From an optimization exercise on the open Yosys and OpenROAD flow, aimed at small area and a short achievable clock period; shortcuts taken in it are not production practice.
At most, simulation tests tie the RTL to the original design; equivalence was not proved.
Some runs may be left out. An edit can pass the tests and still lose a function that they never use.
No functional check of the RTL was part of runs 2 to 5.

**Run 1: wires at chosen ports, followed through buffers**

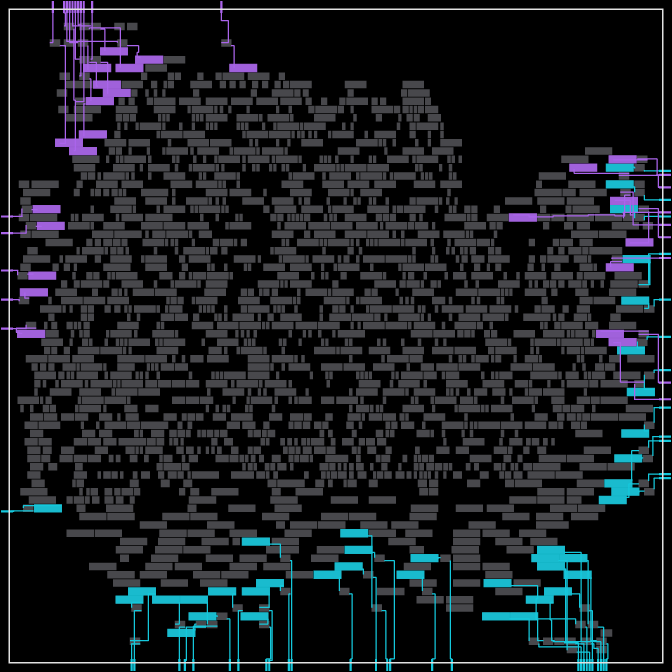
**Run 1: wire density map**

Bar = 50 um. The die is cut into 21 by 21 equal tiles; dark blue is low, red is high, scaled to the fullest tile. Values are wire area over tile area, all layers added.
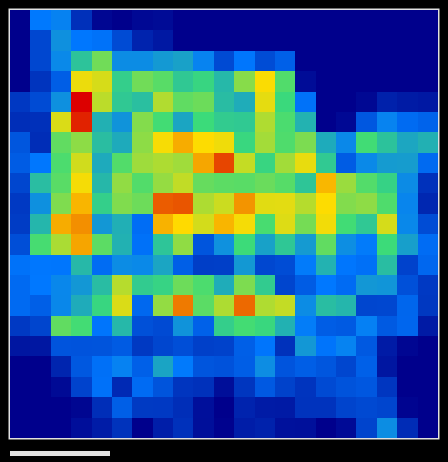
**Run 1: top view of the die**

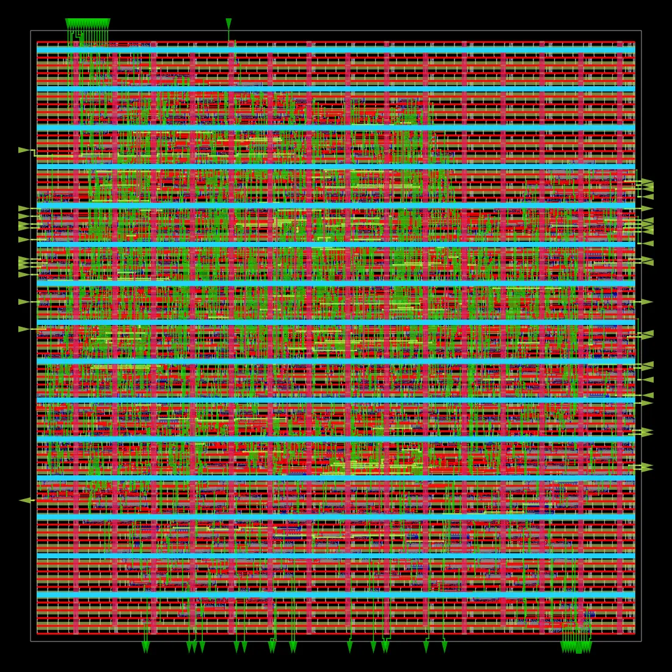
## flow/run.sh

```bash
#!/bin/bash
# synth_recipe.tcl (not shown) runs the flow's synth.tcl, then flattens the netlist and writes it again
# the make line also repeats each setting of config.mk as NAME=value (left out here)
make -C /OpenROAD-flow-scripts/flow DESIGN_CONFIG=/design/flow/config.mk WORK_HOME=/design/flow/orfs CLKGATE_MAP_FILE= SYNTH_SCRIPT=/design/flow/synth_recipe.tcl finish
```

## flow/design.v

```verilog
module mult_unsigned #(
		parameter WIDTHA = 16,
		parameter WIDTHB = 24,
		parameter PIPELINE_DEPTH = 4
)
(
	input clk,rst,
	input [WIDTHA -1 :0] A,
	input [WIDTHB -1 :0] B,
	output [WIDTHA + WIDTHB - 1:0] result
);
reg [WIDTHA -1 :0] rA;
reg [WIDTHB -1 :0] rB;
reg [WIDTHA + WIDTHB - 1:0] M [PIPELINE_DEPTH-1:0];
integer i;
always @(posedge clk or posedge rst)
begin
	if (rst) begin
		rA <= 0;
		rB <= 0;
		for (i=0; i<PIPELINE_DEPTH; i=i+1)
		  M[i] <=0;
		end
	else
	begin
		rA <= A;
		rB <= B;
		M[0] <= rA * rB;
		for (i=0; i<PIPELINE_DEPTH-1; i=i+1)
			M[i+1] <= M[i];
	end
end
assign result = M[PIPELINE_DEPTH-1];
endmodule
```

## flow/config.mk

```make
export PLATFORM = sky130hd
export DESIGN_NAME = mult_unsigned
export DESIGN_NICKNAME = mult_unsigned
export VERILOG_FILES = /design/flow/design.v
export SDC_FILE = /design/flow/constraint.sdc
export NUM_CORES = 4
export LEC_CHECK = 0
export CAP_MARGIN = 20
export CORE_MARGIN = 2
export CORE_UTILIZATION = 40
export SLEW_MARGIN = 20
```

## flow/constraint.sdc

```tcl
create_clock -name core_clock -period 8.0 [get_ports {clk}]
set_input_delay 1.6000 -clock core_clock [delete_from_list [all_inputs] [get_ports {clk}]]
set_output_delay 1.6000 -clock core_clock [all_outputs]
set_load 0.01 [all_outputs]
```

==> impl_metrics.tcl, run 1 <==
set metrics [dict create \
    drive_gt1_share_pct 2.99 \
    async_reset_ff_share_pct 100 \
    yosysWarnings 2 \
    htreeDepth 4 \
    finalCriticalPeriod_ns 6.52 \
    critPathRequiredTime_ns 8.34 \
    drv_cap 0 \
    ys_seq_area_share_pct 28.5 \
    synth_area_leaders "fa_1, dfrtp_1, ha_1" \
    std_cell_rows 76 \
    clock_sinks 200 \
    fillers 4107 \
    max_slew_margin_pct 39.0 \
    syn_area_per_cell_um2 10.6 \
    grt_pass1_vias 12225 \
    met3_length_um 1470 \
    initial_core_util_pct 40.7 \
    rsz0062_at_grt "false" \
    cts-root-buf "clkbuf_16" \
    postPlaceCellArea_um2 18900 \
    numPortBuffers 81 \
    drv_slew 0 \
    drc_errors 0 \
    via_per_inst 4.84 \
    yosysMostFrequentCell "inv_1" \
    skew_ns 0.0154 \
    synth-seq-cells 200 \
    synth_top_cells_by_count "inv_1, fa_1, nand2_1" \
    drtIter0Drc 601 \
    clock_latency_ns 0.46 \
    dpl.hpwl_um 29200 \
    ios 82 \
    grt_max_degree 137 \
    top_layer "met4" \
    synth_top_area_share_pct 34.9 \
    hold_path.class "register to register" \
    hold_viol 0 \
    dr.pass1.iters 4 \
    syn_inst 1655 \
    worst_slew_pin_slew_ns 0.914 \
    drtAntennaViolNets 0 \
    pre_cts_ws_ns 1.48 \
    setup_tns_ns 0 \
    hold_buffers 0 \
    fin_nets 2152 \
    crit_fanout 24 \
    crit_type "register to register" \
    antenna_cells 0 \
    cts_buffer_depth 2 \
    syn_area_um2 17500 \
    die-area_um2 45600 \
    cp.arrival_ns 6.86 \
    core_area_um2 43200 \
    wl_per_cell_um 16.2 \
    fmax_mhz 153 \
    vias 11085 \
    area_growth_pct 11.0 \
    antenna_found_initial 0 \
    met1_length_um 14600 \
    place_congestion 0.862 \
    outcome "finished clean" \
    synth_cell_types 55 \
    end_kind "register" \
    cp-start-kind "register" \
    overflow 0 \
    routed_wl_um 37000 \
    fin_crit_sh_pct 81.5 \
    cts_resized 0 \
    finalSetupViolCount 0 \
    post_cts_buffers 0 \
    yosys.area.top_type "fa_1" \
    finalWorstSetupSlack_ns 1.48 \
    grt_pass1_wl_um 62200 \
    synthFlopType "dfrtp_1" \
    met2_wirelength_um 20000 \
    final_cell_area_um2 19500 \
    synth-edff-count 0 \
    clk_pin_slew_ns 0.07 \
    syn_nets 2115 \
    cts_buffers 17 \
    cts_tree "built" \
    track_usage_pct 17.8 \
]
About 'wires at chosen ports, followed through buffers':
| port | color | bits | direction | edge | end cells | wire |
|---|---|---|---|---|---|---|
| result | cyan | 40 | output | 27 bottom, 12 right, 1 left | 40 | 973 um |
| B | purple | 24 | input | 11 top, 8 right, 5 left | 24 | 681 um |

About 'wire density map':
nearly empty tiles: 17%
emptiest ninth of the die: top right
densest ninth of the die: middle

About 'top view of the die':
Die Span Y: 213 um
die width: 213 um

-- run 1: sequential cells by signal, summed over array words and instances, names as in the netlist --
name and count:
M 160, rB 24, rA 16
-- run 1: metal layers --
layer  vias up  track usage [%]
li1       4957                -
met1      5825             21.5
met2       244             32.3
met3        59             2.61
met4         0             6.35
met5         -                0
-- run 1: area by class of cell --
cell class	instances	area [um2]	share of cell area, %
clock inverter	12	180	0.925
tap	585	732	3.76
clock buffer	19	453	2.32
multi-input combinational	1036	10900	56.2
timing repair buffer	84	833	4.28
sequential	200	5000	25.7
inverter	353	1330	6.84
-- run 1: metrics by stage --
stage                     utilization (%)  hold WS [ns]  instances
final                                45.1         0.343       2289
after global routing                 45.1         0.349       2289
after CTS                            45.1         0.344       2289
after detailed placement             43.7         0.335       2258
after global placement               43.7         0.332       2258
after floorplan                         -         0.331       1655
-- run 1: placed cells by master (no fill, tap or decap), types with 4 or more instances in the layout --
cell / count
nor2b_1: 5
nor2_1: 20
and2_1: 176
a31oi_1: 4
a21o_1: 22
xnor2_1: 24
o21ai_0: 12
nand3_1: 10
nand2_1: 232
clkdlybuf4s50_1: 81
o21bai_1: 4
nand4_1: 5
fa_1: 306
clkbuf_16: 17
xor2_1: 12
a21oi_1: 39
inv_1: 352
dfrtp_1: 200
ha_1: 112
-- run 1: critical path, cell delays in order, from the launching register on --
cell,delay (ns)
dfrtp_1,0.93
nand2_1,0.18
fa_1,0.55
fa_1,0.52
fa_1,0.53
inv_1,0.06
fa_1,0.48
fa_1,0.49
inv_1,0.06
fa_1,0.51
inv_1,0.05
ha_1,0.43
a21oi_2,0.19
nor2b_1,0.07
or4_4,0.42
o21ai_2,0.28
o211ai_4,0.18
o21a_1,0.24
o211a_1,0.23
-- run 1: cell families after synthesis --
| kind of cell | share of synthesized area (%) |
|---|---|
| AO/OA/AOI/OAI | 4.43 |
| XOR/XNOR | 1.80 |
| adder cells (fa/ha/maj) | 42.9 |
| buffers and inverters | 9.10 |
| flip-flops | 28.5 |
| AND/OR/NAND/NOR | 13.3 |
-- run 1: final timing paths --
kind,from,end,slack [ns],depth (start not counted)
worst max-delay path,rA[1],M[0][39],1.48,18
worst min-delay path,M[2][24],M[3][24],0.34,0
worst max register to register,rA[1],M[0][39],1.48,18
worst min register to register,M[2][24],M[3][24],0.34,0
max in group asynchronous,rst,rA[11],4.86,3
min in group asynchronous,rst,M[3][19],1.73,2
## Run 2: files that changed since run 1, shown whole
==> flow/design.v <==
module mult_unsigned (
	input clk, rst,
	input [15:0] A,
	input [23:0] B,
	output [39:0] result
);
reg [15:0] ra;
reg [23:0] rb;
reg [99:0] r2;
reg [39:0] r3, r4, r5;
reg [3:0] v;
wire one1;
wire two2;
wire pp3;
wire pp4;
wire pp5;
wire pp6;
wire pp7;
wire pp8;
wire pp9;
wire pp10;
wire pp11;
wire pp12;
wire pp13;
wire pp14;
wire pp15;
wire pp16;
wire pp17;
wire pp18;
wire pp19;
wire pp20;
wire pp21;
wire pp22;
wire pp23;
wire pp24;
wire pp25;
wire pp26;
wire pp27;
wire ns28;
wire one29;
wire two30;
wire pp31;
wire pp32;
wire pp33;
wire pp34;
wire pp35;
wire pp36;
wire pp37;
wire pp38;
wire pp39;
wire pp40;
wire pp41;
wire pp42;
wire pp43;
wire pp44;
wire pp45;
wire pp46;
wire pp47;
wire pp48;
wire pp49;
wire pp50;
wire pp51;
wire pp52;
wire pp53;
wire pp54;
wire pp55;
wire ns56;
wire one57;
wire two58;
wire pp59;
wire pp60;
wire pp61;
wire pp62;
wire pp63;
wire pp64;
wire pp65;
wire pp66;
wire pp67;
wire pp68;
wire pp69;
wire pp70;
wire pp71;
wire pp72;
wire pp73;
wire pp74;
wire pp75;
wire pp76;
wire pp77;
wire pp78;
wire pp79;
wire pp80;
wire pp81;
wire pp82;
wire pp83;
wire ns84;
wire one85;
wire two86;
wire pp87;
wire pp88;
wire pp89;
wire pp90;
wire pp91;
wire pp92;
wire pp93;
wire pp94;
wire pp95;
wire pp96;
wire pp97;
wire pp98;
wire pp99;
wire pp100;
wire pp101;
wire pp102;
wire pp103;
wire pp104;
wire pp105;
wire pp106;
wire pp107;
wire pp108;
wire pp109;
wire pp110;
wire pp111;
wire ns112;
wire one113;
wire two114;
wire pp115;
wire pp116;
wire pp117;
wire pp118;
wire pp119;
wire pp120;
wire pp121;
wire pp122;
wire pp123;
wire pp124;
wire pp125;
wire pp126;
wire pp127;
wire pp128;
wire pp129;
wire pp130;
wire pp131;
wire pp132;
wire pp133;
wire pp134;
wire pp135;
wire pp136;
wire pp137;
wire pp138;
wire pp139;
wire ns140;
wire one141;
wire two142;
wire pp143;
wire pp144;
wire pp145;
wire pp146;
wire pp147;
wire pp148;
wire pp149;
wire pp150;
wire pp151;
wire pp152;
wire pp153;
wire pp154;
wire pp155;
wire pp156;
wire pp157;
wire pp158;
wire pp159;
wire pp160;
wire pp161;
wire pp162;
wire pp163;
wire pp164;
wire pp165;
wire pp166;
wire pp167;
wire ns168;
wire one169;
wire two170;
wire pp171;
wire pp172;
wire pp173;
wire pp174;
wire pp175;
wire pp176;
wire pp177;
wire pp178;
wire pp179;
wire pp180;
wire pp181;
wire pp182;
wire pp183;
wire pp184;
wire pp185;
wire pp186;
wire pp187;
wire pp188;
wire pp189;
wire pp190;
wire pp191;
wire pp192;
wire pp193;
wire pp194;
wire pp195;
wire ns196;
wire one197;
wire two198;
wire pp199;
wire pp200;
wire pp201;
wire pp202;
wire pp203;
wire pp204;
wire pp205;
wire pp206;
wire pp207;
wire pp208;
wire pp209;
wire pp210;
wire pp211;
wire pp212;
wire pp213;
wire pp214;
wire pp215;
wire pp216;
wire pp217;
wire pp218;
wire pp219;
wire pp220;
wire pp221;
wire pp222;
wire pp223;
wire ns224;
wire pp225;
wire pp226;
wire pp227;
wire pp228;
wire pp229;
wire pp230;
wire pp231;
wire pp232;
wire pp233;
wire pp234;
wire pp235;
wire pp236;
wire pp237;
wire pp238;
wire pp239;
wire pp240;
wire pp241;
wire pp242;
wire pp243;
wire pp244;
wire pp245;
wire pp246;
wire pp247;
wire pp248;
wire s249;
wire c250;
wire s251;
wire c252;
wire s253;
wire c254;
wire s255;
wire c256;
wire s257;
wire c258;
wire s259;
wire c260;
wire s261;
wire c262;
wire s263;
wire c264;
wire s265;
wire c266;
wire s267;
wire c268;
wire s269;
wire c270;
wire s271;
wire c272;
wire s273;
wire c274;
wire s275;
wire c276;
wire s277;
wire c278;
wire s279;
wire c280;
wire s281;
wire c282;
wire s283;
wire c284;
wire s285;
wire c286;
wire s287;
wire c288;
wire s289;
wire c290;
wire s291;
wire c292;
wire s293;
wire c294;
wire s295;
wire c296;
wire s297;
wire c298;
wire s299;
wire c300;
wire s301;
wire c302;
wire s303;
wire c304;
wire s305;
wire c306;
wire s307;
wire c308;
wire s309;
wire c310;
wire s311;
wire c312;
wire s313;
wire c314;
wire s315;
wire c316;
wire s317;
wire c318;
wire s319;
wire c320;
wire s321;
wire c322;
wire s323;
wire c324;
wire s325;
wire c326;
wire s327;
wire c328;
wire s329;
wire c330;
wire s331;
wire c332;
wire s333;
wire c334;
wire s335;
wire c336;
wire s337;
wire c338;
wire s339;
wire c340;
wire s341;
wire c342;
wire s343;
wire c344;
wire s345;
wire c346;
wire s347;
wire c348;
wire s349;
wire c350;
wire s351;
wire c352;
wire s353;
wire c354;
wire s355;
wire c356;
wire s357;
wire c358;
wire s359;
wire c360;
wire s361;
wire c362;
wire s363;
wire c364;
wire s365;
wire c366;
wire s367;
wire c368;
wire s369;
wire c370;
wire s371;
wire c372;
wire s373;
wire c374;
wire s375;
wire c376;
wire s377;
wire c378;
wire s379;
wire c380;
wire s381;
wire c382;
wire s383;
wire c384;
wire s385;
wire c386;
wire s387;
wire c388;
wire s389;
wire c390;
wire s391;
wire c392;
wire s393;
wire c394;
wire s395;
wire c396;
wire s397;
wire c398;
wire s399;
wire c400;
wire s401;
wire c402;
wire s403;
wire c404;
wire s405;
wire c406;
wire s407;
wire c408;
wire s409;
wire c410;
wire s411;
wire c412;
wire s413;
wire c414;
wire s415;
wire c416;
wire s417;
wire c418;
wire s419;
wire c420;
wire s421;
wire c422;
wire s423;
wire c424;
wire s425;
wire c426;
wire s427;
wire c428;
wire s429;
wire c430;
wire s431;
wire c432;
wire s433;
wire c434;
wire s435;
wire c436;
wire s437;
wire c438;
wire s439;
wire c440;
wire s441;
wire c442;
wire s443;
wire c444;
wire s445;
wire c446;
wire s447;
wire c448;
wire s449;
wire c450;
wire s451;
wire c452;
wire s453;
wire c454;
wire s455;
wire c456;
wire s457;
wire c458;
wire s459;
wire c460;
wire s461;
wire c462;
wire s463;
wire c464;
wire s465;
wire c466;
wire s467;
wire c468;
wire s469;
wire c470;
wire s471;
wire c472;
wire s473;
wire c474;
wire s475;
wire c476;
wire s477;
wire c478;
wire s479;
wire c480;
wire s481;
wire c482;
wire s483;
wire c484;
wire s485;
wire c486;
wire s487;
wire c488;
wire s489;
wire c490;
wire s491;
wire c492;
wire s493;
wire c494;
wire s495;
wire c496;
wire s497;
wire c498;
wire s499;
wire c500;
wire s501;
wire c502;
wire s503;
wire c504;
wire s505;
wire c506;
wire s507;
wire c508;
wire s509;
wire c510;
wire s511;
wire c512;
wire s513;
wire c514;
wire s515;
wire c516;
wire s517;
wire c518;
wire s519;
wire c520;
wire s521;
wire c522;
wire s523;
wire c524;
wire s525;
wire c526;
wire s527;
wire c528;
wire s529;
wire c530;
wire s531;
wire c532;
wire s533;
wire c534;
wire s535;
wire c536;
wire s537;
wire c538;
wire s539;
wire c540;
wire s541;
wire c542;
wire s543;
wire c544;
wire s545;
wire c546;
wire s547;
wire c548;
wire s549;
wire c550;
wire s551;
wire c552;
wire s553;
wire c554;
wire s555;
wire c556;
wire s557;
wire c558;
wire s559;
wire c560;
wire s561;
wire c562;
wire s563;
wire c564;
wire s565;
wire c566;
wire s567;
wire c568;
wire s569;
wire c570;
wire s571;
wire c572;
wire s573;
wire c574;
wire s575;
wire c576;
wire s577;
wire c578;
wire s579;
wire c580;
wire s581;
wire c582;
wire s583;
wire c584;
wire s585;
wire c586;
wire s587;
wire c588;
wire s589;
wire c590;
wire s591;
wire c592;
wire s593;
wire c594;
wire s595;
wire c596;
wire s597;
wire c598;
wire s599;
wire c600;
wire s601;
wire c602;
wire s603;
wire c604;
wire s605;
wire c606;
wire s607;
wire c608;
wire s609;
wire c610;
wire s611;
wire c612;
wire s613;
wire c614;
wire s615;
wire c616;
wire s617;
wire c618;
wire s619;
wire c620;
wire s621;
wire c622;
wire s623;
wire c624;
wire s625;
wire c626;
wire s627;
wire c628;
assign one1 = ra[0];
assign two2 = ra[1] & ~ra[0];
assign pp3 = ((one1 & rb[0])) ^ ra[1];
assign pp4 = ((one1 & rb[1]) | (two2 & rb[0])) ^ ra[1];
assign pp5 = ((one1 & rb[2]) | (two2 & rb[1])) ^ ra[1];
assign pp6 = ((one1 & rb[3]) | (two2 & rb[2])) ^ ra[1];
assign pp7 = ((one1 & rb[4]) | (two2 & rb[3])) ^ ra[1];
assign pp8 = ((one1 & rb[5]) | (two2 & rb[4])) ^ ra[1];
assign pp9 = ((one1 & rb[6]) | (two2 & rb[5])) ^ ra[1];
assign pp10 = ((one1 & rb[7]) | (two2 & rb[6])) ^ ra[1];
assign pp11 = ((one1 & rb[8]) | (two2 & rb[7])) ^ ra[1];
assign pp12 = ((one1 & rb[9]) | (two2 & rb[8])) ^ ra[1];
assign pp13 = ((one1 & rb[10]) | (two2 & rb[9])) ^ ra[1];
assign pp14 = ((one1 & rb[11]) | (two2 & rb[10])) ^ ra[1];
assign pp15 = ((one1 & rb[12]) | (two2 & rb[11])) ^ ra[1];
assign pp16 = ((one1 & rb[13]) | (two2 & rb[12])) ^ ra[1];
assign pp17 = ((one1 & rb[14]) | (two2 & rb[13])) ^ ra[1];
assign pp18 = ((one1 & rb[15]) | (two2 & rb[14])) ^ ra[1];
assign pp19 = ((one1 & rb[16]) | (two2 & rb[15])) ^ ra[1];
assign pp20 = ((one1 & rb[17]) | (two2 & rb[16])) ^ ra[1];
assign pp21 = ((one1 & rb[18]) | (two2 & rb[17])) ^ ra[1];
assign pp22 = ((one1 & rb[19]) | (two2 & rb[18])) ^ ra[1];
assign pp23 = ((one1 & rb[20]) | (two2 & rb[19])) ^ ra[1];
assign pp24 = ((one1 & rb[21]) | (two2 & rb[20])) ^ ra[1];
assign pp25 = ((one1 & rb[22]) | (two2 & rb[21])) ^ ra[1];
assign pp26 = ((one1 & rb[23]) | (two2 & rb[22])) ^ ra[1];
assign pp27 = ((two2 & rb[23])) ^ ra[1];
assign ns28 = ~ra[1];
assign one29 = ra[2] ^ ra[1];
assign two30 = (ra[3] & ~ra[2] & ~ra[1]) | (~ra[3] & ra[2] & ra[1]);
assign pp31 = ((one29 & rb[0])) ^ ra[3];
assign pp32 = ((one29 & rb[1]) | (two30 & rb[0])) ^ ra[3];
assign pp33 = ((one29 & rb[2]) | (two30 & rb[1])) ^ ra[3];
assign pp34 = ((one29 & rb[3]) | (two30 & rb[2])) ^ ra[3];
assign pp35 = ((one29 & rb[4]) | (two30 & rb[3])) ^ ra[3];
assign pp36 = ((one29 & rb[5]) | (two30 & rb[4])) ^ ra[3];
assign pp37 = ((one29 & rb[6]) | (two30 & rb[5])) ^ ra[3];
assign pp38 = ((one29 & rb[7]) | (two30 & rb[6])) ^ ra[3];
assign pp39 = ((one29 & rb[8]) | (two30 & rb[7])) ^ ra[3];
assign pp40 = ((one29 & rb[9]) | (two30 & rb[8])) ^ ra[3];
assign pp41 = ((one29 & rb[10]) | (two30 & rb[9])) ^ ra[3];
assign pp42 = ((one29 & rb[11]) | (two30 & rb[10])) ^ ra[3];
assign pp43 = ((one29 & rb[12]) | (two30 & rb[11])) ^ ra[3];
assign pp44 = ((one29 & rb[13]) | (two30 & rb[12])) ^ ra[3];
assign pp45 = ((one29 & rb[14]) | (two30 & rb[13])) ^ ra[3];
assign pp46 = ((one29 & rb[15]) | (two30 & rb[14])) ^ ra[3];
assign pp47 = ((one29 & rb[16]) | (two30 & rb[15])) ^ ra[3];
assign pp48 = ((one29 & rb[17]) | (two30 & rb[16])) ^ ra[3];
assign pp49 = ((one29 & rb[18]) | (two30 & rb[17])) ^ ra[3];
assign pp50 = ((one29 & rb[19]) | (two30 & rb[18])) ^ ra[3];
assign pp51 = ((one29 & rb[20]) | (two30 & rb[19])) ^ ra[3];
assign pp52 = ((one29 & rb[21]) | (two30 & rb[20])) ^ ra[3];
assign pp53 = ((one29 & rb[22]) | (two30 & rb[21])) ^ ra[3];
assign pp54 = ((one29 & rb[23]) | (two30 & rb[22])) ^ ra[3];
assign pp55 = ((two30 & rb[23])) ^ ra[3];
assign ns56 = ~ra[3];
assign one57 = ra[4] ^ ra[3];
assign two58 = (ra[5] & ~ra[4] & ~ra[3]) | (~ra[5] & ra[4] & ra[3]);
assign pp59 = ((one57 & rb[0])) ^ ra[5];
assign pp60 = ((one57 & rb[1]) | (two58 & rb[0])) ^ ra[5];
assign pp61 = ((one57 & rb[2]) | (two58 & rb[1])) ^ ra[5];
assign pp62 = ((one57 & rb[3]) | (two58 & rb[2])) ^ ra[5];
assign pp63 = ((one57 & rb[4]) | (two58 & rb[3])) ^ ra[5];
assign pp64 = ((one57 & rb[5]) | (two58 & rb[4])) ^ ra[5];
assign pp65 = ((one57 & rb[6]) | (two58 & rb[5])) ^ ra[5];
assign pp66 = ((one57 & rb[7]) | (two58 & rb[6])) ^ ra[5];
assign pp67 = ((one57 & rb[8]) | (two58 & rb[7])) ^ ra[5];
assign pp68 = ((one57 & rb[9]) | (two58 & rb[8])) ^ ra[5];
assign pp69 = ((one57 & rb[10]) | (two58 & rb[9])) ^ ra[5];
assign pp70 = ((one57 & rb[11]) | (two58 & rb[10])) ^ ra[5];
assign pp71 = ((one57 & rb[12]) | (two58 & rb[11])) ^ ra[5];
assign pp72 = ((one57 & rb[13]) | (two58 & rb[12])) ^ ra[5];
assign pp73 = ((one57 & rb[14]) | (two58 & rb[13])) ^ ra[5];
assign pp74 = ((one57 & rb[15]) | (two58 & rb[14])) ^ ra[5];
assign pp75 = ((one57 & rb[16]) | (two58 & rb[15])) ^ ra[5];
assign pp76 = ((one57 & rb[17]) | (two58 & rb[16])) ^ ra[5];
assign pp77 = ((one57 & rb[18]) | (two58 & rb[17])) ^ ra[5];
assign pp78 = ((one57 & rb[19]) | (two58 & rb[18])) ^ ra[5];
assign pp79 = ((one57 & rb[20]) | (two58 & rb[19])) ^ ra[5];
assign pp80 = ((one57 & rb[21]) | (two58 & rb[20])) ^ ra[5];
assign pp81 = ((one57 & rb[22]) | (two58 & rb[21])) ^ ra[5];
assign pp82 = ((one57 & rb[23]) | (two58 & rb[22])) ^ ra[5];
assign pp83 = ((two58 & rb[23])) ^ ra[5];
assign ns84 = ~ra[5];
assign one85 = ra[6] ^ ra[5];
assign two86 = (ra[7] & ~ra[6] & ~ra[5]) | (~ra[7] & ra[6] & ra[5]);
assign pp87 = ((one85 & rb[0])) ^ ra[7];
assign pp88 = ((one85 & rb[1]) | (two86 & rb[0])) ^ ra[7];
assign pp89 = ((one85 & rb[2]) | (two86 & rb[1])) ^ ra[7];
assign pp90 = ((one85 & rb[3]) | (two86 & rb[2])) ^ ra[7];
assign pp91 = ((one85 & rb[4]) | (two86 & rb[3])) ^ ra[7];
assign pp92 = ((one85 & rb[5]) | (two86 & rb[4])) ^ ra[7];
assign pp93 = ((one85 & rb[6]) | (two86 & rb[5])) ^ ra[7];
assign pp94 = ((one85 & rb[7]) | (two86 & rb[6])) ^ ra[7];
assign pp95 = ((one85 & rb[8]) | (two86 & rb[7])) ^ ra[7];
assign pp96 = ((one85 & rb[9]) | (two86 & rb[8])) ^ ra[7];
assign pp97 = ((one85 & rb[10]) | (two86 & rb[9])) ^ ra[7];
assign pp98 = ((one85 & rb[11]) | (two86 & rb[10])) ^ ra[7];
assign pp99 = ((one85 & rb[12]) | (two86 & rb[11])) ^ ra[7];
assign pp100 = ((one85 & rb[13]) | (two86 & rb[12])) ^ ra[7];
assign pp101 = ((one85 & rb[14]) | (two86 & rb[13])) ^ ra[7];
assign pp102 = ((one85 & rb[15]) | (two86 & rb[14])) ^ ra[7];
assign pp103 = ((one85 & rb[16]) | (two86 & rb[15])) ^ ra[7];
assign pp104 = ((one85 & rb[17]) | (two86 & rb[16])) ^ ra[7];
assign pp105 = ((one85 & rb[18]) | (two86 & rb[17])) ^ ra[7];
assign pp106 = ((one85 & rb[19]) | (two86 & rb[18])) ^ ra[7];
assign pp107 = ((one85 & rb[20]) | (two86 & rb[19])) ^ ra[7];
assign pp108 = ((one85 & rb[21]) | (two86 & rb[20])) ^ ra[7];
assign pp109 = ((one85 & rb[22]) | (two86 & rb[21])) ^ ra[7];
assign pp110 = ((one85 & rb[23]) | (two86 & rb[22])) ^ ra[7];
assign pp111 = ((two86 & rb[23])) ^ ra[7];
assign ns112 = ~ra[7];
assign one113 = ra[8] ^ ra[7];
assign two114 = (ra[9] & ~ra[8] & ~ra[7]) | (~ra[9] & ra[8] & ra[7]);
assign pp115 = ((one113 & rb[0])) ^ ra[9];
assign pp116 = ((one113 & rb[1]) | (two114 & rb[0])) ^ ra[9];
assign pp117 = ((one113 & rb[2]) | (two114 & rb[1])) ^ ra[9];
assign pp118 = ((one113 & rb[3]) | (two114 & rb[2])) ^ ra[9];
assign pp119 = ((one113 & rb[4]) | (two114 & rb[3])) ^ ra[9];
assign pp120 = ((one113 & rb[5]) | (two114 & rb[4])) ^ ra[9];
assign pp121 = ((one113 & rb[6]) | (two114 & rb[5])) ^ ra[9];
assign pp122 = ((one113 & rb[7]) | (two114 & rb[6])) ^ ra[9];
assign pp123 = ((one113 & rb[8]) | (two114 & rb[7])) ^ ra[9];
assign pp124 = ((one113 & rb[9]) | (two114 & rb[8])) ^ ra[9];
assign pp125 = ((one113 & rb[10]) | (two114 & rb[9])) ^ ra[9];
assign pp126 = ((one113 & rb[11]) | (two114 & rb[10])) ^ ra[9];
assign pp127 = ((one113 & rb[12]) | (two114 & rb[11])) ^ ra[9];
assign pp128 = ((one113 & rb[13]) | (two114 & rb[12])) ^ ra[9];
assign pp129 = ((one113 & rb[14]) | (two114 & rb[13])) ^ ra[9];
assign pp130 = ((one113 & rb[15]) | (two114 & rb[14])) ^ ra[9];
assign pp131 = ((one113 & rb[16]) | (two114 & rb[15])) ^ ra[9];
assign pp132 = ((one113 & rb[17]) | (two114 & rb[16])) ^ ra[9];
assign pp133 = ((one113 & rb[18]) | (two114 & rb[17])) ^ ra[9];
assign pp134 = ((one113 & rb[19]) | (two114 & rb[18])) ^ ra[9];
assign pp135 = ((one113 & rb[20]) | (two114 & rb[19])) ^ ra[9];
assign pp136 = ((one113 & rb[21]) | (two114 & rb[20])) ^ ra[9];
assign pp137 = ((one113 & rb[22]) | (two114 & rb[21])) ^ ra[9];
assign pp138 = ((one113 & rb[23]) | (two114 & rb[22])) ^ ra[9];
assign pp139 = ((two114 & rb[23])) ^ ra[9];
assign ns140 = ~ra[9];
assign one141 = ra[10] ^ ra[9];
assign two142 = (ra[11] & ~ra[10] & ~ra[9]) | (~ra[11] & ra[10] & ra[9]);
assign pp143 = ((one141 & rb[0])) ^ ra[11];
assign pp144 = ((one141 & rb[1]) | (two142 & rb[0])) ^ ra[11];
assign pp145 = ((one141 & rb[2]) | (two142 & rb[1])) ^ ra[11];
assign pp146 = ((one141 & rb[3]) | (two142 & rb[2])) ^ ra[11];
assign pp147 = ((one141 & rb[4]) | (two142 & rb[3])) ^ ra[11];
assign pp148 = ((one141 & rb[5]) | (two142 & rb[4])) ^ ra[11];
assign pp149 = ((one141 & rb[6]) | (two142 & rb[5])) ^ ra[11];
assign pp150 = ((one141 & rb[7]) | (two142 & rb[6])) ^ ra[11];
assign pp151 = ((one141 & rb[8]) | (two142 & rb[7])) ^ ra[11];
assign pp152 = ((one141 & rb[9]) | (two142 & rb[8])) ^ ra[11];
assign pp153 = ((one141 & rb[10]) | (two142 & rb[9])) ^ ra[11];
assign pp154 = ((one141 & rb[11]) | (two142 & rb[10])) ^ ra[11];
assign pp155 = ((one141 & rb[12]) | (two142 & rb[11])) ^ ra[11];
assign pp156 = ((one141 & rb[13]) | (two142 & rb[12])) ^ ra[11];
assign pp157 = ((one141 & rb[14]) | (two142 & rb[13])) ^ ra[11];
assign pp158 = ((one141 & rb[15]) | (two142 & rb[14])) ^ ra[11];
assign pp159 = ((one141 & rb[16]) | (two142 & rb[15])) ^ ra[11];
assign pp160 = ((one141 & rb[17]) | (two142 & rb[16])) ^ ra[11];
assign pp161 = ((one141 & rb[18]) | (two142 & rb[17])) ^ ra[11];
assign pp162 = ((one141 & rb[19]) | (two142 & rb[18])) ^ ra[11];
assign pp163 = ((one141 & rb[20]) | (two142 & rb[19])) ^ ra[11];
assign pp164 = ((one141 & rb[21]) | (two142 & rb[20])) ^ ra[11];
assign pp165 = ((one141 & rb[22]) | (two142 & rb[21])) ^ ra[11];
assign pp166 = ((one141 & rb[23]) | (two142 & rb[22])) ^ ra[11];
assign pp167 = ((two142 & rb[23])) ^ ra[11];
assign ns168 = ~ra[11];
assign one169 = ra[12] ^ ra[11];
assign two170 = (ra[13] & ~ra[12] & ~ra[11]) | (~ra[13] & ra[12] & ra[11]);
assign pp171 = ((one169 & rb[0])) ^ ra[13];
assign pp172 = ((one169 & rb[1]) | (two170 & rb[0])) ^ ra[13];
assign pp173 = ((one169 & rb[2]) | (two170 & rb[1])) ^ ra[13];
assign pp174 = ((one169 & rb[3]) | (two170 & rb[2])) ^ ra[13];
assign pp175 = ((one169 & rb[4]) | (two170 & rb[3])) ^ ra[13];
assign pp176 = ((one169 & rb[5]) | (two170 & rb[4])) ^ ra[13];
assign pp177 = ((one169 & rb[6]) | (two170 & rb[5])) ^ ra[13];
assign pp178 = ((one169 & rb[7]) | (two170 & rb[6])) ^ ra[13];
assign pp179 = ((one169 & rb[8]) | (two170 & rb[7])) ^ ra[13];
assign pp180 = ((one169 & rb[9]) | (two170 & rb[8])) ^ ra[13];
assign pp181 = ((one169 & rb[10]) | (two170 & rb[9])) ^ ra[13];
assign pp182 = ((one169 & rb[11]) | (two170 & rb[10])) ^ ra[13];
assign pp183 = ((one169 & rb[12]) | (two170 & rb[11])) ^ ra[13];
assign pp184 = ((one169 & rb[13]) | (two170 & rb[12])) ^ ra[13];
assign pp185 = ((one169 & rb[14]) | (two170 & rb[13])) ^ ra[13];
assign pp186 = ((one169 & rb[15]) | (two170 & rb[14])) ^ ra[13];
assign pp187 = ((one169 & rb[16]) | (two170 & rb[15])) ^ ra[13];
assign pp188 = ((one169 & rb[17]) | (two170 & rb[16])) ^ ra[13];
assign pp189 = ((one169 & rb[18]) | (two170 & rb[17])) ^ ra[13];
assign pp190 = ((one169 & rb[19]) | (two170 & rb[18])) ^ ra[13];
assign pp191 = ((one169 & rb[20]) | (two170 & rb[19])) ^ ra[13];
assign pp192 = ((one169 & rb[21]) | (two170 & rb[20])) ^ ra[13];
assign pp193 = ((one169 & rb[22]) | (two170 & rb[21])) ^ ra[13];
assign pp194 = ((one169 & rb[23]) | (two170 & rb[22])) ^ ra[13];
assign pp195 = ((two170 & rb[23])) ^ ra[13];
assign ns196 = ~ra[13];
assign one197 = ra[14] ^ ra[13];
assign two198 = (ra[15] & ~ra[14] & ~ra[13]) | (~ra[15] & ra[14] & ra[13]);
assign pp199 = ((one197 & rb[0])) ^ ra[15];
assign pp200 = ((one197 & rb[1]) | (two198 & rb[0])) ^ ra[15];
assign pp201 = ((one197 & rb[2]) | (two198 & rb[1])) ^ ra[15];
assign pp202 = ((one197 & rb[3]) | (two198 & rb[2])) ^ ra[15];
assign pp203 = ((one197 & rb[4]) | (two198 & rb[3])) ^ ra[15];
assign pp204 = ((one197 & rb[5]) | (two198 & rb[4])) ^ ra[15];
assign pp205 = ((one197 & rb[6]) | (two198 & rb[5])) ^ ra[15];
assign pp206 = ((one197 & rb[7]) | (two198 & rb[6])) ^ ra[15];
assign pp207 = ((one197 & rb[8]) | (two198 & rb[7])) ^ ra[15];
assign pp208 = ((one197 & rb[9]) | (two198 & rb[8])) ^ ra[15];
assign pp209 = ((one197 & rb[10]) | (two198 & rb[9])) ^ ra[15];
assign pp210 = ((one197 & rb[11]) | (two198 & rb[10])) ^ ra[15];
assign pp211 = ((one197 & rb[12]) | (two198 & rb[11])) ^ ra[15];
assign pp212 = ((one197 & rb[13]) | (two198 & rb[12])) ^ ra[15];
assign pp213 = ((one197 & rb[14]) | (two198 & rb[13])) ^ ra[15];
assign pp214 = ((one197 & rb[15]) | (two198 & rb[14])) ^ ra[15];
assign pp215 = ((one197 & rb[16]) | (two198 & rb[15])) ^ ra[15];
assign pp216 = ((one197 & rb[17]) | (two198 & rb[16])) ^ ra[15];
assign pp217 = ((one197 & rb[18]) | (two198 & rb[17])) ^ ra[15];
assign pp218 = ((one197 & rb[19]) | (two198 & rb[18])) ^ ra[15];
assign pp219 = ((one197 & rb[20]) | (two198 & rb[19])) ^ ra[15];
assign pp220 = ((one197 & rb[21]) | (two198 & rb[20])) ^ ra[15];
assign pp221 = ((one197 & rb[22]) | (two198 & rb[21])) ^ ra[15];
assign pp222 = ((one197 & rb[23]) | (two198 & rb[22])) ^ ra[15];
assign pp223 = ((two198 & rb[23])) ^ ra[15];
assign ns224 = ~ra[15];
assign pp225 = ra[15] & rb[0];
assign pp226 = ra[15] & rb[1];
assign pp227 = ra[15] & rb[2];
assign pp228 = ra[15] & rb[3];
assign pp229 = ra[15] & rb[4];
assign pp230 = ra[15] & rb[5];
assign pp231 = ra[15] & rb[6];
assign pp232 = ra[15] & rb[7];
assign pp233 = ra[15] & rb[8];
assign pp234 = ra[15] & rb[9];
assign pp235 = ra[15] & rb[10];
assign pp236 = ra[15] & rb[11];
assign pp237 = ra[15] & rb[12];
assign pp238 = ra[15] & rb[13];
assign pp239 = ra[15] & rb[14];
assign pp240 = ra[15] & rb[15];
assign pp241 = ra[15] & rb[16];
assign pp242 = ra[15] & rb[17];
assign pp243 = ra[15] & rb[18];
assign pp244 = ra[15] & rb[19];
assign pp245 = ra[15] & rb[20];
assign pp246 = ra[15] & rb[21];
assign pp247 = ra[15] & rb[22];
assign pp248 = ra[15] & rb[23];
assign s249 = ra[3] ^ pp5 ^ pp31;
assign c250 = (ra[3] & pp5) | (ra[3] & pp31) | (pp5 & pp31);
assign s251 = pp6 ^ pp32 ^ c250;
assign c252 = (pp6 & pp32) | (pp6 & c250) | (pp32 & c250);
assign s253 = ra[5] ^ pp7 ^ pp33;
assign c254 = (ra[5] & pp7) | (ra[5] & pp33) | (pp7 & pp33);
assign s255 = pp59 ^ s253 ^ c252;
assign c256 = (pp59 & s253) | (pp59 & c252) | (s253 & c252);
assign s257 = pp8 ^ pp34 ^ pp60;
assign c258 = (pp8 & pp34) | (pp8 & pp60) | (pp34 & pp60);
assign s259 = ra[7] ^ pp9 ^ pp35;
assign c260 = (ra[7] & pp9) | (ra[7] & pp35) | (pp9 & pp35);
assign s261 = pp61 ^ pp87 ^ c258;
assign c262 = (pp61 & pp87) | (pp61 & c258) | (pp87 & c258);
assign s263 = pp10 ^ pp36 ^ pp62;
assign c264 = (pp10 & pp36) | (pp10 & pp62) | (pp36 & pp62);
assign s265 = pp88 ^ c260 ^ s263;
assign c266 = (pp88 & c260) | (pp88 & s263) | (c260 & s263);
assign s267 = ra[9] ^ pp11 ^ pp37;
assign c268 = (ra[9] & pp11) | (ra[9] & pp37) | (pp11 & pp37);
assign s269 = pp63 ^ pp89 ^ pp115;
assign c270 = (pp63 & pp89) | (pp63 & pp115) | (pp89 & pp115);
assign s271 = c264 ^ s267 ^ s269;
assign c272 = (c264 & s267) | (c264 & s269) | (s267 & s269);
assign s273 = pp12 ^ pp38 ^ pp64;
assign c274 = (pp12 & pp38) | (pp12 & pp64) | (pp38 & pp64);
assign s275 = pp90 ^ pp116 ^ c268;
assign c276 = (pp90 & pp116) | (pp90 & c268) | (pp116 & c268);
assign s277 = c270 ^ s273 ^ c272;
assign c278 = (c270 & s273) | (c270 & c272) | (s273 & c272);
assign s279 = ra[11] ^ pp13 ^ pp39;
assign c280 = (ra[11] & pp13) | (ra[11] & pp39) | (pp13 & pp39);
assign s281 = pp65 ^ pp91 ^ pp117;
assign c282 = (pp65 & pp91) | (pp65 & pp117) | (pp91 & pp117);
assign s283 = pp143 ^ c274 ^ s279;
assign c284 = (pp143 & c274) | (pp143 & s279) | (c274 & s279);
assign s285 = s281 ^ c276 ^ s283;
assign c286 = (s281 & c276) | (s281 & s283) | (c276 & s283);
assign s287 = pp14 ^ pp40 ^ pp66;
assign c288 = (pp14 & pp40) | (pp14 & pp66) | (pp40 & pp66);
assign s289 = pp92 ^ pp118 ^ pp144;
assign c290 = (pp92 & pp118) | (pp92 & pp144) | (pp118 & pp144);
assign s291 = c280 ^ c282 ^ s287;
assign c292 = (c280 & c282) | (c280 & s287) | (c282 & s287);
assign s293 = s289 ^ c284 ^ s291;
assign c294 = (s289 & c284) | (s289 & s291) | (c284 & s291);
assign s295 = ra[13] ^ pp15 ^ pp41;
assign c296 = (ra[13] & pp15) | (ra[13] & pp41) | (pp15 & pp41);
assign s297 = pp67 ^ pp93 ^ pp119;
assign c298 = (pp67 & pp93) | (pp67 & pp119) | (pp93 & pp119);
assign s299 = pp145 ^ pp171 ^ c288;
assign c300 = (pp145 & pp171) | (pp145 & c288) | (pp171 & c288);
assign s301 = c290 ^ s295 ^ s297;
assign c302 = (c290 & s295) | (c290 & s297) | (s295 & s297);
assign s303 = c292 ^ s299 ^ s301;
assign c304 = (c292 & s299) | (c292 & s301) | (s299 & s301);
assign s305 = pp16 ^ pp42 ^ pp68;
assign c306 = (pp16 & pp42) | (pp16 & pp68) | (pp42 & pp68);
assign s307 = pp94 ^ pp120 ^ pp146;
assign c308 = (pp94 & pp120) | (pp94 & pp146) | (pp120 & pp146);
assign s309 = pp172 ^ c296 ^ c298;
assign c310 = (pp172 & c296) | (pp172 & c298) | (c296 & c298);
assign s311 = s305 ^ s307 ^ c300;
assign c312 = (s305 & s307) | (s305 & c300) | (s307 & c300);
assign s313 = ra[15] ^ pp17 ^ pp43;
assign c314 = (ra[15] & pp17) | (ra[15] & pp43) | (pp17 & pp43);
assign s315 = pp69 ^ pp95 ^ pp121;
assign c316 = (pp69 & pp95) | (pp69 & pp121) | (pp95 & pp121);
assign s317 = pp147 ^ pp173 ^ pp199;
assign c318 = (pp147 & pp173) | (pp147 & pp199) | (pp173 & pp199);
assign s319 = c306 ^ c308 ^ s313;
assign c320 = (c306 & c308) | (c306 & s313) | (c308 & s313);
assign s321 = s315 ^ s317 ^ c310;
assign c322 = (s315 & s317) | (s315 & c310) | (s317 & c310);
assign s323 = pp18 ^ pp44 ^ pp70;
assign c324 = (pp18 & pp44) | (pp18 & pp70) | (pp44 & pp70);
assign s325 = pp96 ^ pp122 ^ pp148;
assign c326 = (pp96 & pp122) | (pp96 & pp148) | (pp122 & pp148);
assign s327 = pp174 ^ pp200 ^ c314;
assign c328 = (pp174 & pp200) | (pp174 & c314) | (pp200 & c314);
assign s329 = c316 ^ c318 ^ s323;
assign c330 = (c316 & c318) | (c316 & s323) | (c318 & s323);
assign s331 = s325 ^ c320 ^ s327;
assign c332 = (s325 & c320) | (s325 & s327) | (c320 & s327);
assign s333 = pp19 ^ pp45 ^ pp71;
assign c334 = (pp19 & pp45) | (pp19 & pp71) | (pp45 & pp71);
assign s335 = pp97 ^ pp123 ^ pp149;
assign c336 = (pp97 & pp123) | (pp97 & pp149) | (pp123 & pp149);
assign s337 = pp175 ^ pp201 ^ pp225;
assign c338 = (pp175 & pp201) | (pp175 & pp225) | (pp201 & pp225);
assign s339 = c324 ^ c326 ^ s333;
assign c340 = (c324 & c326) | (c324 & s333) | (c326 & s333);
assign s341 = s335 ^ s337 ^ c328;
assign c342 = (s335 & s337) | (s335 & c328) | (s337 & c328);
assign s343 = pp20 ^ pp46 ^ pp72;
assign c344 = (pp20 & pp46) | (pp20 & pp72) | (pp46 & pp72);
assign s345 = pp98 ^ pp124 ^ pp150;
assign c346 = (pp98 & pp124) | (pp98 & pp150) | (pp124 & pp150);
assign s347 = pp176 ^ pp202 ^ pp226;
assign c348 = (pp176 & pp202) | (pp176 & pp226) | (pp202 & pp226);
assign s349 = c334 ^ c336 ^ c338;
assign c350 = (c334 & c336) | (c334 & c338) | (c336 & c338);
assign s351 = s343 ^ s345 ^ s347;
assign c352 = (s343 & s345) | (s343 & s347) | (s345 & s347);
assign s353 = c340 ^ s349 ^ s351;
assign c354 = (c340 & s349) | (c340 & s351) | (s349 & s351);
assign s355 = pp21 ^ pp47 ^ pp73;
assign c356 = (pp21 & pp47) | (pp21 & pp73) | (pp47 & pp73);
assign s357 = pp99 ^ pp125 ^ pp151;
assign c358 = (pp99 & pp125) | (pp99 & pp151) | (pp125 & pp151);
assign s359 = pp177 ^ pp203 ^ pp227;
assign c360 = (pp177 & pp203) | (pp177 & pp227) | (pp203 & pp227);
assign s361 = c344 ^ c346 ^ c348;
assign c362 = (c344 & c346) | (c344 & c348) | (c346 & c348);
assign s363 = s355 ^ s357 ^ s359;
assign c364 = (s355 & s357) | (s355 & s359) | (s357 & s359);
assign s365 = c350 ^ c352 ^ s361;
assign c366 = (c350 & c352) | (c350 & s361) | (c352 & s361);
assign s367 = pp22 ^ pp48 ^ pp74;
assign c368 = (pp22 & pp48) | (pp22 & pp74) | (pp48 & pp74);
assign s369 = pp100 ^ pp126 ^ pp152;
assign c370 = (pp100 & pp126) | (pp100 & pp152) | (pp126 & pp152);
assign s371 = pp178 ^ pp204 ^ pp228;
assign c372 = (pp178 & pp204) | (pp178 & pp228) | (pp204 & pp228);
assign s373 = c356 ^ c358 ^ c360;
assign c374 = (c356 & c358) | (c356 & c360) | (c358 & c360);
assign s375 = s367 ^ s369 ^ s371;
assign c376 = (s367 & s369) | (s367 & s371) | (s369 & s371);
assign s377 = c362 ^ c364 ^ s373;
assign c378 = (c362 & c364) | (c362 & s373) | (c364 & s373);
assign s379 = pp23 ^ pp49 ^ pp75;
assign c380 = (pp23 & pp49) | (pp23 & pp75) | (pp49 & pp75);
assign s381 = pp101 ^ pp127 ^ pp153;
assign c382 = (pp101 & pp127) | (pp101 & pp153) | (pp127 & pp153);
assign s383 = pp179 ^ pp205 ^ pp229;
assign c384 = (pp179 & pp205) | (pp179 & pp229) | (pp205 & pp229);
assign s385 = c368 ^ c370 ^ c372;
assign c386 = (c368 & c370) | (c368 & c372) | (c370 & c372);
assign s387 = s379 ^ s381 ^ s383;
assign c388 = (s379 & s381) | (s379 & s383) | (s381 & s383);
assign s389 = c374 ^ c376 ^ s385;
assign c390 = (c374 & c376) | (c374 & s385) | (c376 & s385);
assign s391 = pp24 ^ pp50 ^ pp76;
assign c392 = (pp24 & pp50) | (pp24 & pp76) | (pp50 & pp76);
assign s393 = pp102 ^ pp128 ^ pp154;
assign c394 = (pp102 & pp128) | (pp102 & pp154) | (pp128 & pp154);
assign s395 = pp180 ^ pp206 ^ pp230;
assign c396 = (pp180 & pp206) | (pp180 & pp230) | (pp206 & pp230);
assign s397 = c380 ^ c382 ^ c384;
assign c398 = (c380 & c382) | (c380 & c384) | (c382 & c384);
assign s399 = s391 ^ s393 ^ s395;
assign c400 = (s391 & s393) | (s391 & s395) | (s393 & s395);
assign s401 = c386 ^ c388 ^ s397;
assign c402 = (c386 & c388) | (c386 & s397) | (c388 & s397);
assign s403 = pp25 ^ pp51 ^ pp77;
assign c404 = (pp25 & pp51) | (pp25 & pp77) | (pp51 & pp77);
assign s405 = pp103 ^ pp129 ^ pp155;
assign c406 = (pp103 & pp129) | (pp103 & pp155) | (pp129 & pp155);
assign s407 = pp181 ^ pp207 ^ pp231;
assign c408 = (pp181 & pp207) | (pp181 & pp231) | (pp207 & pp231);
assign s409 = c392 ^ c394 ^ c396;
assign c410 = (c392 & c394) | (c392 & c396) | (c394 & c396);
assign s411 = s403 ^ s405 ^ s407;
assign c412 = (s403 & s405) | (s403 & s407) | (s405 & s407);
assign s413 = c398 ^ c400 ^ s409;
assign c414 = (c398 & c400) | (c398 & s409) | (c400 & s409);
assign s415 = pp26 ^ pp52 ^ pp78;
assign c416 = (pp26 & pp52) | (pp26 & pp78) | (pp52 & pp78);
assign s417 = pp104 ^ pp130 ^ pp156;
assign c418 = (pp104 & pp130) | (pp104 & pp156) | (pp130 & pp156);
assign s419 = pp182 ^ pp208 ^ pp232;
assign c420 = (pp182 & pp208) | (pp182 & pp232) | (pp208 & pp232);
assign s421 = c404 ^ c406 ^ c408;
assign c422 = (c404 & c406) | (c404 & c408) | (c406 & c408);
assign s423 = s415 ^ s417 ^ s419;
assign c424 = (s415 & s417) | (s415 & s419) | (s417 & s419);
assign s425 = c410 ^ c412 ^ s421;
assign c426 = (c410 & c412) | (c410 & s421) | (c412 & s421);
assign s427 = pp27 ^ pp53 ^ pp79;
assign c428 = (pp27 & pp53) | (pp27 & pp79) | (pp53 & pp79);
assign s429 = pp105 ^ pp131 ^ pp157;
assign c430 = (pp105 & pp131) | (pp105 & pp157) | (pp131 & pp157);
assign s431 = pp183 ^ pp209 ^ pp233;
assign c432 = (pp183 & pp209) | (pp183 & pp233) | (pp209 & pp233);
assign s433 = c416 ^ c418 ^ c420;
assign c434 = (c416 & c418) | (c416 & c420) | (c418 & c420);
assign s435 = s427 ^ s429 ^ s431;
assign c436 = (s427 & s429) | (s427 & s431) | (s429 & s431);
assign s437 = c422 ^ c424 ^ s433;
assign c438 = (c422 & c424) | (c422 & s433) | (c424 & s433);
assign s439 = ~(ns28 ^ pp54);
assign c440 = ns28 | pp54;
assign s441 = pp80 ^ pp106 ^ pp132;
assign c442 = (pp80 & pp106) | (pp80 & pp132) | (pp106 & pp132);
assign s443 = pp158 ^ pp184 ^ pp210;
assign c444 = (pp158 & pp184) | (pp158 & pp210) | (pp184 & pp210);
assign s445 = pp234 ^ c428 ^ c430;
assign c446 = (pp234 & c428) | (pp234 & c430) | (c428 & c430);
assign s447 = c432 ^ s439 ^ s441;
assign c448 = (c432 & s439) | (c432 & s441) | (s439 & s441);
assign s449 = s443 ^ c434 ^ c436;
assign c450 = (s443 & c434) | (s443 & c436) | (c434 & c436);
assign s451 = ~(pp55 ^ pp81);
assign c452 = pp55 | pp81;
assign s453 = pp107 ^ pp133 ^ pp159;
assign c454 = (pp107 & pp133) | (pp107 & pp159) | (pp133 & pp159);
assign s455 = pp185 ^ pp211 ^ pp235;
assign c456 = (pp185 & pp211) | (pp185 & pp235) | (pp211 & pp235);
assign s457 = c440 ^ c442 ^ c444;
assign c458 = (c440 & c442) | (c440 & c444) | (c442 & c444);
assign s459 = s451 ^ s453 ^ s455;
assign c460 = (s451 & s453) | (s451 & s455) | (s453 & s455);
assign s461 = c446 ^ c448 ^ s457;
assign c462 = (c446 & c448) | (c446 & s457) | (c448 & s457);
assign s463 = ns56 ^ pp82 ^ pp108;
assign c464 = (ns56 & pp82) | (ns56 & pp108) | (pp82 & pp108);
assign s465 = pp134 ^ pp160 ^ pp186;
assign c466 = (pp134 & pp160) | (pp134 & pp186) | (pp160 & pp186);
assign s467 = pp212 ^ pp236 ^ c452;
assign c468 = (pp212 & pp236) | (pp212 & c452) | (pp236 & c452);
assign s469 = c454 ^ c456 ^ s463;
assign c470 = (c454 & c456) | (c454 & s463) | (c456 & s463);
assign s471 = s465 ^ c458 ^ c460;
assign c472 = (s465 & c458) | (s465 & c460) | (c458 & c460);
assign s473 = ~(pp83 ^ pp109);
assign c474 = pp83 | pp109;
assign s475 = pp135 ^ pp161 ^ pp187;
assign c476 = (pp135 & pp161) | (pp135 & pp187) | (pp161 & pp187);
assign s477 = pp213 ^ pp237 ^ c464;
assign c478 = (pp213 & pp237) | (pp213 & c464) | (pp237 & c464);
assign s479 = c466 ^ s473 ^ s475;
assign c480 = (c466 & s473) | (c466 & s475) | (s473 & s475);
assign s481 = c468 ^ c470 ^ s477;
assign c482 = (c468 & c470) | (c468 & s477) | (c470 & s477);
assign s483 = ns84 ^ pp110 ^ pp136;
assign c484 = (ns84 & pp110) | (ns84 & pp136) | (pp110 & pp136);
assign s485 = pp162 ^ pp188 ^ pp214;
assign c486 = (pp162 & pp188) | (pp162 & pp214) | (pp188 & pp214);
assign s487 = pp238 ^ c474 ^ c476;
assign c488 = (pp238 & c474) | (pp238 & c476) | (c474 & c476);
assign s489 = s483 ^ s485 ^ c478;
assign c490 = (s483 & s485) | (s483 & c478) | (s485 & c478);
assign s491 = ~(pp111 ^ pp137);
assign c492 = pp111 | pp137;
assign s493 = pp163 ^ pp189 ^ pp215;
assign c494 = (pp163 & pp189) | (pp163 & pp215) | (pp189 & pp215);
assign s495 = pp239 ^ c484 ^ c486;
assign c496 = (pp239 & c484) | (pp239 & c486) | (c484 & c486);
assign s497 = s491 ^ s493 ^ c488;
assign c498 = (s491 & s493) | (s491 & c488) | (s493 & c488);
assign s499 = ns112 ^ pp138 ^ pp164;
assign c500 = (ns112 & pp138) | (ns112 & pp164) | (pp138 & pp164);
assign s501 = pp190 ^ pp216 ^ pp240;
assign c502 = (pp190 & pp216) | (pp190 & pp240) | (pp216 & pp240);
assign s503 = c492 ^ c494 ^ s499;
assign c504 = (c492 & c494) | (c492 & s499) | (c494 & s499);
assign s505 = s501 ^ c496 ^ s503;
assign c506 = (s501 & c496) | (s501 & s503) | (c496 & s503);
assign s507 = ~(pp139 ^ pp165);
assign c508 = pp139 | pp165;
assign s509 = pp191 ^ pp217 ^ pp241;
assign c510 = (pp191 & pp217) | (pp191 & pp241) | (pp217 & pp241);
assign s511 = c500 ^ c502 ^ s507;
assign c512 = (c500 & c502) | (c500 & s507) | (c502 & s507);
assign s513 = s509 ^ c504 ^ s511;
assign c514 = (s509 & c504) | (s509 & s511) | (c504 & s511);
assign s515 = ns140 ^ pp166 ^ pp192;
assign c516 = (ns140 & pp166) | (ns140 & pp192) | (pp166 & pp192);
assign s517 = pp218 ^ pp242 ^ c508;
assign c518 = (pp218 & pp242) | (pp218 & c508) | (pp242 & c508);
assign s519 = c510 ^ s515 ^ c512;
assign c520 = (c510 & s515) | (c510 & c512) | (s515 & c512);
assign s521 = ~(pp167 ^ pp193);
assign c522 = pp167 | pp193;
assign s523 = pp219 ^ pp243 ^ c516;
assign c524 = (pp219 & pp243) | (pp219 & c516) | (pp243 & c516);
assign s525 = s521 ^ c518 ^ s523;
assign c526 = (s521 & c518) | (s521 & s523) | (c518 & s523);
assign s527 = ns168 ^ pp194 ^ pp220;
assign c528 = (ns168 & pp194) | (ns168 & pp220) | (pp194 & pp220);
assign s529 = pp244 ^ c522 ^ s527;
assign c530 = (pp244 & c522) | (pp244 & s527) | (c522 & s527);
assign s531 = ~(pp195 ^ pp221);
assign c532 = pp195 | pp221;
assign s533 = pp245 ^ c528 ^ s531;
assign c534 = (pp245 & c528) | (pp245 & s531) | (c528 & s531);
assign s535 = ns196 ^ pp222 ^ pp246;
assign c536 = (ns196 & pp222) | (ns196 & pp246) | (pp222 & pp246);
assign s537 = c532 ^ s535 ^ c534;
assign c538 = (c532 & s535) | (c532 & c534) | (s535 & c534);
assign s539 = ~(pp223 ^ pp247);
assign c540 = pp223 | pp247;
assign s541 = ns224 ^ pp248 ^ c540;
assign c542 = (ns224 & pp248) | (ns224 & c540) | (pp248 & c540);
assign s543 = r2[6] ^ r2[7] ^ r2[8];
assign c544 = (r2[6] & r2[7]) | (r2[6] & r2[8]) | (r2[7] & r2[8]);
assign s545 = r2[9] ^ r2[10] ^ c544;
assign c546 = (r2[9] & r2[10]) | (r2[9] & c544) | (r2[10] & c544);
assign s547 = r2[11] ^ r2[12] ^ c546;
assign c548 = (r2[11] & r2[12]) | (r2[11] & c546) | (r2[12] & c546);
assign s549 = r2[13] ^ r2[14] ^ c548;
assign c550 = (r2[13] & r2[14]) | (r2[13] & c548) | (r2[14] & c548);
assign s551 = r2[15] ^ r2[16] ^ c550;
assign c552 = (r2[15] & r2[16]) | (r2[15] & c550) | (r2[16] & c550);
assign s553 = r2[17] ^ r2[18] ^ c552;
assign c554 = (r2[17] & r2[18]) | (r2[17] & c552) | (r2[18] & c552);
assign s555 = r2[19] ^ r2[20] ^ c554;
assign c556 = (r2[19] & r2[20]) | (r2[19] & c554) | (r2[20] & c554);
assign s557 = r2[21] ^ r2[22] ^ c556;
assign c558 = (r2[21] & r2[22]) | (r2[21] & c556) | (r2[22] & c556);
assign s559 = r2[23] ^ r2[24] ^ r2[25];
assign c560 = (r2[23] & r2[24]) | (r2[23] & r2[25]) | (r2[24] & r2[25]);
assign s561 = r2[26] ^ s559 ^ c558;
assign c562 = (r2[26] & s559) | (r2[26] & c558) | (s559 & c558);
assign s563 = r2[27] ^ r2[28] ^ r2[29];
assign c564 = (r2[27] & r2[28]) | (r2[27] & r2[29]) | (r2[28] & r2[29]);
assign s565 = c560 ^ s563 ^ c562;
assign c566 = (c560 & s563) | (c560 & c562) | (s563 & c562);
assign s567 = r2[30] ^ r2[31] ^ r2[32];
assign c568 = (r2[30] & r2[31]) | (r2[30] & r2[32]) | (r2[31] & r2[32]);
assign s569 = c564 ^ s567 ^ c566;
assign c570 = (c564 & s567) | (c564 & c566) | (s567 & c566);
assign s571 = r2[33] ^ r2[34] ^ r2[35];
assign c572 = (r2[33] & r2[34]) | (r2[33] & r2[35]) | (r2[34] & r2[35]);
assign s573 = r2[36] ^ c568 ^ s571;
assign c574 = (r2[36] & c568) | (r2[36] & s571) | (c568 & s571);
assign s575 = r2[37] ^ r2[38] ^ c572;
assign c576 = (r2[37] & r2[38]) | (r2[37] & c572) | (r2[38] & c572);
assign s577 = r2[39] ^ r2[40] ^ r2[41];
assign c578 = (r2[39] & r2[40]) | (r2[39] & r2[41]) | (r2[40] & r2[41]);
assign s579 = r2[42] ^ r2[43] ^ r2[44];
assign c580 = (r2[42] & r2[43]) | (r2[42] & r2[44]) | (r2[43] & r2[44]);
assign s581 = r2[45] ^ r2[46] ^ r2[47];
assign c582 = (r2[45] & r2[46]) | (r2[45] & r2[47]) | (r2[46] & r2[47]);
assign s583 = r2[48] ^ r2[49] ^ r2[50];
assign c584 = (r2[48] & r2[49]) | (r2[48] & r2[50]) | (r2[49] & r2[50]);
assign s585 = r2[51] ^ r2[52] ^ r2[53];
assign c586 = (r2[51] & r2[52]) | (r2[51] & r2[53]) | (r2[52] & r2[53]);
assign s587 = r2[54] ^ r2[55] ^ r2[56];
assign c588 = (r2[54] & r2[55]) | (r2[54] & r2[56]) | (r2[55] & r2[56]);
assign s589 = r2[57] ^ r2[58] ^ r2[59];
assign c590 = (r2[57] & r2[58]) | (r2[57] & r2[59]) | (r2[58] & r2[59]);
assign s591 = r2[60] ^ r2[61] ^ r2[62];
assign c592 = (r2[60] & r2[61]) | (r2[60] & r2[62]) | (r2[61] & r2[62]);
assign s593 = r2[63] ^ c590 ^ s591;
assign c594 = (r2[63] & c590) | (r2[63] & s591) | (c590 & s591);
assign s595 = r2[64] ^ r2[65] ^ r2[66];
assign c596 = (r2[64] & r2[65]) | (r2[64] & r2[66]) | (r2[65] & r2[66]);
assign s597 = c592 ^ s595 ^ c594;
assign c598 = (c592 & s595) | (c592 & c594) | (s595 & c594);
assign s599 = r2[67] ^ r2[68] ^ r2[69];
assign c600 = (r2[67] & r2[68]) | (r2[67] & r2[69]) | (r2[68] & r2[69]);
assign s601 = r2[70] ^ c596 ^ s599;
assign c602 = (r2[70] & c596) | (r2[70] & s599) | (c596 & s599);
assign s603 = r2[71] ^ r2[72] ^ r2[73];
assign c604 = (r2[71] & r2[72]) | (r2[71] & r2[73]) | (r2[72] & r2[73]);
assign s605 = c600 ^ s603 ^ c602;
assign c606 = (c600 & s603) | (c600 & c602) | (s603 & c602);
assign s607 = r2[74] ^ r2[75] ^ r2[76];
assign c608 = (r2[74] & r2[75]) | (r2[74] & r2[76]) | (r2[75] & r2[76]);
assign s609 = r2[77] ^ c604 ^ s607;
assign c610 = (r2[77] & c604) | (r2[77] & s607) | (c604 & s607);
assign s611 = r2[78] ^ r2[79] ^ r2[80];
assign c612 = (r2[78] & r2[79]) | (r2[78] & r2[80]) | (r2[79] & r2[80]);
assign s613 = c608 ^ s611 ^ c610;
assign c614 = (c608 & s611) | (c608 & c610) | (s611 & c610);
assign s615 = r2[81] ^ r2[82] ^ c612;
assign c616 = (r2[81] & r2[82]) | (r2[81] & c612) | (r2[82] & c612);
assign s617 = r2[83] ^ r2[84] ^ c616;
assign c618 = (r2[83] & r2[84]) | (r2[83] & c616) | (r2[84] & c616);
assign s619 = r2[85] ^ r2[86] ^ r2[87];
assign c620 = (r2[85] & r2[86]) | (r2[85] & r2[87]) | (r2[86] & r2[87]);
assign s621 = r2[88] ^ r2[89] ^ c620;
assign c622 = (r2[88] & r2[89]) | (r2[88] & c620) | (r2[89] & c620);
assign s623 = r2[90] ^ r2[91] ^ r2[92];
assign c624 = (r2[90] & r2[91]) | (r2[90] & r2[92]) | (r2[91] & r2[92]);
assign s625 = r2[93] ^ r2[94] ^ c624;
assign c626 = (r2[93] & r2[94]) | (r2[93] & c624) | (r2[94] & c624);
assign s627 = r2[96] ^ r2[97] ^ r2[98];
assign c628 = (r2[96] & r2[97]) | (r2[96] & r2[98]) | (r2[97] & r2[98]);
wire [39:0] sx = {r2[99], s627, r2[95], s625, c622, s621, c618, s617, c614, s613, c606, s605, c598, s597, s593, c588, c586, c584, c582, c580, c578, c576, c574, c570, s569, s565, s561, s557, s555, s553, s551, s549, s547, s545, s543, r2[5], r2[4], r2[3], r2[2], r2[0]};
wire [39:0] sy = {c628, 1'b0, c626, 1'b0, s623, 1'b0, s619, 1'b0, s615, 1'b0, s609, 1'b0, s601, 1'b0, 1'b0, s589, s587, s585, s583, s581, s579, s577, s575, s573, 1'b0, 1'b0, 1'b0, 1'b0, 1'b0, 1'b0, 1'b0, 1'b0, 1'b0, 1'b0, 1'b0, 1'b0, 1'b0, 1'b0, 1'b0, r2[1]};
wire [39:0] prod = sx + sy;
always @(posedge clk) begin
	ra <= A;
	rb <= B;
	r2 <= {s541, s539, c538, c536, s537, s533, c530, s529, c526, c524, s525, c520, s519, c514, s517, s513, c506, s505, c498, s497, c490, s495, s489, c482, s487, c480, s481, c472, s479, s471, c462, s469, s467, s461, c450, s459, s449, c438, s447, s445, s437, c426, s435, s425, c414, s423, s413, c402, s411, s401, c390, s399, s389, c378, s387, s377, c366, s375, s365, c354, s363, s353, c342, s341, c332, s339, c330, s331, c322, s329, s321, c312, s319, s311, c304, s309, c302, s303, c294, s293, c286, s285, c278, s277, s275, s271, c266, s265, c262, s261, s259, s257, c256, c254, s255, s251, s249, pp4, ra[1], pp3};
	r3 <= prod;
	r4 <= r3;
end
always @(posedge clk or posedge rst) begin
	if (rst) begin
		v <= 4'b0;
		r5 <= 40'b0;
	end else begin
		v <= {v[2:0], 1'b1};
		r5 <= r4 & {40{v[3]}};
	end
end
assign result = r5;
endmodule
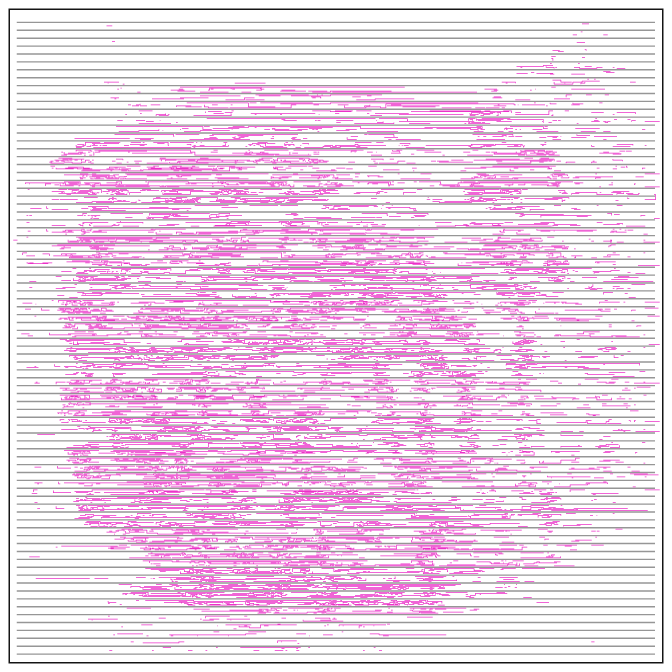
**Above:** run 2 (signal wires on met1).
Supply wires on this layer in gray.
nets with wire on the layer: 2215
share of all routed wire: 43%

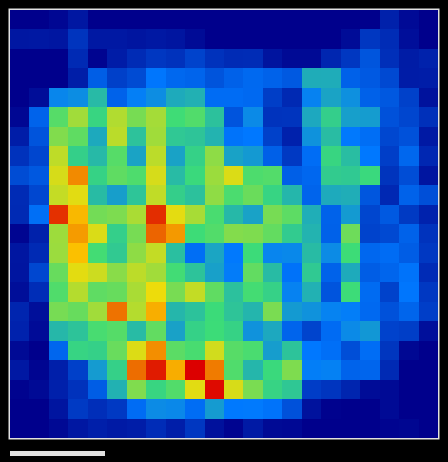
**Above:** run 2 (wire density map).
Bar = 50 um. The die is cut into 22 by 22 equal tiles; dark blue is low, red is high, scaled to the fullest tile. Values are wire area over tile area, all layers added.
Post-Route WL: 58800 um
vias post-DR: 16597
drt wl/cell: 20.9 um

==> impl_metrics.tcl, run 2 <==
set metrics [dict create \
    drc_errors 0 \
    hold_path.class "register to register" \
    grt_max_degree 101 \
    skew_ns 0.0365 \
    cp-start-kind "register" \
    drive_gt1_share_pct 5.61 \
    hold_viol 0 \
    hold_buffers 0 \
    cts_resized 0 \
    grt_pass1_vias 15446 \
    synth_top_area_share_pct 22.6 \
    finalWorstSetupSlack_ns 1.77 \
    end_kind "register" \
    layout_common_cells "a21oi_1, dfxtp_1, nand2_1" \
    yosys.area.top_type "dfxtp_1" \
    largest_reg_flops 100 \
    path_depth 22 \
    track_usage_pct 23.1 \
    die-area_um2 50400 \
    syn_area_um2 19500 \
    pre_cts_ws_ns 1.79 \
    min_path_cells 0 \
    cp.arrival_ns 6.69 \
    regArea_um2 5530 \
    clk_pin_slew_ns 0.07 \
    synth-edff-count 0 \
    syn_area_per_cell_um2 8.62 \
    drtIter0Drc 1768 \
    syn_inst 2259 \
    async_reset_ff_share_pct 16.7 \
    setup_tns_ns 0 \
    path_cells "fa_1, inv_1, fa_1, fa_1, fa_1, fa_1, fa_1, fa_1, fa_1, inv_1, fa_1, inv_1, fa_1, inv_1, fa_1, ha_1, and4b_1, nand2_1, nor4_1, nor4_2, o221ai_1, xor2_1" \
    crit_type "register to register" \
    initial_core_util_pct 40.7 \
    worst_slew_pin_slew_ns 1.15 \
    cpLargestDelayFamily "adder cells" \
    synth-seq-cells 264 \
    clock_latency_ns 0.60 \
    ios 82 \
    fillers 4658 \
    die_x_um 225 \
    synth_cell_types 56 \
    finalCriticalPeriod_ns 6.23 \
    startpoint "r2[6]" \
    rsz0062_at_grt "false" \
    rr_worst_depth 22 \
    crit_path_top_delay_cell "nor4_2" \
    synthFlopType "dfxtp_1" \
    top_register "r2" \
    antenna_cells 0 \
    yosysWarnings 1 \
    overflow 0 \
    std_cell_rows 80 \
    fin_crit_sh_pct 77.9 \
    multi_input_comb_area_um2 12300 \
    ys_seq_area_share_pct 28.3 \
    synth_top_cells_by_count "a21oi_1, dfxtp_1, clkbuf_1" \
    finalSetupViolCount 0 \
    path_buf_inv 4 \
    core_area_um2 47800 \
    hp-start "r3[6]" \
    critPathRequiredTime_ns 8.46 \
    r2r-start "r2[6]" \
    numPortBuffers 81 \
    via_per_inst 5.91 \
    die_y_um 225 \
    outcome "finished clean" \
    fin_nets 2418 \
]
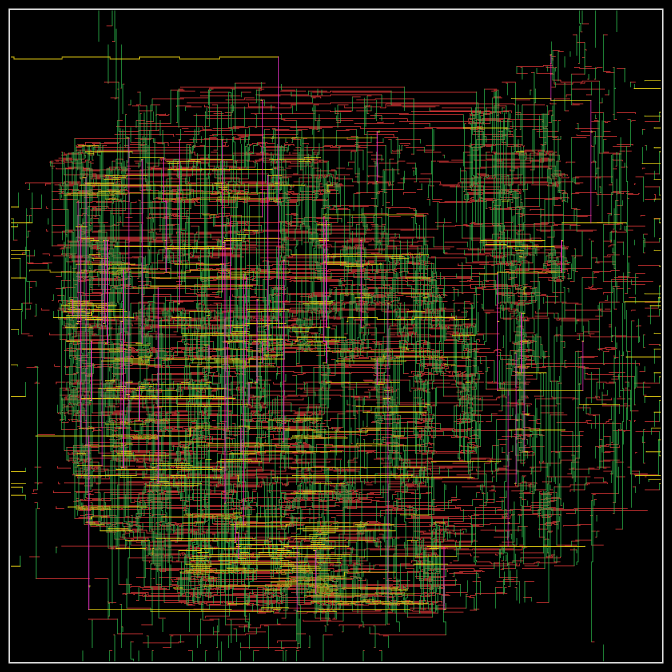
**Above:** run 2 (signal wires by layer).
| layer | color | wire length |
|---|---|---|
| met2 | green | 26.5 mm |
| met4 | magenta | 2110 um |
| met3 | yellow | 4990 um |
| met1 | red | 25.3 mm |

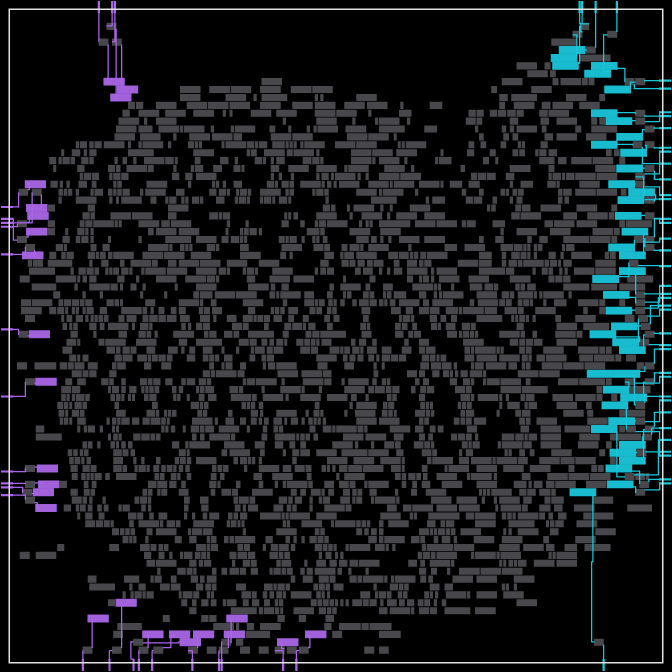
**Above:** run 2 (wires at chosen ports, followed through buffers).
| port | color | bits | direction | edge | end cells | wire |
|---|---|---|---|---|---|---|
| result | cyan | 40 | output | 35 right, 4 top, 1 bottom | 40 | 594 um |
| B | purple | 24 | input | 11 left, 10 bottom, 3 top | 24 | 327 um |

## run 2: through the flow
stage | instances | area [um2]
finish | 2809 | 21500
global placement | 2754 | 20500
detailed placement | 2755 | 20500
CTS | 2809 | 21500
global route | 2809 | 21500
floorplan | 2259 | 19500
## run 2: routing by layer
layer  global-route usage (%)  share of wire, %  up-vias
met3                     3.36               8.5      124
li1                         -                 -     7577
met5                        0                 0        -
met4                     7.84               3.6        0
met1                     32.0                43     8059
met2                     37.0                45      837
## run 2: cell families after synthesis
kind of cell | synth area share (%)
AO/OA/AOI/OAI | 22.9
AND/OR/NAND/NOR | 13.2
buffers and inverters | 8.45
adder cells (fa/ha/maj) | 23.6
flip-flops | 28.3
XOR/XNOR | 3.46
other | 0.0193
## run 2: final cells by class
cell class                 count  area share, %
sequential                   264           25.7
timing repair buffer         128           5.44
clock buffer                  36           3.72
multi-input combinational   1557           57.2
clock inverter                18           1.08
tap                          615           3.57
inverter                     191           3.33
## run 2: worst register-to-register path: cells and delay by family, from the launching register on
family,cells,cell delay (ns)
buffers and inverters,4,0.27
adders and majority gates,12,3.89
xor gates and xnor gates,1,0.19
DFF,1,0.35
and+or+nand+nor,4,1.15
AOI/OAI and AO/OA,1,0.27
## run 2: worst paths after layout
| path | end | slack [ns] |
|---|---|---|
| min reg2reg | r4[6] | 0.33 |
| max | r3[31] | 1.77 |
| max reg2reg | r3[31] | 1.77 |
| min in group asynchronous | r5[15] | 1.52 |
| max in group asynchronous | r5[21] | 5.93 |
| min | r4[6] | 0.33 |
==> run 3, diff against run 2 <==
--- a/flow/config.mk
+++ b/flow/config.mk
@@ -7,2 +7,3 @@
 export LEC_CHECK = 0
+export ABC_CLOCK_PERIOD_IN_PS = 1500
 export CAP_MARGIN = 20
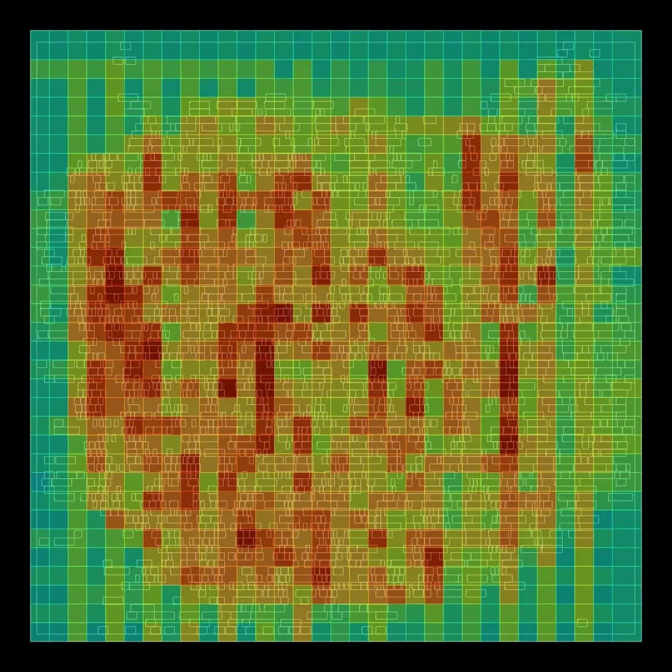
**Above:** run 3 (routing congestion map).
grt met1 use: 32.0%
aggregate global-route resource usage: 23.1%

==> impl_metrics.tcl, run 3 <==
set metrics [dict create \
    finalSetupViolCount 0 \
    worst_path_most_repeated_cell "fa_1" \
    drive_gt1_share_pct 5.61 \
    hold_buffers 0 \
    grt_pass1_wl_um 90500 \
    drv_cap 0 \
    post_cts_buffers 0 \
    routed_wl_um 58800 \
    r2r-start "r2[6]" \
    std_cell_rows 80 \
    yosys.area.top_type "dfxtp_1" \
    syn_area_per_cell_um2 8.62 \
    fin_crit_sh_pct 77.9 \
    vias 16597 \
    cts-root-buf "clkbuf_16" \
    synth_top_cells_by_count "a21oi_1, dfxtp_1, clkbuf_1" \
    antenna_cells 0 \
    fin_nets 2418 \
    via_per_inst 5.91 \
    core_area_um2 47800 \
    numPortBuffers 81 \
    syn_area_um2 19500 \
    area_growth_pct 10.7 \
    rsz0062_at_grt "false" \
    initial_core_util_pct 40.7 \
    clk_pin_slew_ns 0.07 \
    largest_reg_flops 100 \
    grt_pass1_vias 15446 \
    cpPeakStageDelay_ns 0.69 \
    cts_buffers 29 \
    end_kind "register" \
    outcome "finished clean" \
    synth-seq-cells 264 \
    drv_slew 0 \
    max_slew_margin_pct 23.5 \
    wl_per_cell_um 20.9 \
    r2r_slack_ns 1.77 \
    layout_common_cells "a21oi_1, dfxtp_1, nand2_1" \
    die_x_um 225 \
    synthFlopType "dfxtp_1" \
    drc_errors 0 \
    rr_worst_depth 22 \
    cts_buffer_depth 3 \
    finalCriticalPeriod_ns 6.23 \
    yosysWarnings 1 \
    crit_type "register to register" \
    overflow 0 \
    clock_sinks 264 \
    critPathRequiredTime_ns 8.46 \
    ys_seq_area_share_pct 28.3 \
    synth_top_area_share_pct 22.6 \
    drtIter0Drc 1768 \
    setup_tns_ns 0 \
    startpoint "r2[6]" \
    final_common_cell "a21oi_1" \
    path_cells "fa_1, inv_1, fa_1, fa_1, fa_1, fa_1, fa_1, fa_1, fa_1, inv_1, fa_1, inv_1, fa_1, inv_1, fa_1, ha_1, and4b_1, nand2_1, nor4_1, nor4_2, o221ai_1, xor2_1" \
    syn_nets 2506 \
    synth_area_leaders "dfxtp_1, fa_1, a21oi_1" \
    worstReg2RegEnd "r3[31]" \
    async_reset_ff_share_pct 16.7 \
    clock_latency_ns 0.60 \
    cp.arrival_ns 6.69 \
    place_congestion 0.854 \
    antenna_found_initial 0 \
    syn_inst 2259 \
    skew_ns 0.0365 \
    drtAntennaViolNets 0 \
    grt_max_degree 101 \
    worst_slew_pin_slew_ns 1.15 \
    endpoint "r3[31]" \
    dr.pass1.iters 6 \
    cts_tree "built" \
    cp-start-kind "register" \
    hold_path.class "register to register" \
    dpl.hpwl_um 40800 \
    synth-edff-count 0 \
    die-area_um2 50400 \
    cts_resized 0 \
    fmax_mhz 161 \
    crit_fanout 5 \
    synth_cell_types 56 \
    hold_viol 0 \
    htreeDepth 1 \
    crit_path_top_delay_cell "nor4_2" \
    top_register "r2" \
]
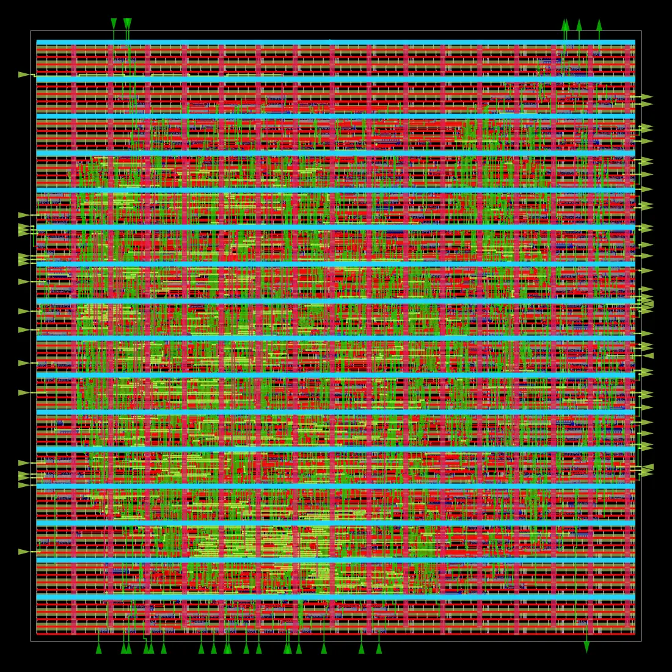
**Above:** run 3 (top view of the die).
Ports: 82
Die Span Y: 225 um

[run 3: how the worst min path moves through the flow]
stage	start	end	cells past startpoint	slack (ns)
6_report	r3[6]	r4[6]	0	0.33
2_1_floorplan	r3[0]	r4[0]	0	0.31
4_1_cts	r3[8]	r4[8]	0	0.33
3_5_place_dp	r3[32]	r4[32]	0	0.31
3_3_place_gp	r3[34]	r4[34]	0	0.31
5_1_grt	r3[19]	r4[19]	0	0.33
[run 3: layout make-up]
class | instances | area [um2]
clock buffer | 36 | 802
timing repair buffer | 128 | 1170
sequential | 264 | 5530
inverter | 191 | 717
tap | 615 | 769
multi-input combinational | 1557 | 12300
clock inverter | 18 | 233
fill | 4658 | 26300
[run 3: routing by layer]
layer / vias to the layer above / global-route usage, % / part of all wire (%)
li1: 7577 / - / -
met1: 8059 / 32.0 / 43
met2: 837 / 37.0 / 45
met3: 124 / 3.36 / 8.5
met4: 0 / 7.84 / 3.6
met5: - / 0 / 0
[run 3: cell families (layout without fill, tap and decap cells)]
group / after synthesis / after routing / synth area share, %
buffers and inverters: 438 / 373 / 8.45
AO/OA/AOI/OAI: 674 / 674 / 22.9
XOR/XNOR: 77 / 77 / 3.46
other: 1 / 1 / 0.0193
flip-flops: 264 / 264 / 28.3
adder cells (fa/ha/maj): 273 / 273 / 23.6
AND/OR/NAND/NOR: 532 / 532 / 13.2
[run 3: per-stage QoR]
step	hold slack, ns	area, um2	utilization, %	cells	setup slack, ns
floorplan	0.310	19500	-	2259	2.36
global placement	0.312	20500	42.8	2754	1.89
detailed placement	0.312	20500	42.9	2755	1.79
CTS	0.328	21500	45.0	2809	1.77
global route	0.330	21500	45.0	2809	1.47
finish	0.326	21500	45.0	2809	1.77
[run 3: critical path: cells and delay by family (launching register included)]
kind	cells	cell delay, ns
buffers and inverters	4	0.27
and+or+nand+nor	4	1.14
AOI/OAI and AO/OA	1	0.27
adders and majority gates	12	3.89
xor gates and xnor gates	1	0.19
DFF	1	0.35
--- run 4: outline of the changes from run 3 ---
flow/design.v: 1288 -> 1754 lines; modules unchanged: 0
  mult_unsigned: edited, 1288 -> 1754 lines
--- a/flow/config.mk
+++ b/flow/config.mk
@@ -6,7 +6,7 @@
 export NUM_CORES = 4
 export LEC_CHECK = 0
-export ABC_CLOCK_PERIOD_IN_PS = 1500
 export CAP_MARGIN = 20
 export CORE_MARGIN = 2
 export CORE_UTILIZATION = 40
+export SETUP_SLACK_MARGIN = 5
 export SLEW_MARGIN = 20
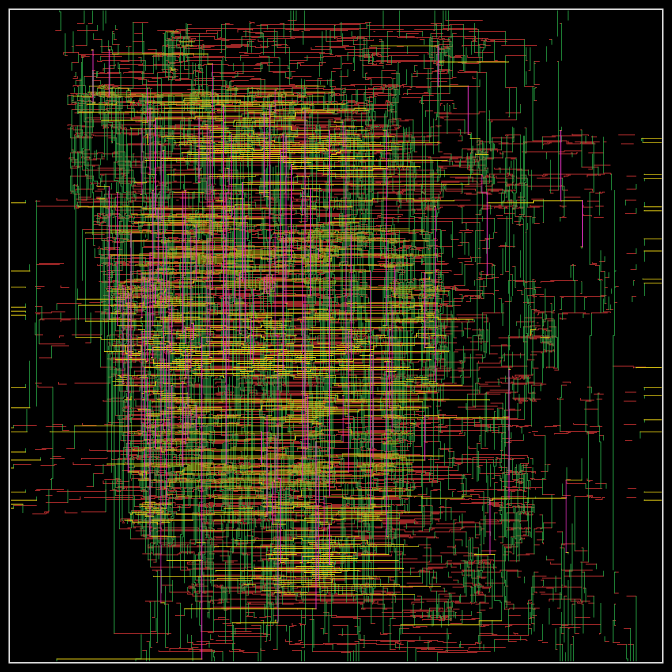
**Above:** run 4 (signal wires by layer).
| layer | color | wire length |
|---|---|---|
| met4 | magenta | 3850 um |
| met1 | red | 25.7 mm |
| met2 | green | 27.4 mm |
| met3 | yellow | 9480 um |
aggregate global-route resource usage: 26.1%
vias post-DR: 17178
drt wl/cell: 23.0 um

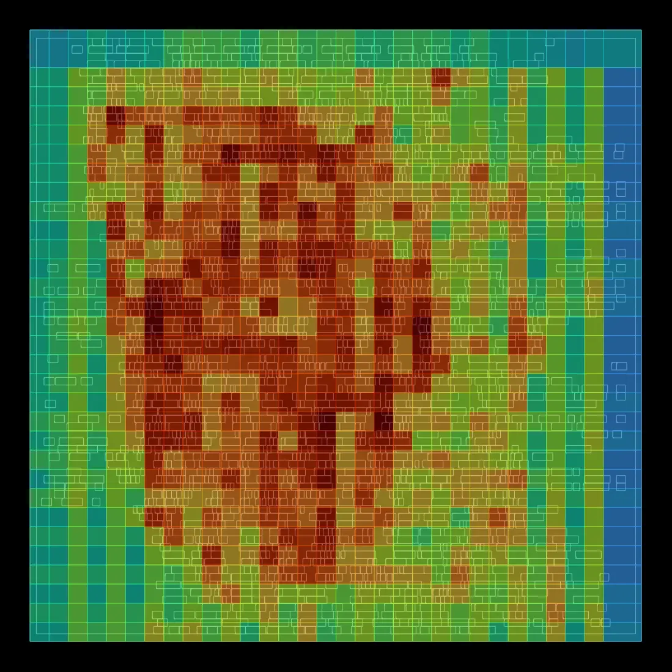
**Above:** run 4 (routing congestion map).
Global Route met3 Usage: 7.77%
grt met2 use: 37.7%

==> impl_metrics.tcl, run 4 <==
set metrics [dict create \
    grt_pass1_vias 15746 \
    ys_seq_area_share_pct 31.1 \
    dpl.hpwl_um 36300 \
    core_area_um2 46500 \
    postPlaceCellArea_um2 19800 \
    crit_type "register to register" \
    max_slew_margin_pct 45.8 \
    final_cell_area_um2 23900 \
    largest_reg_flops 116 \
    holdWs_ns 0.323 \
    rsz0062_at_grt "true" \
    die_y_um 221 \
    final_common_cell "nand2_1" \
    cts_buffer_depth 3 \
    outcome "finished clean" \
    cpLargestDelayFamily "adder cells" \
    dp.cells 2689 \
    top_register "r2" \
    fmax_mhz 320 \
    initial_core_util_pct 40.4 \
    grt_pass1_wl_um 96600 \
    die_x_um 221 \
    synth_area_leaders "dfxtp_1, fa_1, dfrtp_1" \
    synth-edff-count 0 \
    hold_buffers 0 \
    async_reset_ff_share_pct 15.7 \
    dr.pass1.iters 8 \
    clk_pin_slew_ns 0.07 \
    startpoint "r2[47]" \
    yosysMostFrequentCell "nand2_1" \
    synth-seq-cells 280 \
    cpPeakStageDelay_ns 0.58 \
    antenna_found_initial 0 \
    via_per_inst 5.95 \
    clock_latency_ns 0.57 \
    critPathRequiredTime_ns 8.45 \
    fin_nets 2520 \
    finalCriticalPeriod_ns 3.13 \
    syn_area_per_cell_um2 8.57 \
    drc_errors 0 \
    skew_ns 0.0284 \
    syn_inst 2189 \
    drv_slew 0 \
    syn_area_um2 18800 \
    fin_crit_sh_pct 39.1 \
    hold_path.class "register to register" \
    syn_nets 2456 \
    cp.arrival_ns 3.57 \
    synth_top_cells_by_count "nand2_1, dfxtp_1, a21oi_1" \
    synth_top_area_share_pct 25.2 \
    drv_cap 0 \
    fillers 4176 \
    cts_tree "built" \
    path_cells "fa_1, ha_4, a21o_1, a221o_1, a221oi_4, a2bb2oi_4, nand2_4, fa_2, xor2_1" \
    hp-start "r3[10]" \
    finalSetupViolCount 0 \
    drtAntennaViolNets 0 \
    synth_cell_types 56 \
    routed_wl_um 66500 \
    drtIter0Drc 2447 \
    ios 82 \
    place_congestion 0.889 \
    cp-start-kind "register" \
    layout_common_cells "nand2_1, dfxtp_1, a21oi_1" \
    synthFlopType "dfxtp_1" \
    std_cell_rows 79 \
    yosys.area.top_type "dfxtp_1" \
    yosysWarnings 1 \
    setup_tns_ns 0 \
    pre_cts_ws_ns 3.91 \
    r2r-start "r2[47]" \
    cts_buffers 34 \
    finalWorstSetupSlack_ns 4.87 \
    stdcell_count 2886 \
    hold_viol 0 \
    overflow 0 \
    area_growth_pct 27.5 \
    die-area_um2 48700 \
    crit_fanout 4 \
    path_buf_inv 0 \
    crit_path_top_delay_cell "fa_1" \
    grt_max_degree 55 \
    end_kind "register" \
    drive_gt1_share_pct 19.1 \
    cts-root-buf "clkbuf_16" \
    worst_slew_pin_slew_ns 0.812 \
    antenna_cells 0 \
    htreeDepth 2 \
    clock_sinks 280 \
]
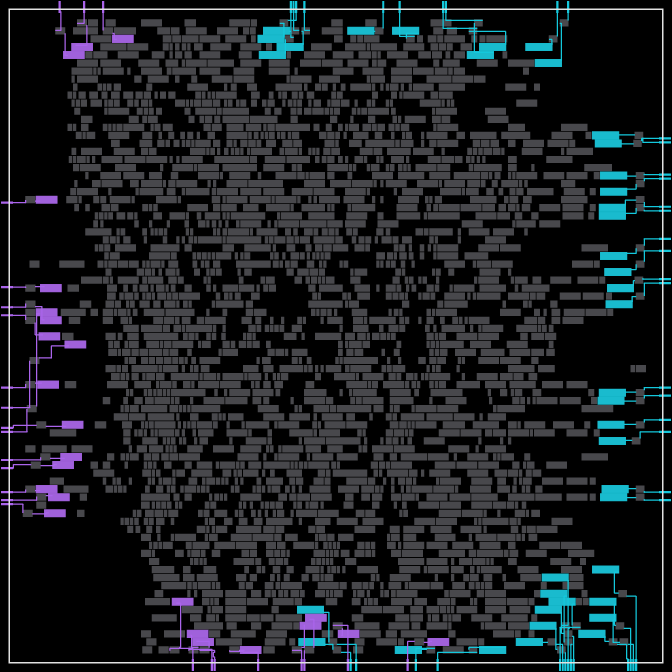
**Above:** run 4 (wires at chosen ports, followed through buffers).
# port buffers: 81

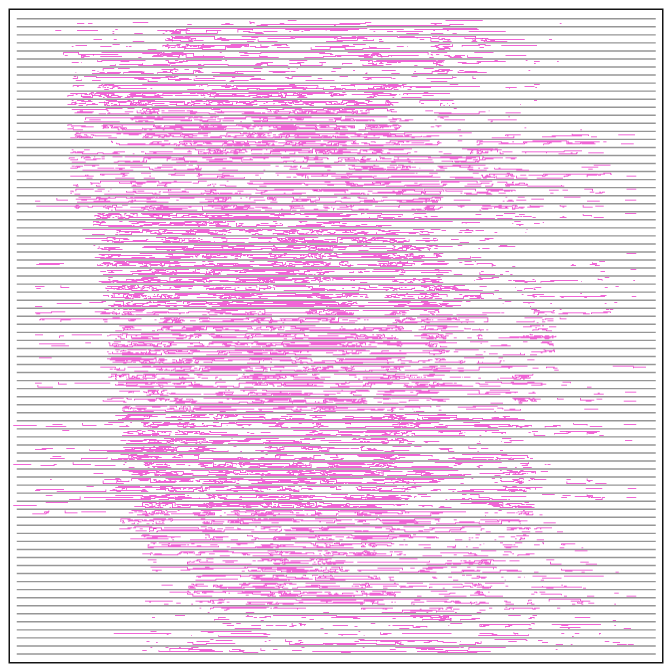
**Above:** run 4 (signal wires on met1).
Supply wires on this layer in gray.
nets with wire on the layer: 2333
main direction: horizontal

## run 4: cell count changes in the layout (fill, tap and decap cells not counted), sizes merged, moves of 25 or more
cell / previous run / this run
a211oi: 78 / 8
a221oi: 38 / 90
buf: 47 / 143
clkdlybuf4s50: 81 / 41
dlygate4sd2: 0 / 40
ha: 25 / 53
inv: 189 / 164
nand2: 186 / 253
nor2: 124 / 194
nor2b: 72 / 21
o311a: 50 / 3
## run 4: metal layers
| metal | routed length (um) | share of wire (%) | up-vias | GRT usage [%] |
|---|---|---|---|---|
| li1 | - | - | 7531 | - |
| met1 | 25700 | 39 | 8114 | 36.3 |
| met2 | 27400 | 41 | 1255 | 37.7 |
| met3 | 9480 | 14 | 278 | 7.77 |
| met4 | 3850 | 5.8 | 0 | 11.3 |
| met5 | 0 | 0 | - | 0 |
## run 4: worst reg2reg max path: cells and delay by family, from the launching register on
family                   cells  cell delay, ns
AO/OA/AOI/OAI                4            1.17
XOR/XNOR                     1            0.15
adder cells (fa/ha/maj)      3            1.20
flip-flops                   1            0.36
AND/OR/NAND/NOR              1            0.13
## run 4: layout make-up
cell class	instances	area (um2)	share of cell area [%]
Clock buffer	46	997	4.17
Tap cell	607	759	3.18
Sequential cell	280	5880	24.6
Clock inverter	16	196	0.821
Multi-Input combinational cell	1518	12500	52.2
Timing Repair inverter	3	22.5	0.0942
Timing Repair Buffer	245	2890	12.1
Inverter	171	678	2.84
## run 4: final timing paths
check / slack (ns) / cells past startpoint / end
max: 4.87 / 9 / r3[33]
min: 0.32 / 0 / r4[10]
max reg2reg: 4.87 / 9 / r3[33]
min reg2reg: 0.32 / 0 / r4[10]
max in group asynchronous: 5.97 / 2 / v[3]
min in group asynchronous: 1.51 / 2 / r5[15]
## run 4: kinds of logic after synthesis
family                     Yosys count  share of synthesized area, %
AOI/OAI and AO/OA                  576                          19.9
xor gates and xnor gates            44                          2.05
adders and majority gates          280                          24.8
buffers and inverters              402                          8.04
DFF                                280                          31.1
muxes                                6                         0.320
other                                1                        0.0200
and+or+nand+nor                    600                          13.8
## run 4: timing repair
action | 4_1_cts | 5_1_grt
buffers inserted | 51 | 48
setup endpoints to repair | 139 | 59
cloned | 25 | 11
pin swaps | 28 | 38
resized for setup | 250 | 141
## run 4: through the flow
step | util, %
2_1_floorplan | -
3_3_place_gp | 42.7
3_5_place_dp | 42.7
4_1_cts | 49.0
5_1_grt | 51.5
6_report | 51.5
==> run 5: too many edits to list; what changed since run 4 <==
flow/design.v: 1754 -> 1754 lines; modules unchanged: 0
  mult_unsigned: edited, 1754 -> 1754 lines
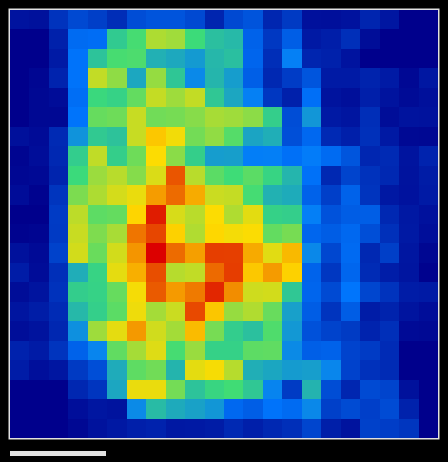
**Above:** run 5 (wire density map).
Bar = 50 um. The die is cut into 22 by 22 equal tiles; dark blue is low, red is high, scaled to the fullest tile. Values are wire area over tile area, all layers added.
tiles over half the peak: 28%
mean over tiles: 0.26
nearly empty tiles: 11%

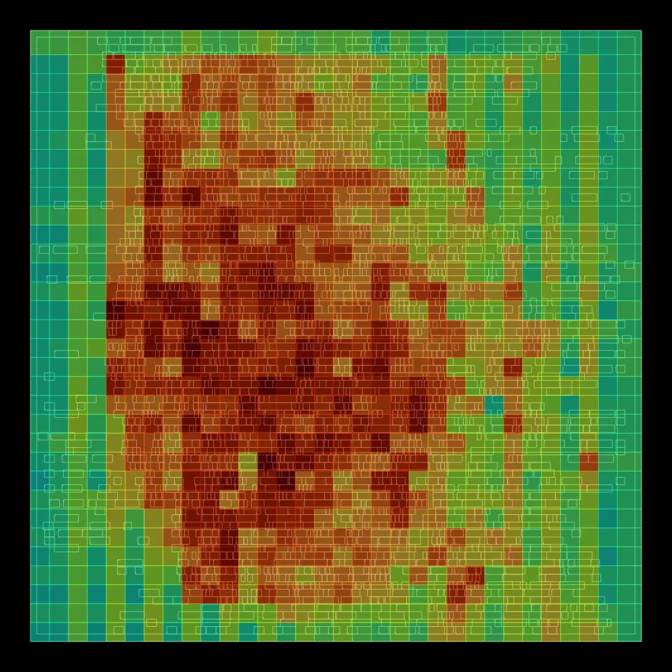
**Above:** run 5 (routing congestion map).
drt wl/cell: 23.7 um
aggregate global-route resource usage: 27.6%
grt met1 use: 35.5%
final design utilization: 56.6%

==> impl_metrics.tcl, run 5 <==
set metrics [dict create \
    outcome "finished clean" \
    grt_max_degree 56 \
    fillers 3944 \
    max_slew_margin_pct 38.3 \
    clock_sinks 243 \
    synth_top_cells_by_count "a21oi_1, inv_1, dfxtp_1" \
    core_area_um2 47400 \
    grtUsageMet2_pct 42.2 \
    hold_viol 0 \
    synth_top_family_by_area "adder cells" \
    clock_latency_ns 0.58 \
    syn_area_um2 19100 \
    crit_fanout 6 \
    fin_crit_sh_pct 43.6 \
    drtAntennaViolNets 0 \
    cp.arrival_ns 3.97 \
    path_cells "buf_12, clkinvlp_4, buf_12, clkbuf_16, o31ai_4, a21oi_2, fa_2, inv_1, fa_2, fa_2, inv_2, fa_2" \
    drv_cap 0 \
    overflow 0 \
    largest_reg_flops 79 \
    drv_slew 0 \
    use_met3_pct 6.81 \
    synth_compound_area_share_pct 24.3 \
    setup_tns_ns 0 \
    finalSetupViolCount 0 \
    post_synth_mux_area_share_pct 0.0523 \
    cp-start-kind "register" \
    async_reset_ff_share_pct 18.1 \
    synth-edff-count 0 \
    synth_cell_types 55 \
    cts_buffers 28 \
    area_growth_pct 40.3 \
    drive_gt1_share_pct 32.3 \
    drtIter0Drc 2659 \
    fin_nets 2696 \
    crit_path_top_delay_cell "fa_2" \
    drc_errors 0 \
    ys_seq_area_share_pct 26.6 \
    die-area_um2 49600 \
    cts-root-buf "clkbuf_16" \
    std_cell_rows 80 \
    critPathRequiredTime_ns 8.48 \
    antenna_cells 0 \
    syn_inst 2281 \
    synth_area_leaders "dfxtp_1, fa_1, a21oi_1" \
    hold_path.class "register to register" \
    grt_pass1_wl_um 107000 \
    synthAdderAreaFrac_pct 25.5 \
    ios 82 \
    syn_area_per_cell_um2 8.39 \
    fmax_mhz 287 \
    yosysMostFrequentCell "a21oi_1" \
    grt.busiest_layer "met2" \
    cts_buffer_depth 3 \
    dr.pass1.iters 7 \
    final_common_cell "a21oi_1" \
    synth-simple-area-share_pct 11.4 \
    numPortBuffers 81 \
    top_register "r2" \
    yosysWarnings 1 \
    yosys.area.top_type "dfxtp_1" \
    end_kind "register" \
    via_per_inst 6.15 \
    cts_tree "built" \
    worst_slew_pin_slew_ns 0.925 \
    synth_xor_area_share_pct 3.11 \
    cpPeakStageDelay_ns 0.56 \
    clk_pin_slew_ns 0.06 \
    die_x_um 223 \
    grt_pass1_vias 17954 \
    skew_ns 0.0344 \
    synth-seq-cells 243 \
    place_congestion 0.897 \
    htreeDepth 1 \
    finalCriticalPeriod_ns 3.48 \
    syn_nets 2548 \
    antenna_found_initial 0 \
    synthFlopType "dfxtp_1" \
    layout_common_cells "a21oi_1, nand2_1, dfxtp_1" \
    initial_core_util_pct 40.3 \
    dpl.hpwl_um 37100 \
    crit_type "register to register" \
    worst_path_most_repeated_cell "fa_2" \
    rsz0062_at_grt "true" \
    synth_top_area_share_pct 20.8 \
    hold_buffers 0 \
]
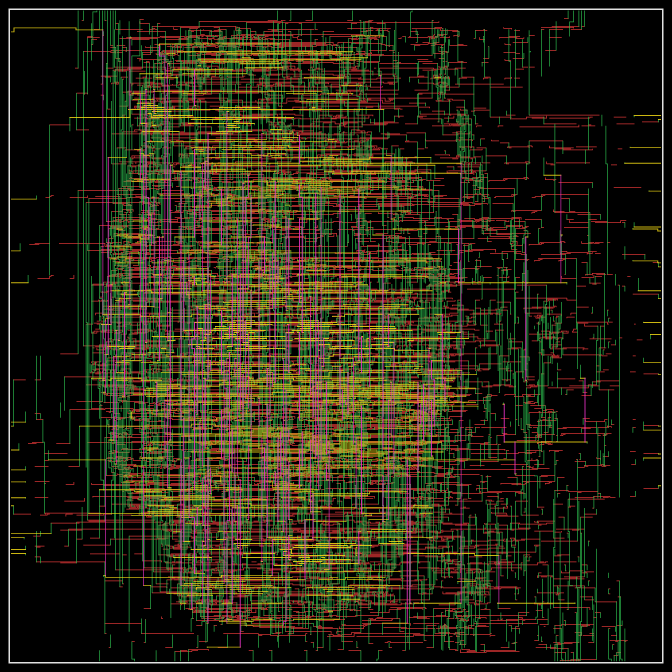
**Above:** run 5 (signal wires by layer).
vias post-DR: 18856
Post-Route WL: 72600 um

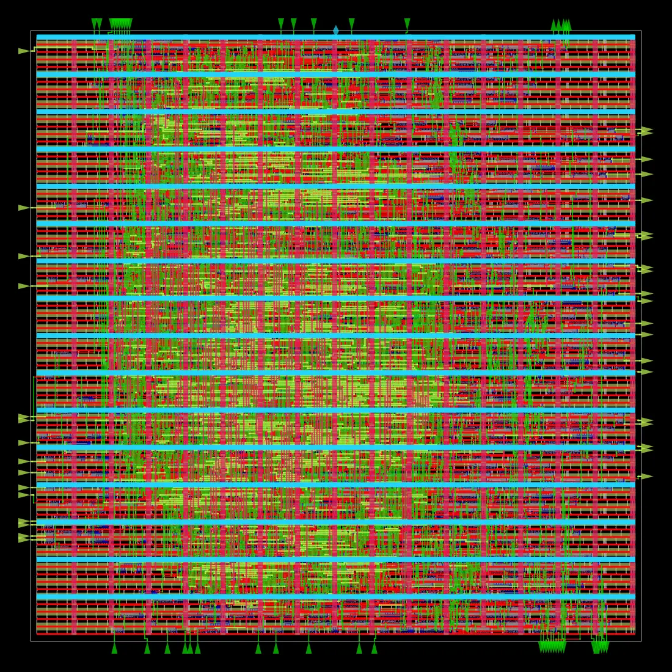
**Above:** run 5 (top view of the die).
non-filler cells, final: 3066
Die Span Y: 223 um
fin area: 26800 um2

==> run 5: cell types whose count changed in the layout (fill, tap and decap cells not counted), sizes merged, moves of 51 or more <==
| cell | previous run | this run |
|---|---|---|
| buf | 143 | 244 |
| a211oi | 8 | 59 |
| nand2 | 253 | 193 |
| nor2 | 194 | 116 |
| a21oi | 204 | 281 |
| a221oi | 90 | 27 |
==> run 5: critical path: cells and delay by family, from the launching register on <==
kind	cells	cell delay (ns)
buffers and inverters	6	0.71
DFF	1	0.39
adders and majority gates	4	1.97
AOI/OAI and AO/OA	2	0.29
==> run 5: cell families after synthesis <==
family | Yosys count
muxes | 1
and+or+nand+nor | 477
adders and majority gates | 303
buffers and inverters | 458
DFF | 243
xor gates and xnor gates | 68
other | 1
AOI/OAI and AO/OA | 730
==> run 5: timing repair <==
item | 4_1_cts | 5_1_grt
cloned | 48 | 6
pin swaps | 122 | 110
buffers inserted | 133 | 55
resized for setup | 445 | 215
setup endpoints to repair | 103 | 57
==> run 5: through the flow <==
step	setup slack (ns)	cells	hold WS [ns]	instance area (um2)
detailed placement	3.03	2772	0.312	20500
finish	4.52	3066	0.305	26800
floorplan	4.80	2281	0.310	20000
global placement	3.08	2772	0.310	20500
global route	4.46	3066	0.320	26800
CTS	4.63	3005	0.316	25500
==> run 5: final timing paths <==
path | depth (start not counted) | slack [ns] | startpoint | to
min reg2reg | 0 | 0.30 | r3[21] | r4[21]
min | 0 | 0.30 | r3[21] | r4[21]
max | 12 | 4.52 | ra[6] | r2[58]
max in group asynchronous | 2 | 5.86 | rst | r5[34]
max reg2reg | 12 | 4.52 | ra[6] | r2[58]
min in group asynchronous | 2 | 1.52 | rst | r5[10]
==> run 5: area by class of cell <==
cell class	count	area, um2	area share (%)
Timing Repair Buffer	356	4850	18.1
Clock inverter	18	206	0.769
Clock buffer	34	743	2.77
Timing Repair inverter	3	26.3	0.0979
Sequential cell	243	5170	19.3
Tap cell	615	769	2.87
Multi-Input combinational cell	1586	14100	52.6
Inverter	211	938	3.50
==> run 5: routing by layer <==
layer	up-vias	routed length, um
met5	-	0
met4	0	5280
met3	393	8470
met2	1345	31400
met1	8938	27400
li1	8180	-

==> port drivers added, routing unchanged <==
How much do the figures lean on ideal ports? The routed layouts below were timed once more, with nothing changed but the port constraints.
Step 1 sets driving cells, clkbuf_16 on the clock port and buf_2 on the other inputs (assumed; they add their load-dependent delay and slew).
Step 2 adds t to the input delays and takes it off the output delays; t is the mean of the earliest and latest rising clock arrival at the registers after step 1. Input paths then give back, and output paths get back, about the clock's delay inside the block.
Three values: no drivers, after step 1, after step 2; two values: the first two.
| run | t (ns) | slack for setup (ns) | clock arrival spread, ns | slew at the worst register clock pin (ns) |
|---|---|---|---|---|
| run 1 | 0.504 | 1.483 / 1.483 / 1.483 | 0.016 / 0.015 | 0.08 / 0.08 |
| run 2 | 0.637 | 1.771 / 1.771 / 1.771 | 0.038 / 0.038 | 0.07 / 0.07 |
| run 3 | 0.637 | 1.771 / 1.771 / 1.771 | 0.038 / 0.038 | 0.07 / 0.07 |
| run 4 | 0.613 | 4.870 / 4.870 / 4.870 | 0.029 / 0.029 | 0.07 / 0.07 |
| run 5 | 0.619 | 4.516 / 4.516 / 4.516 | 0.035 / 0.034 | 0.07 / 0.07 |
After both steps every run listed still meets setup and hold.
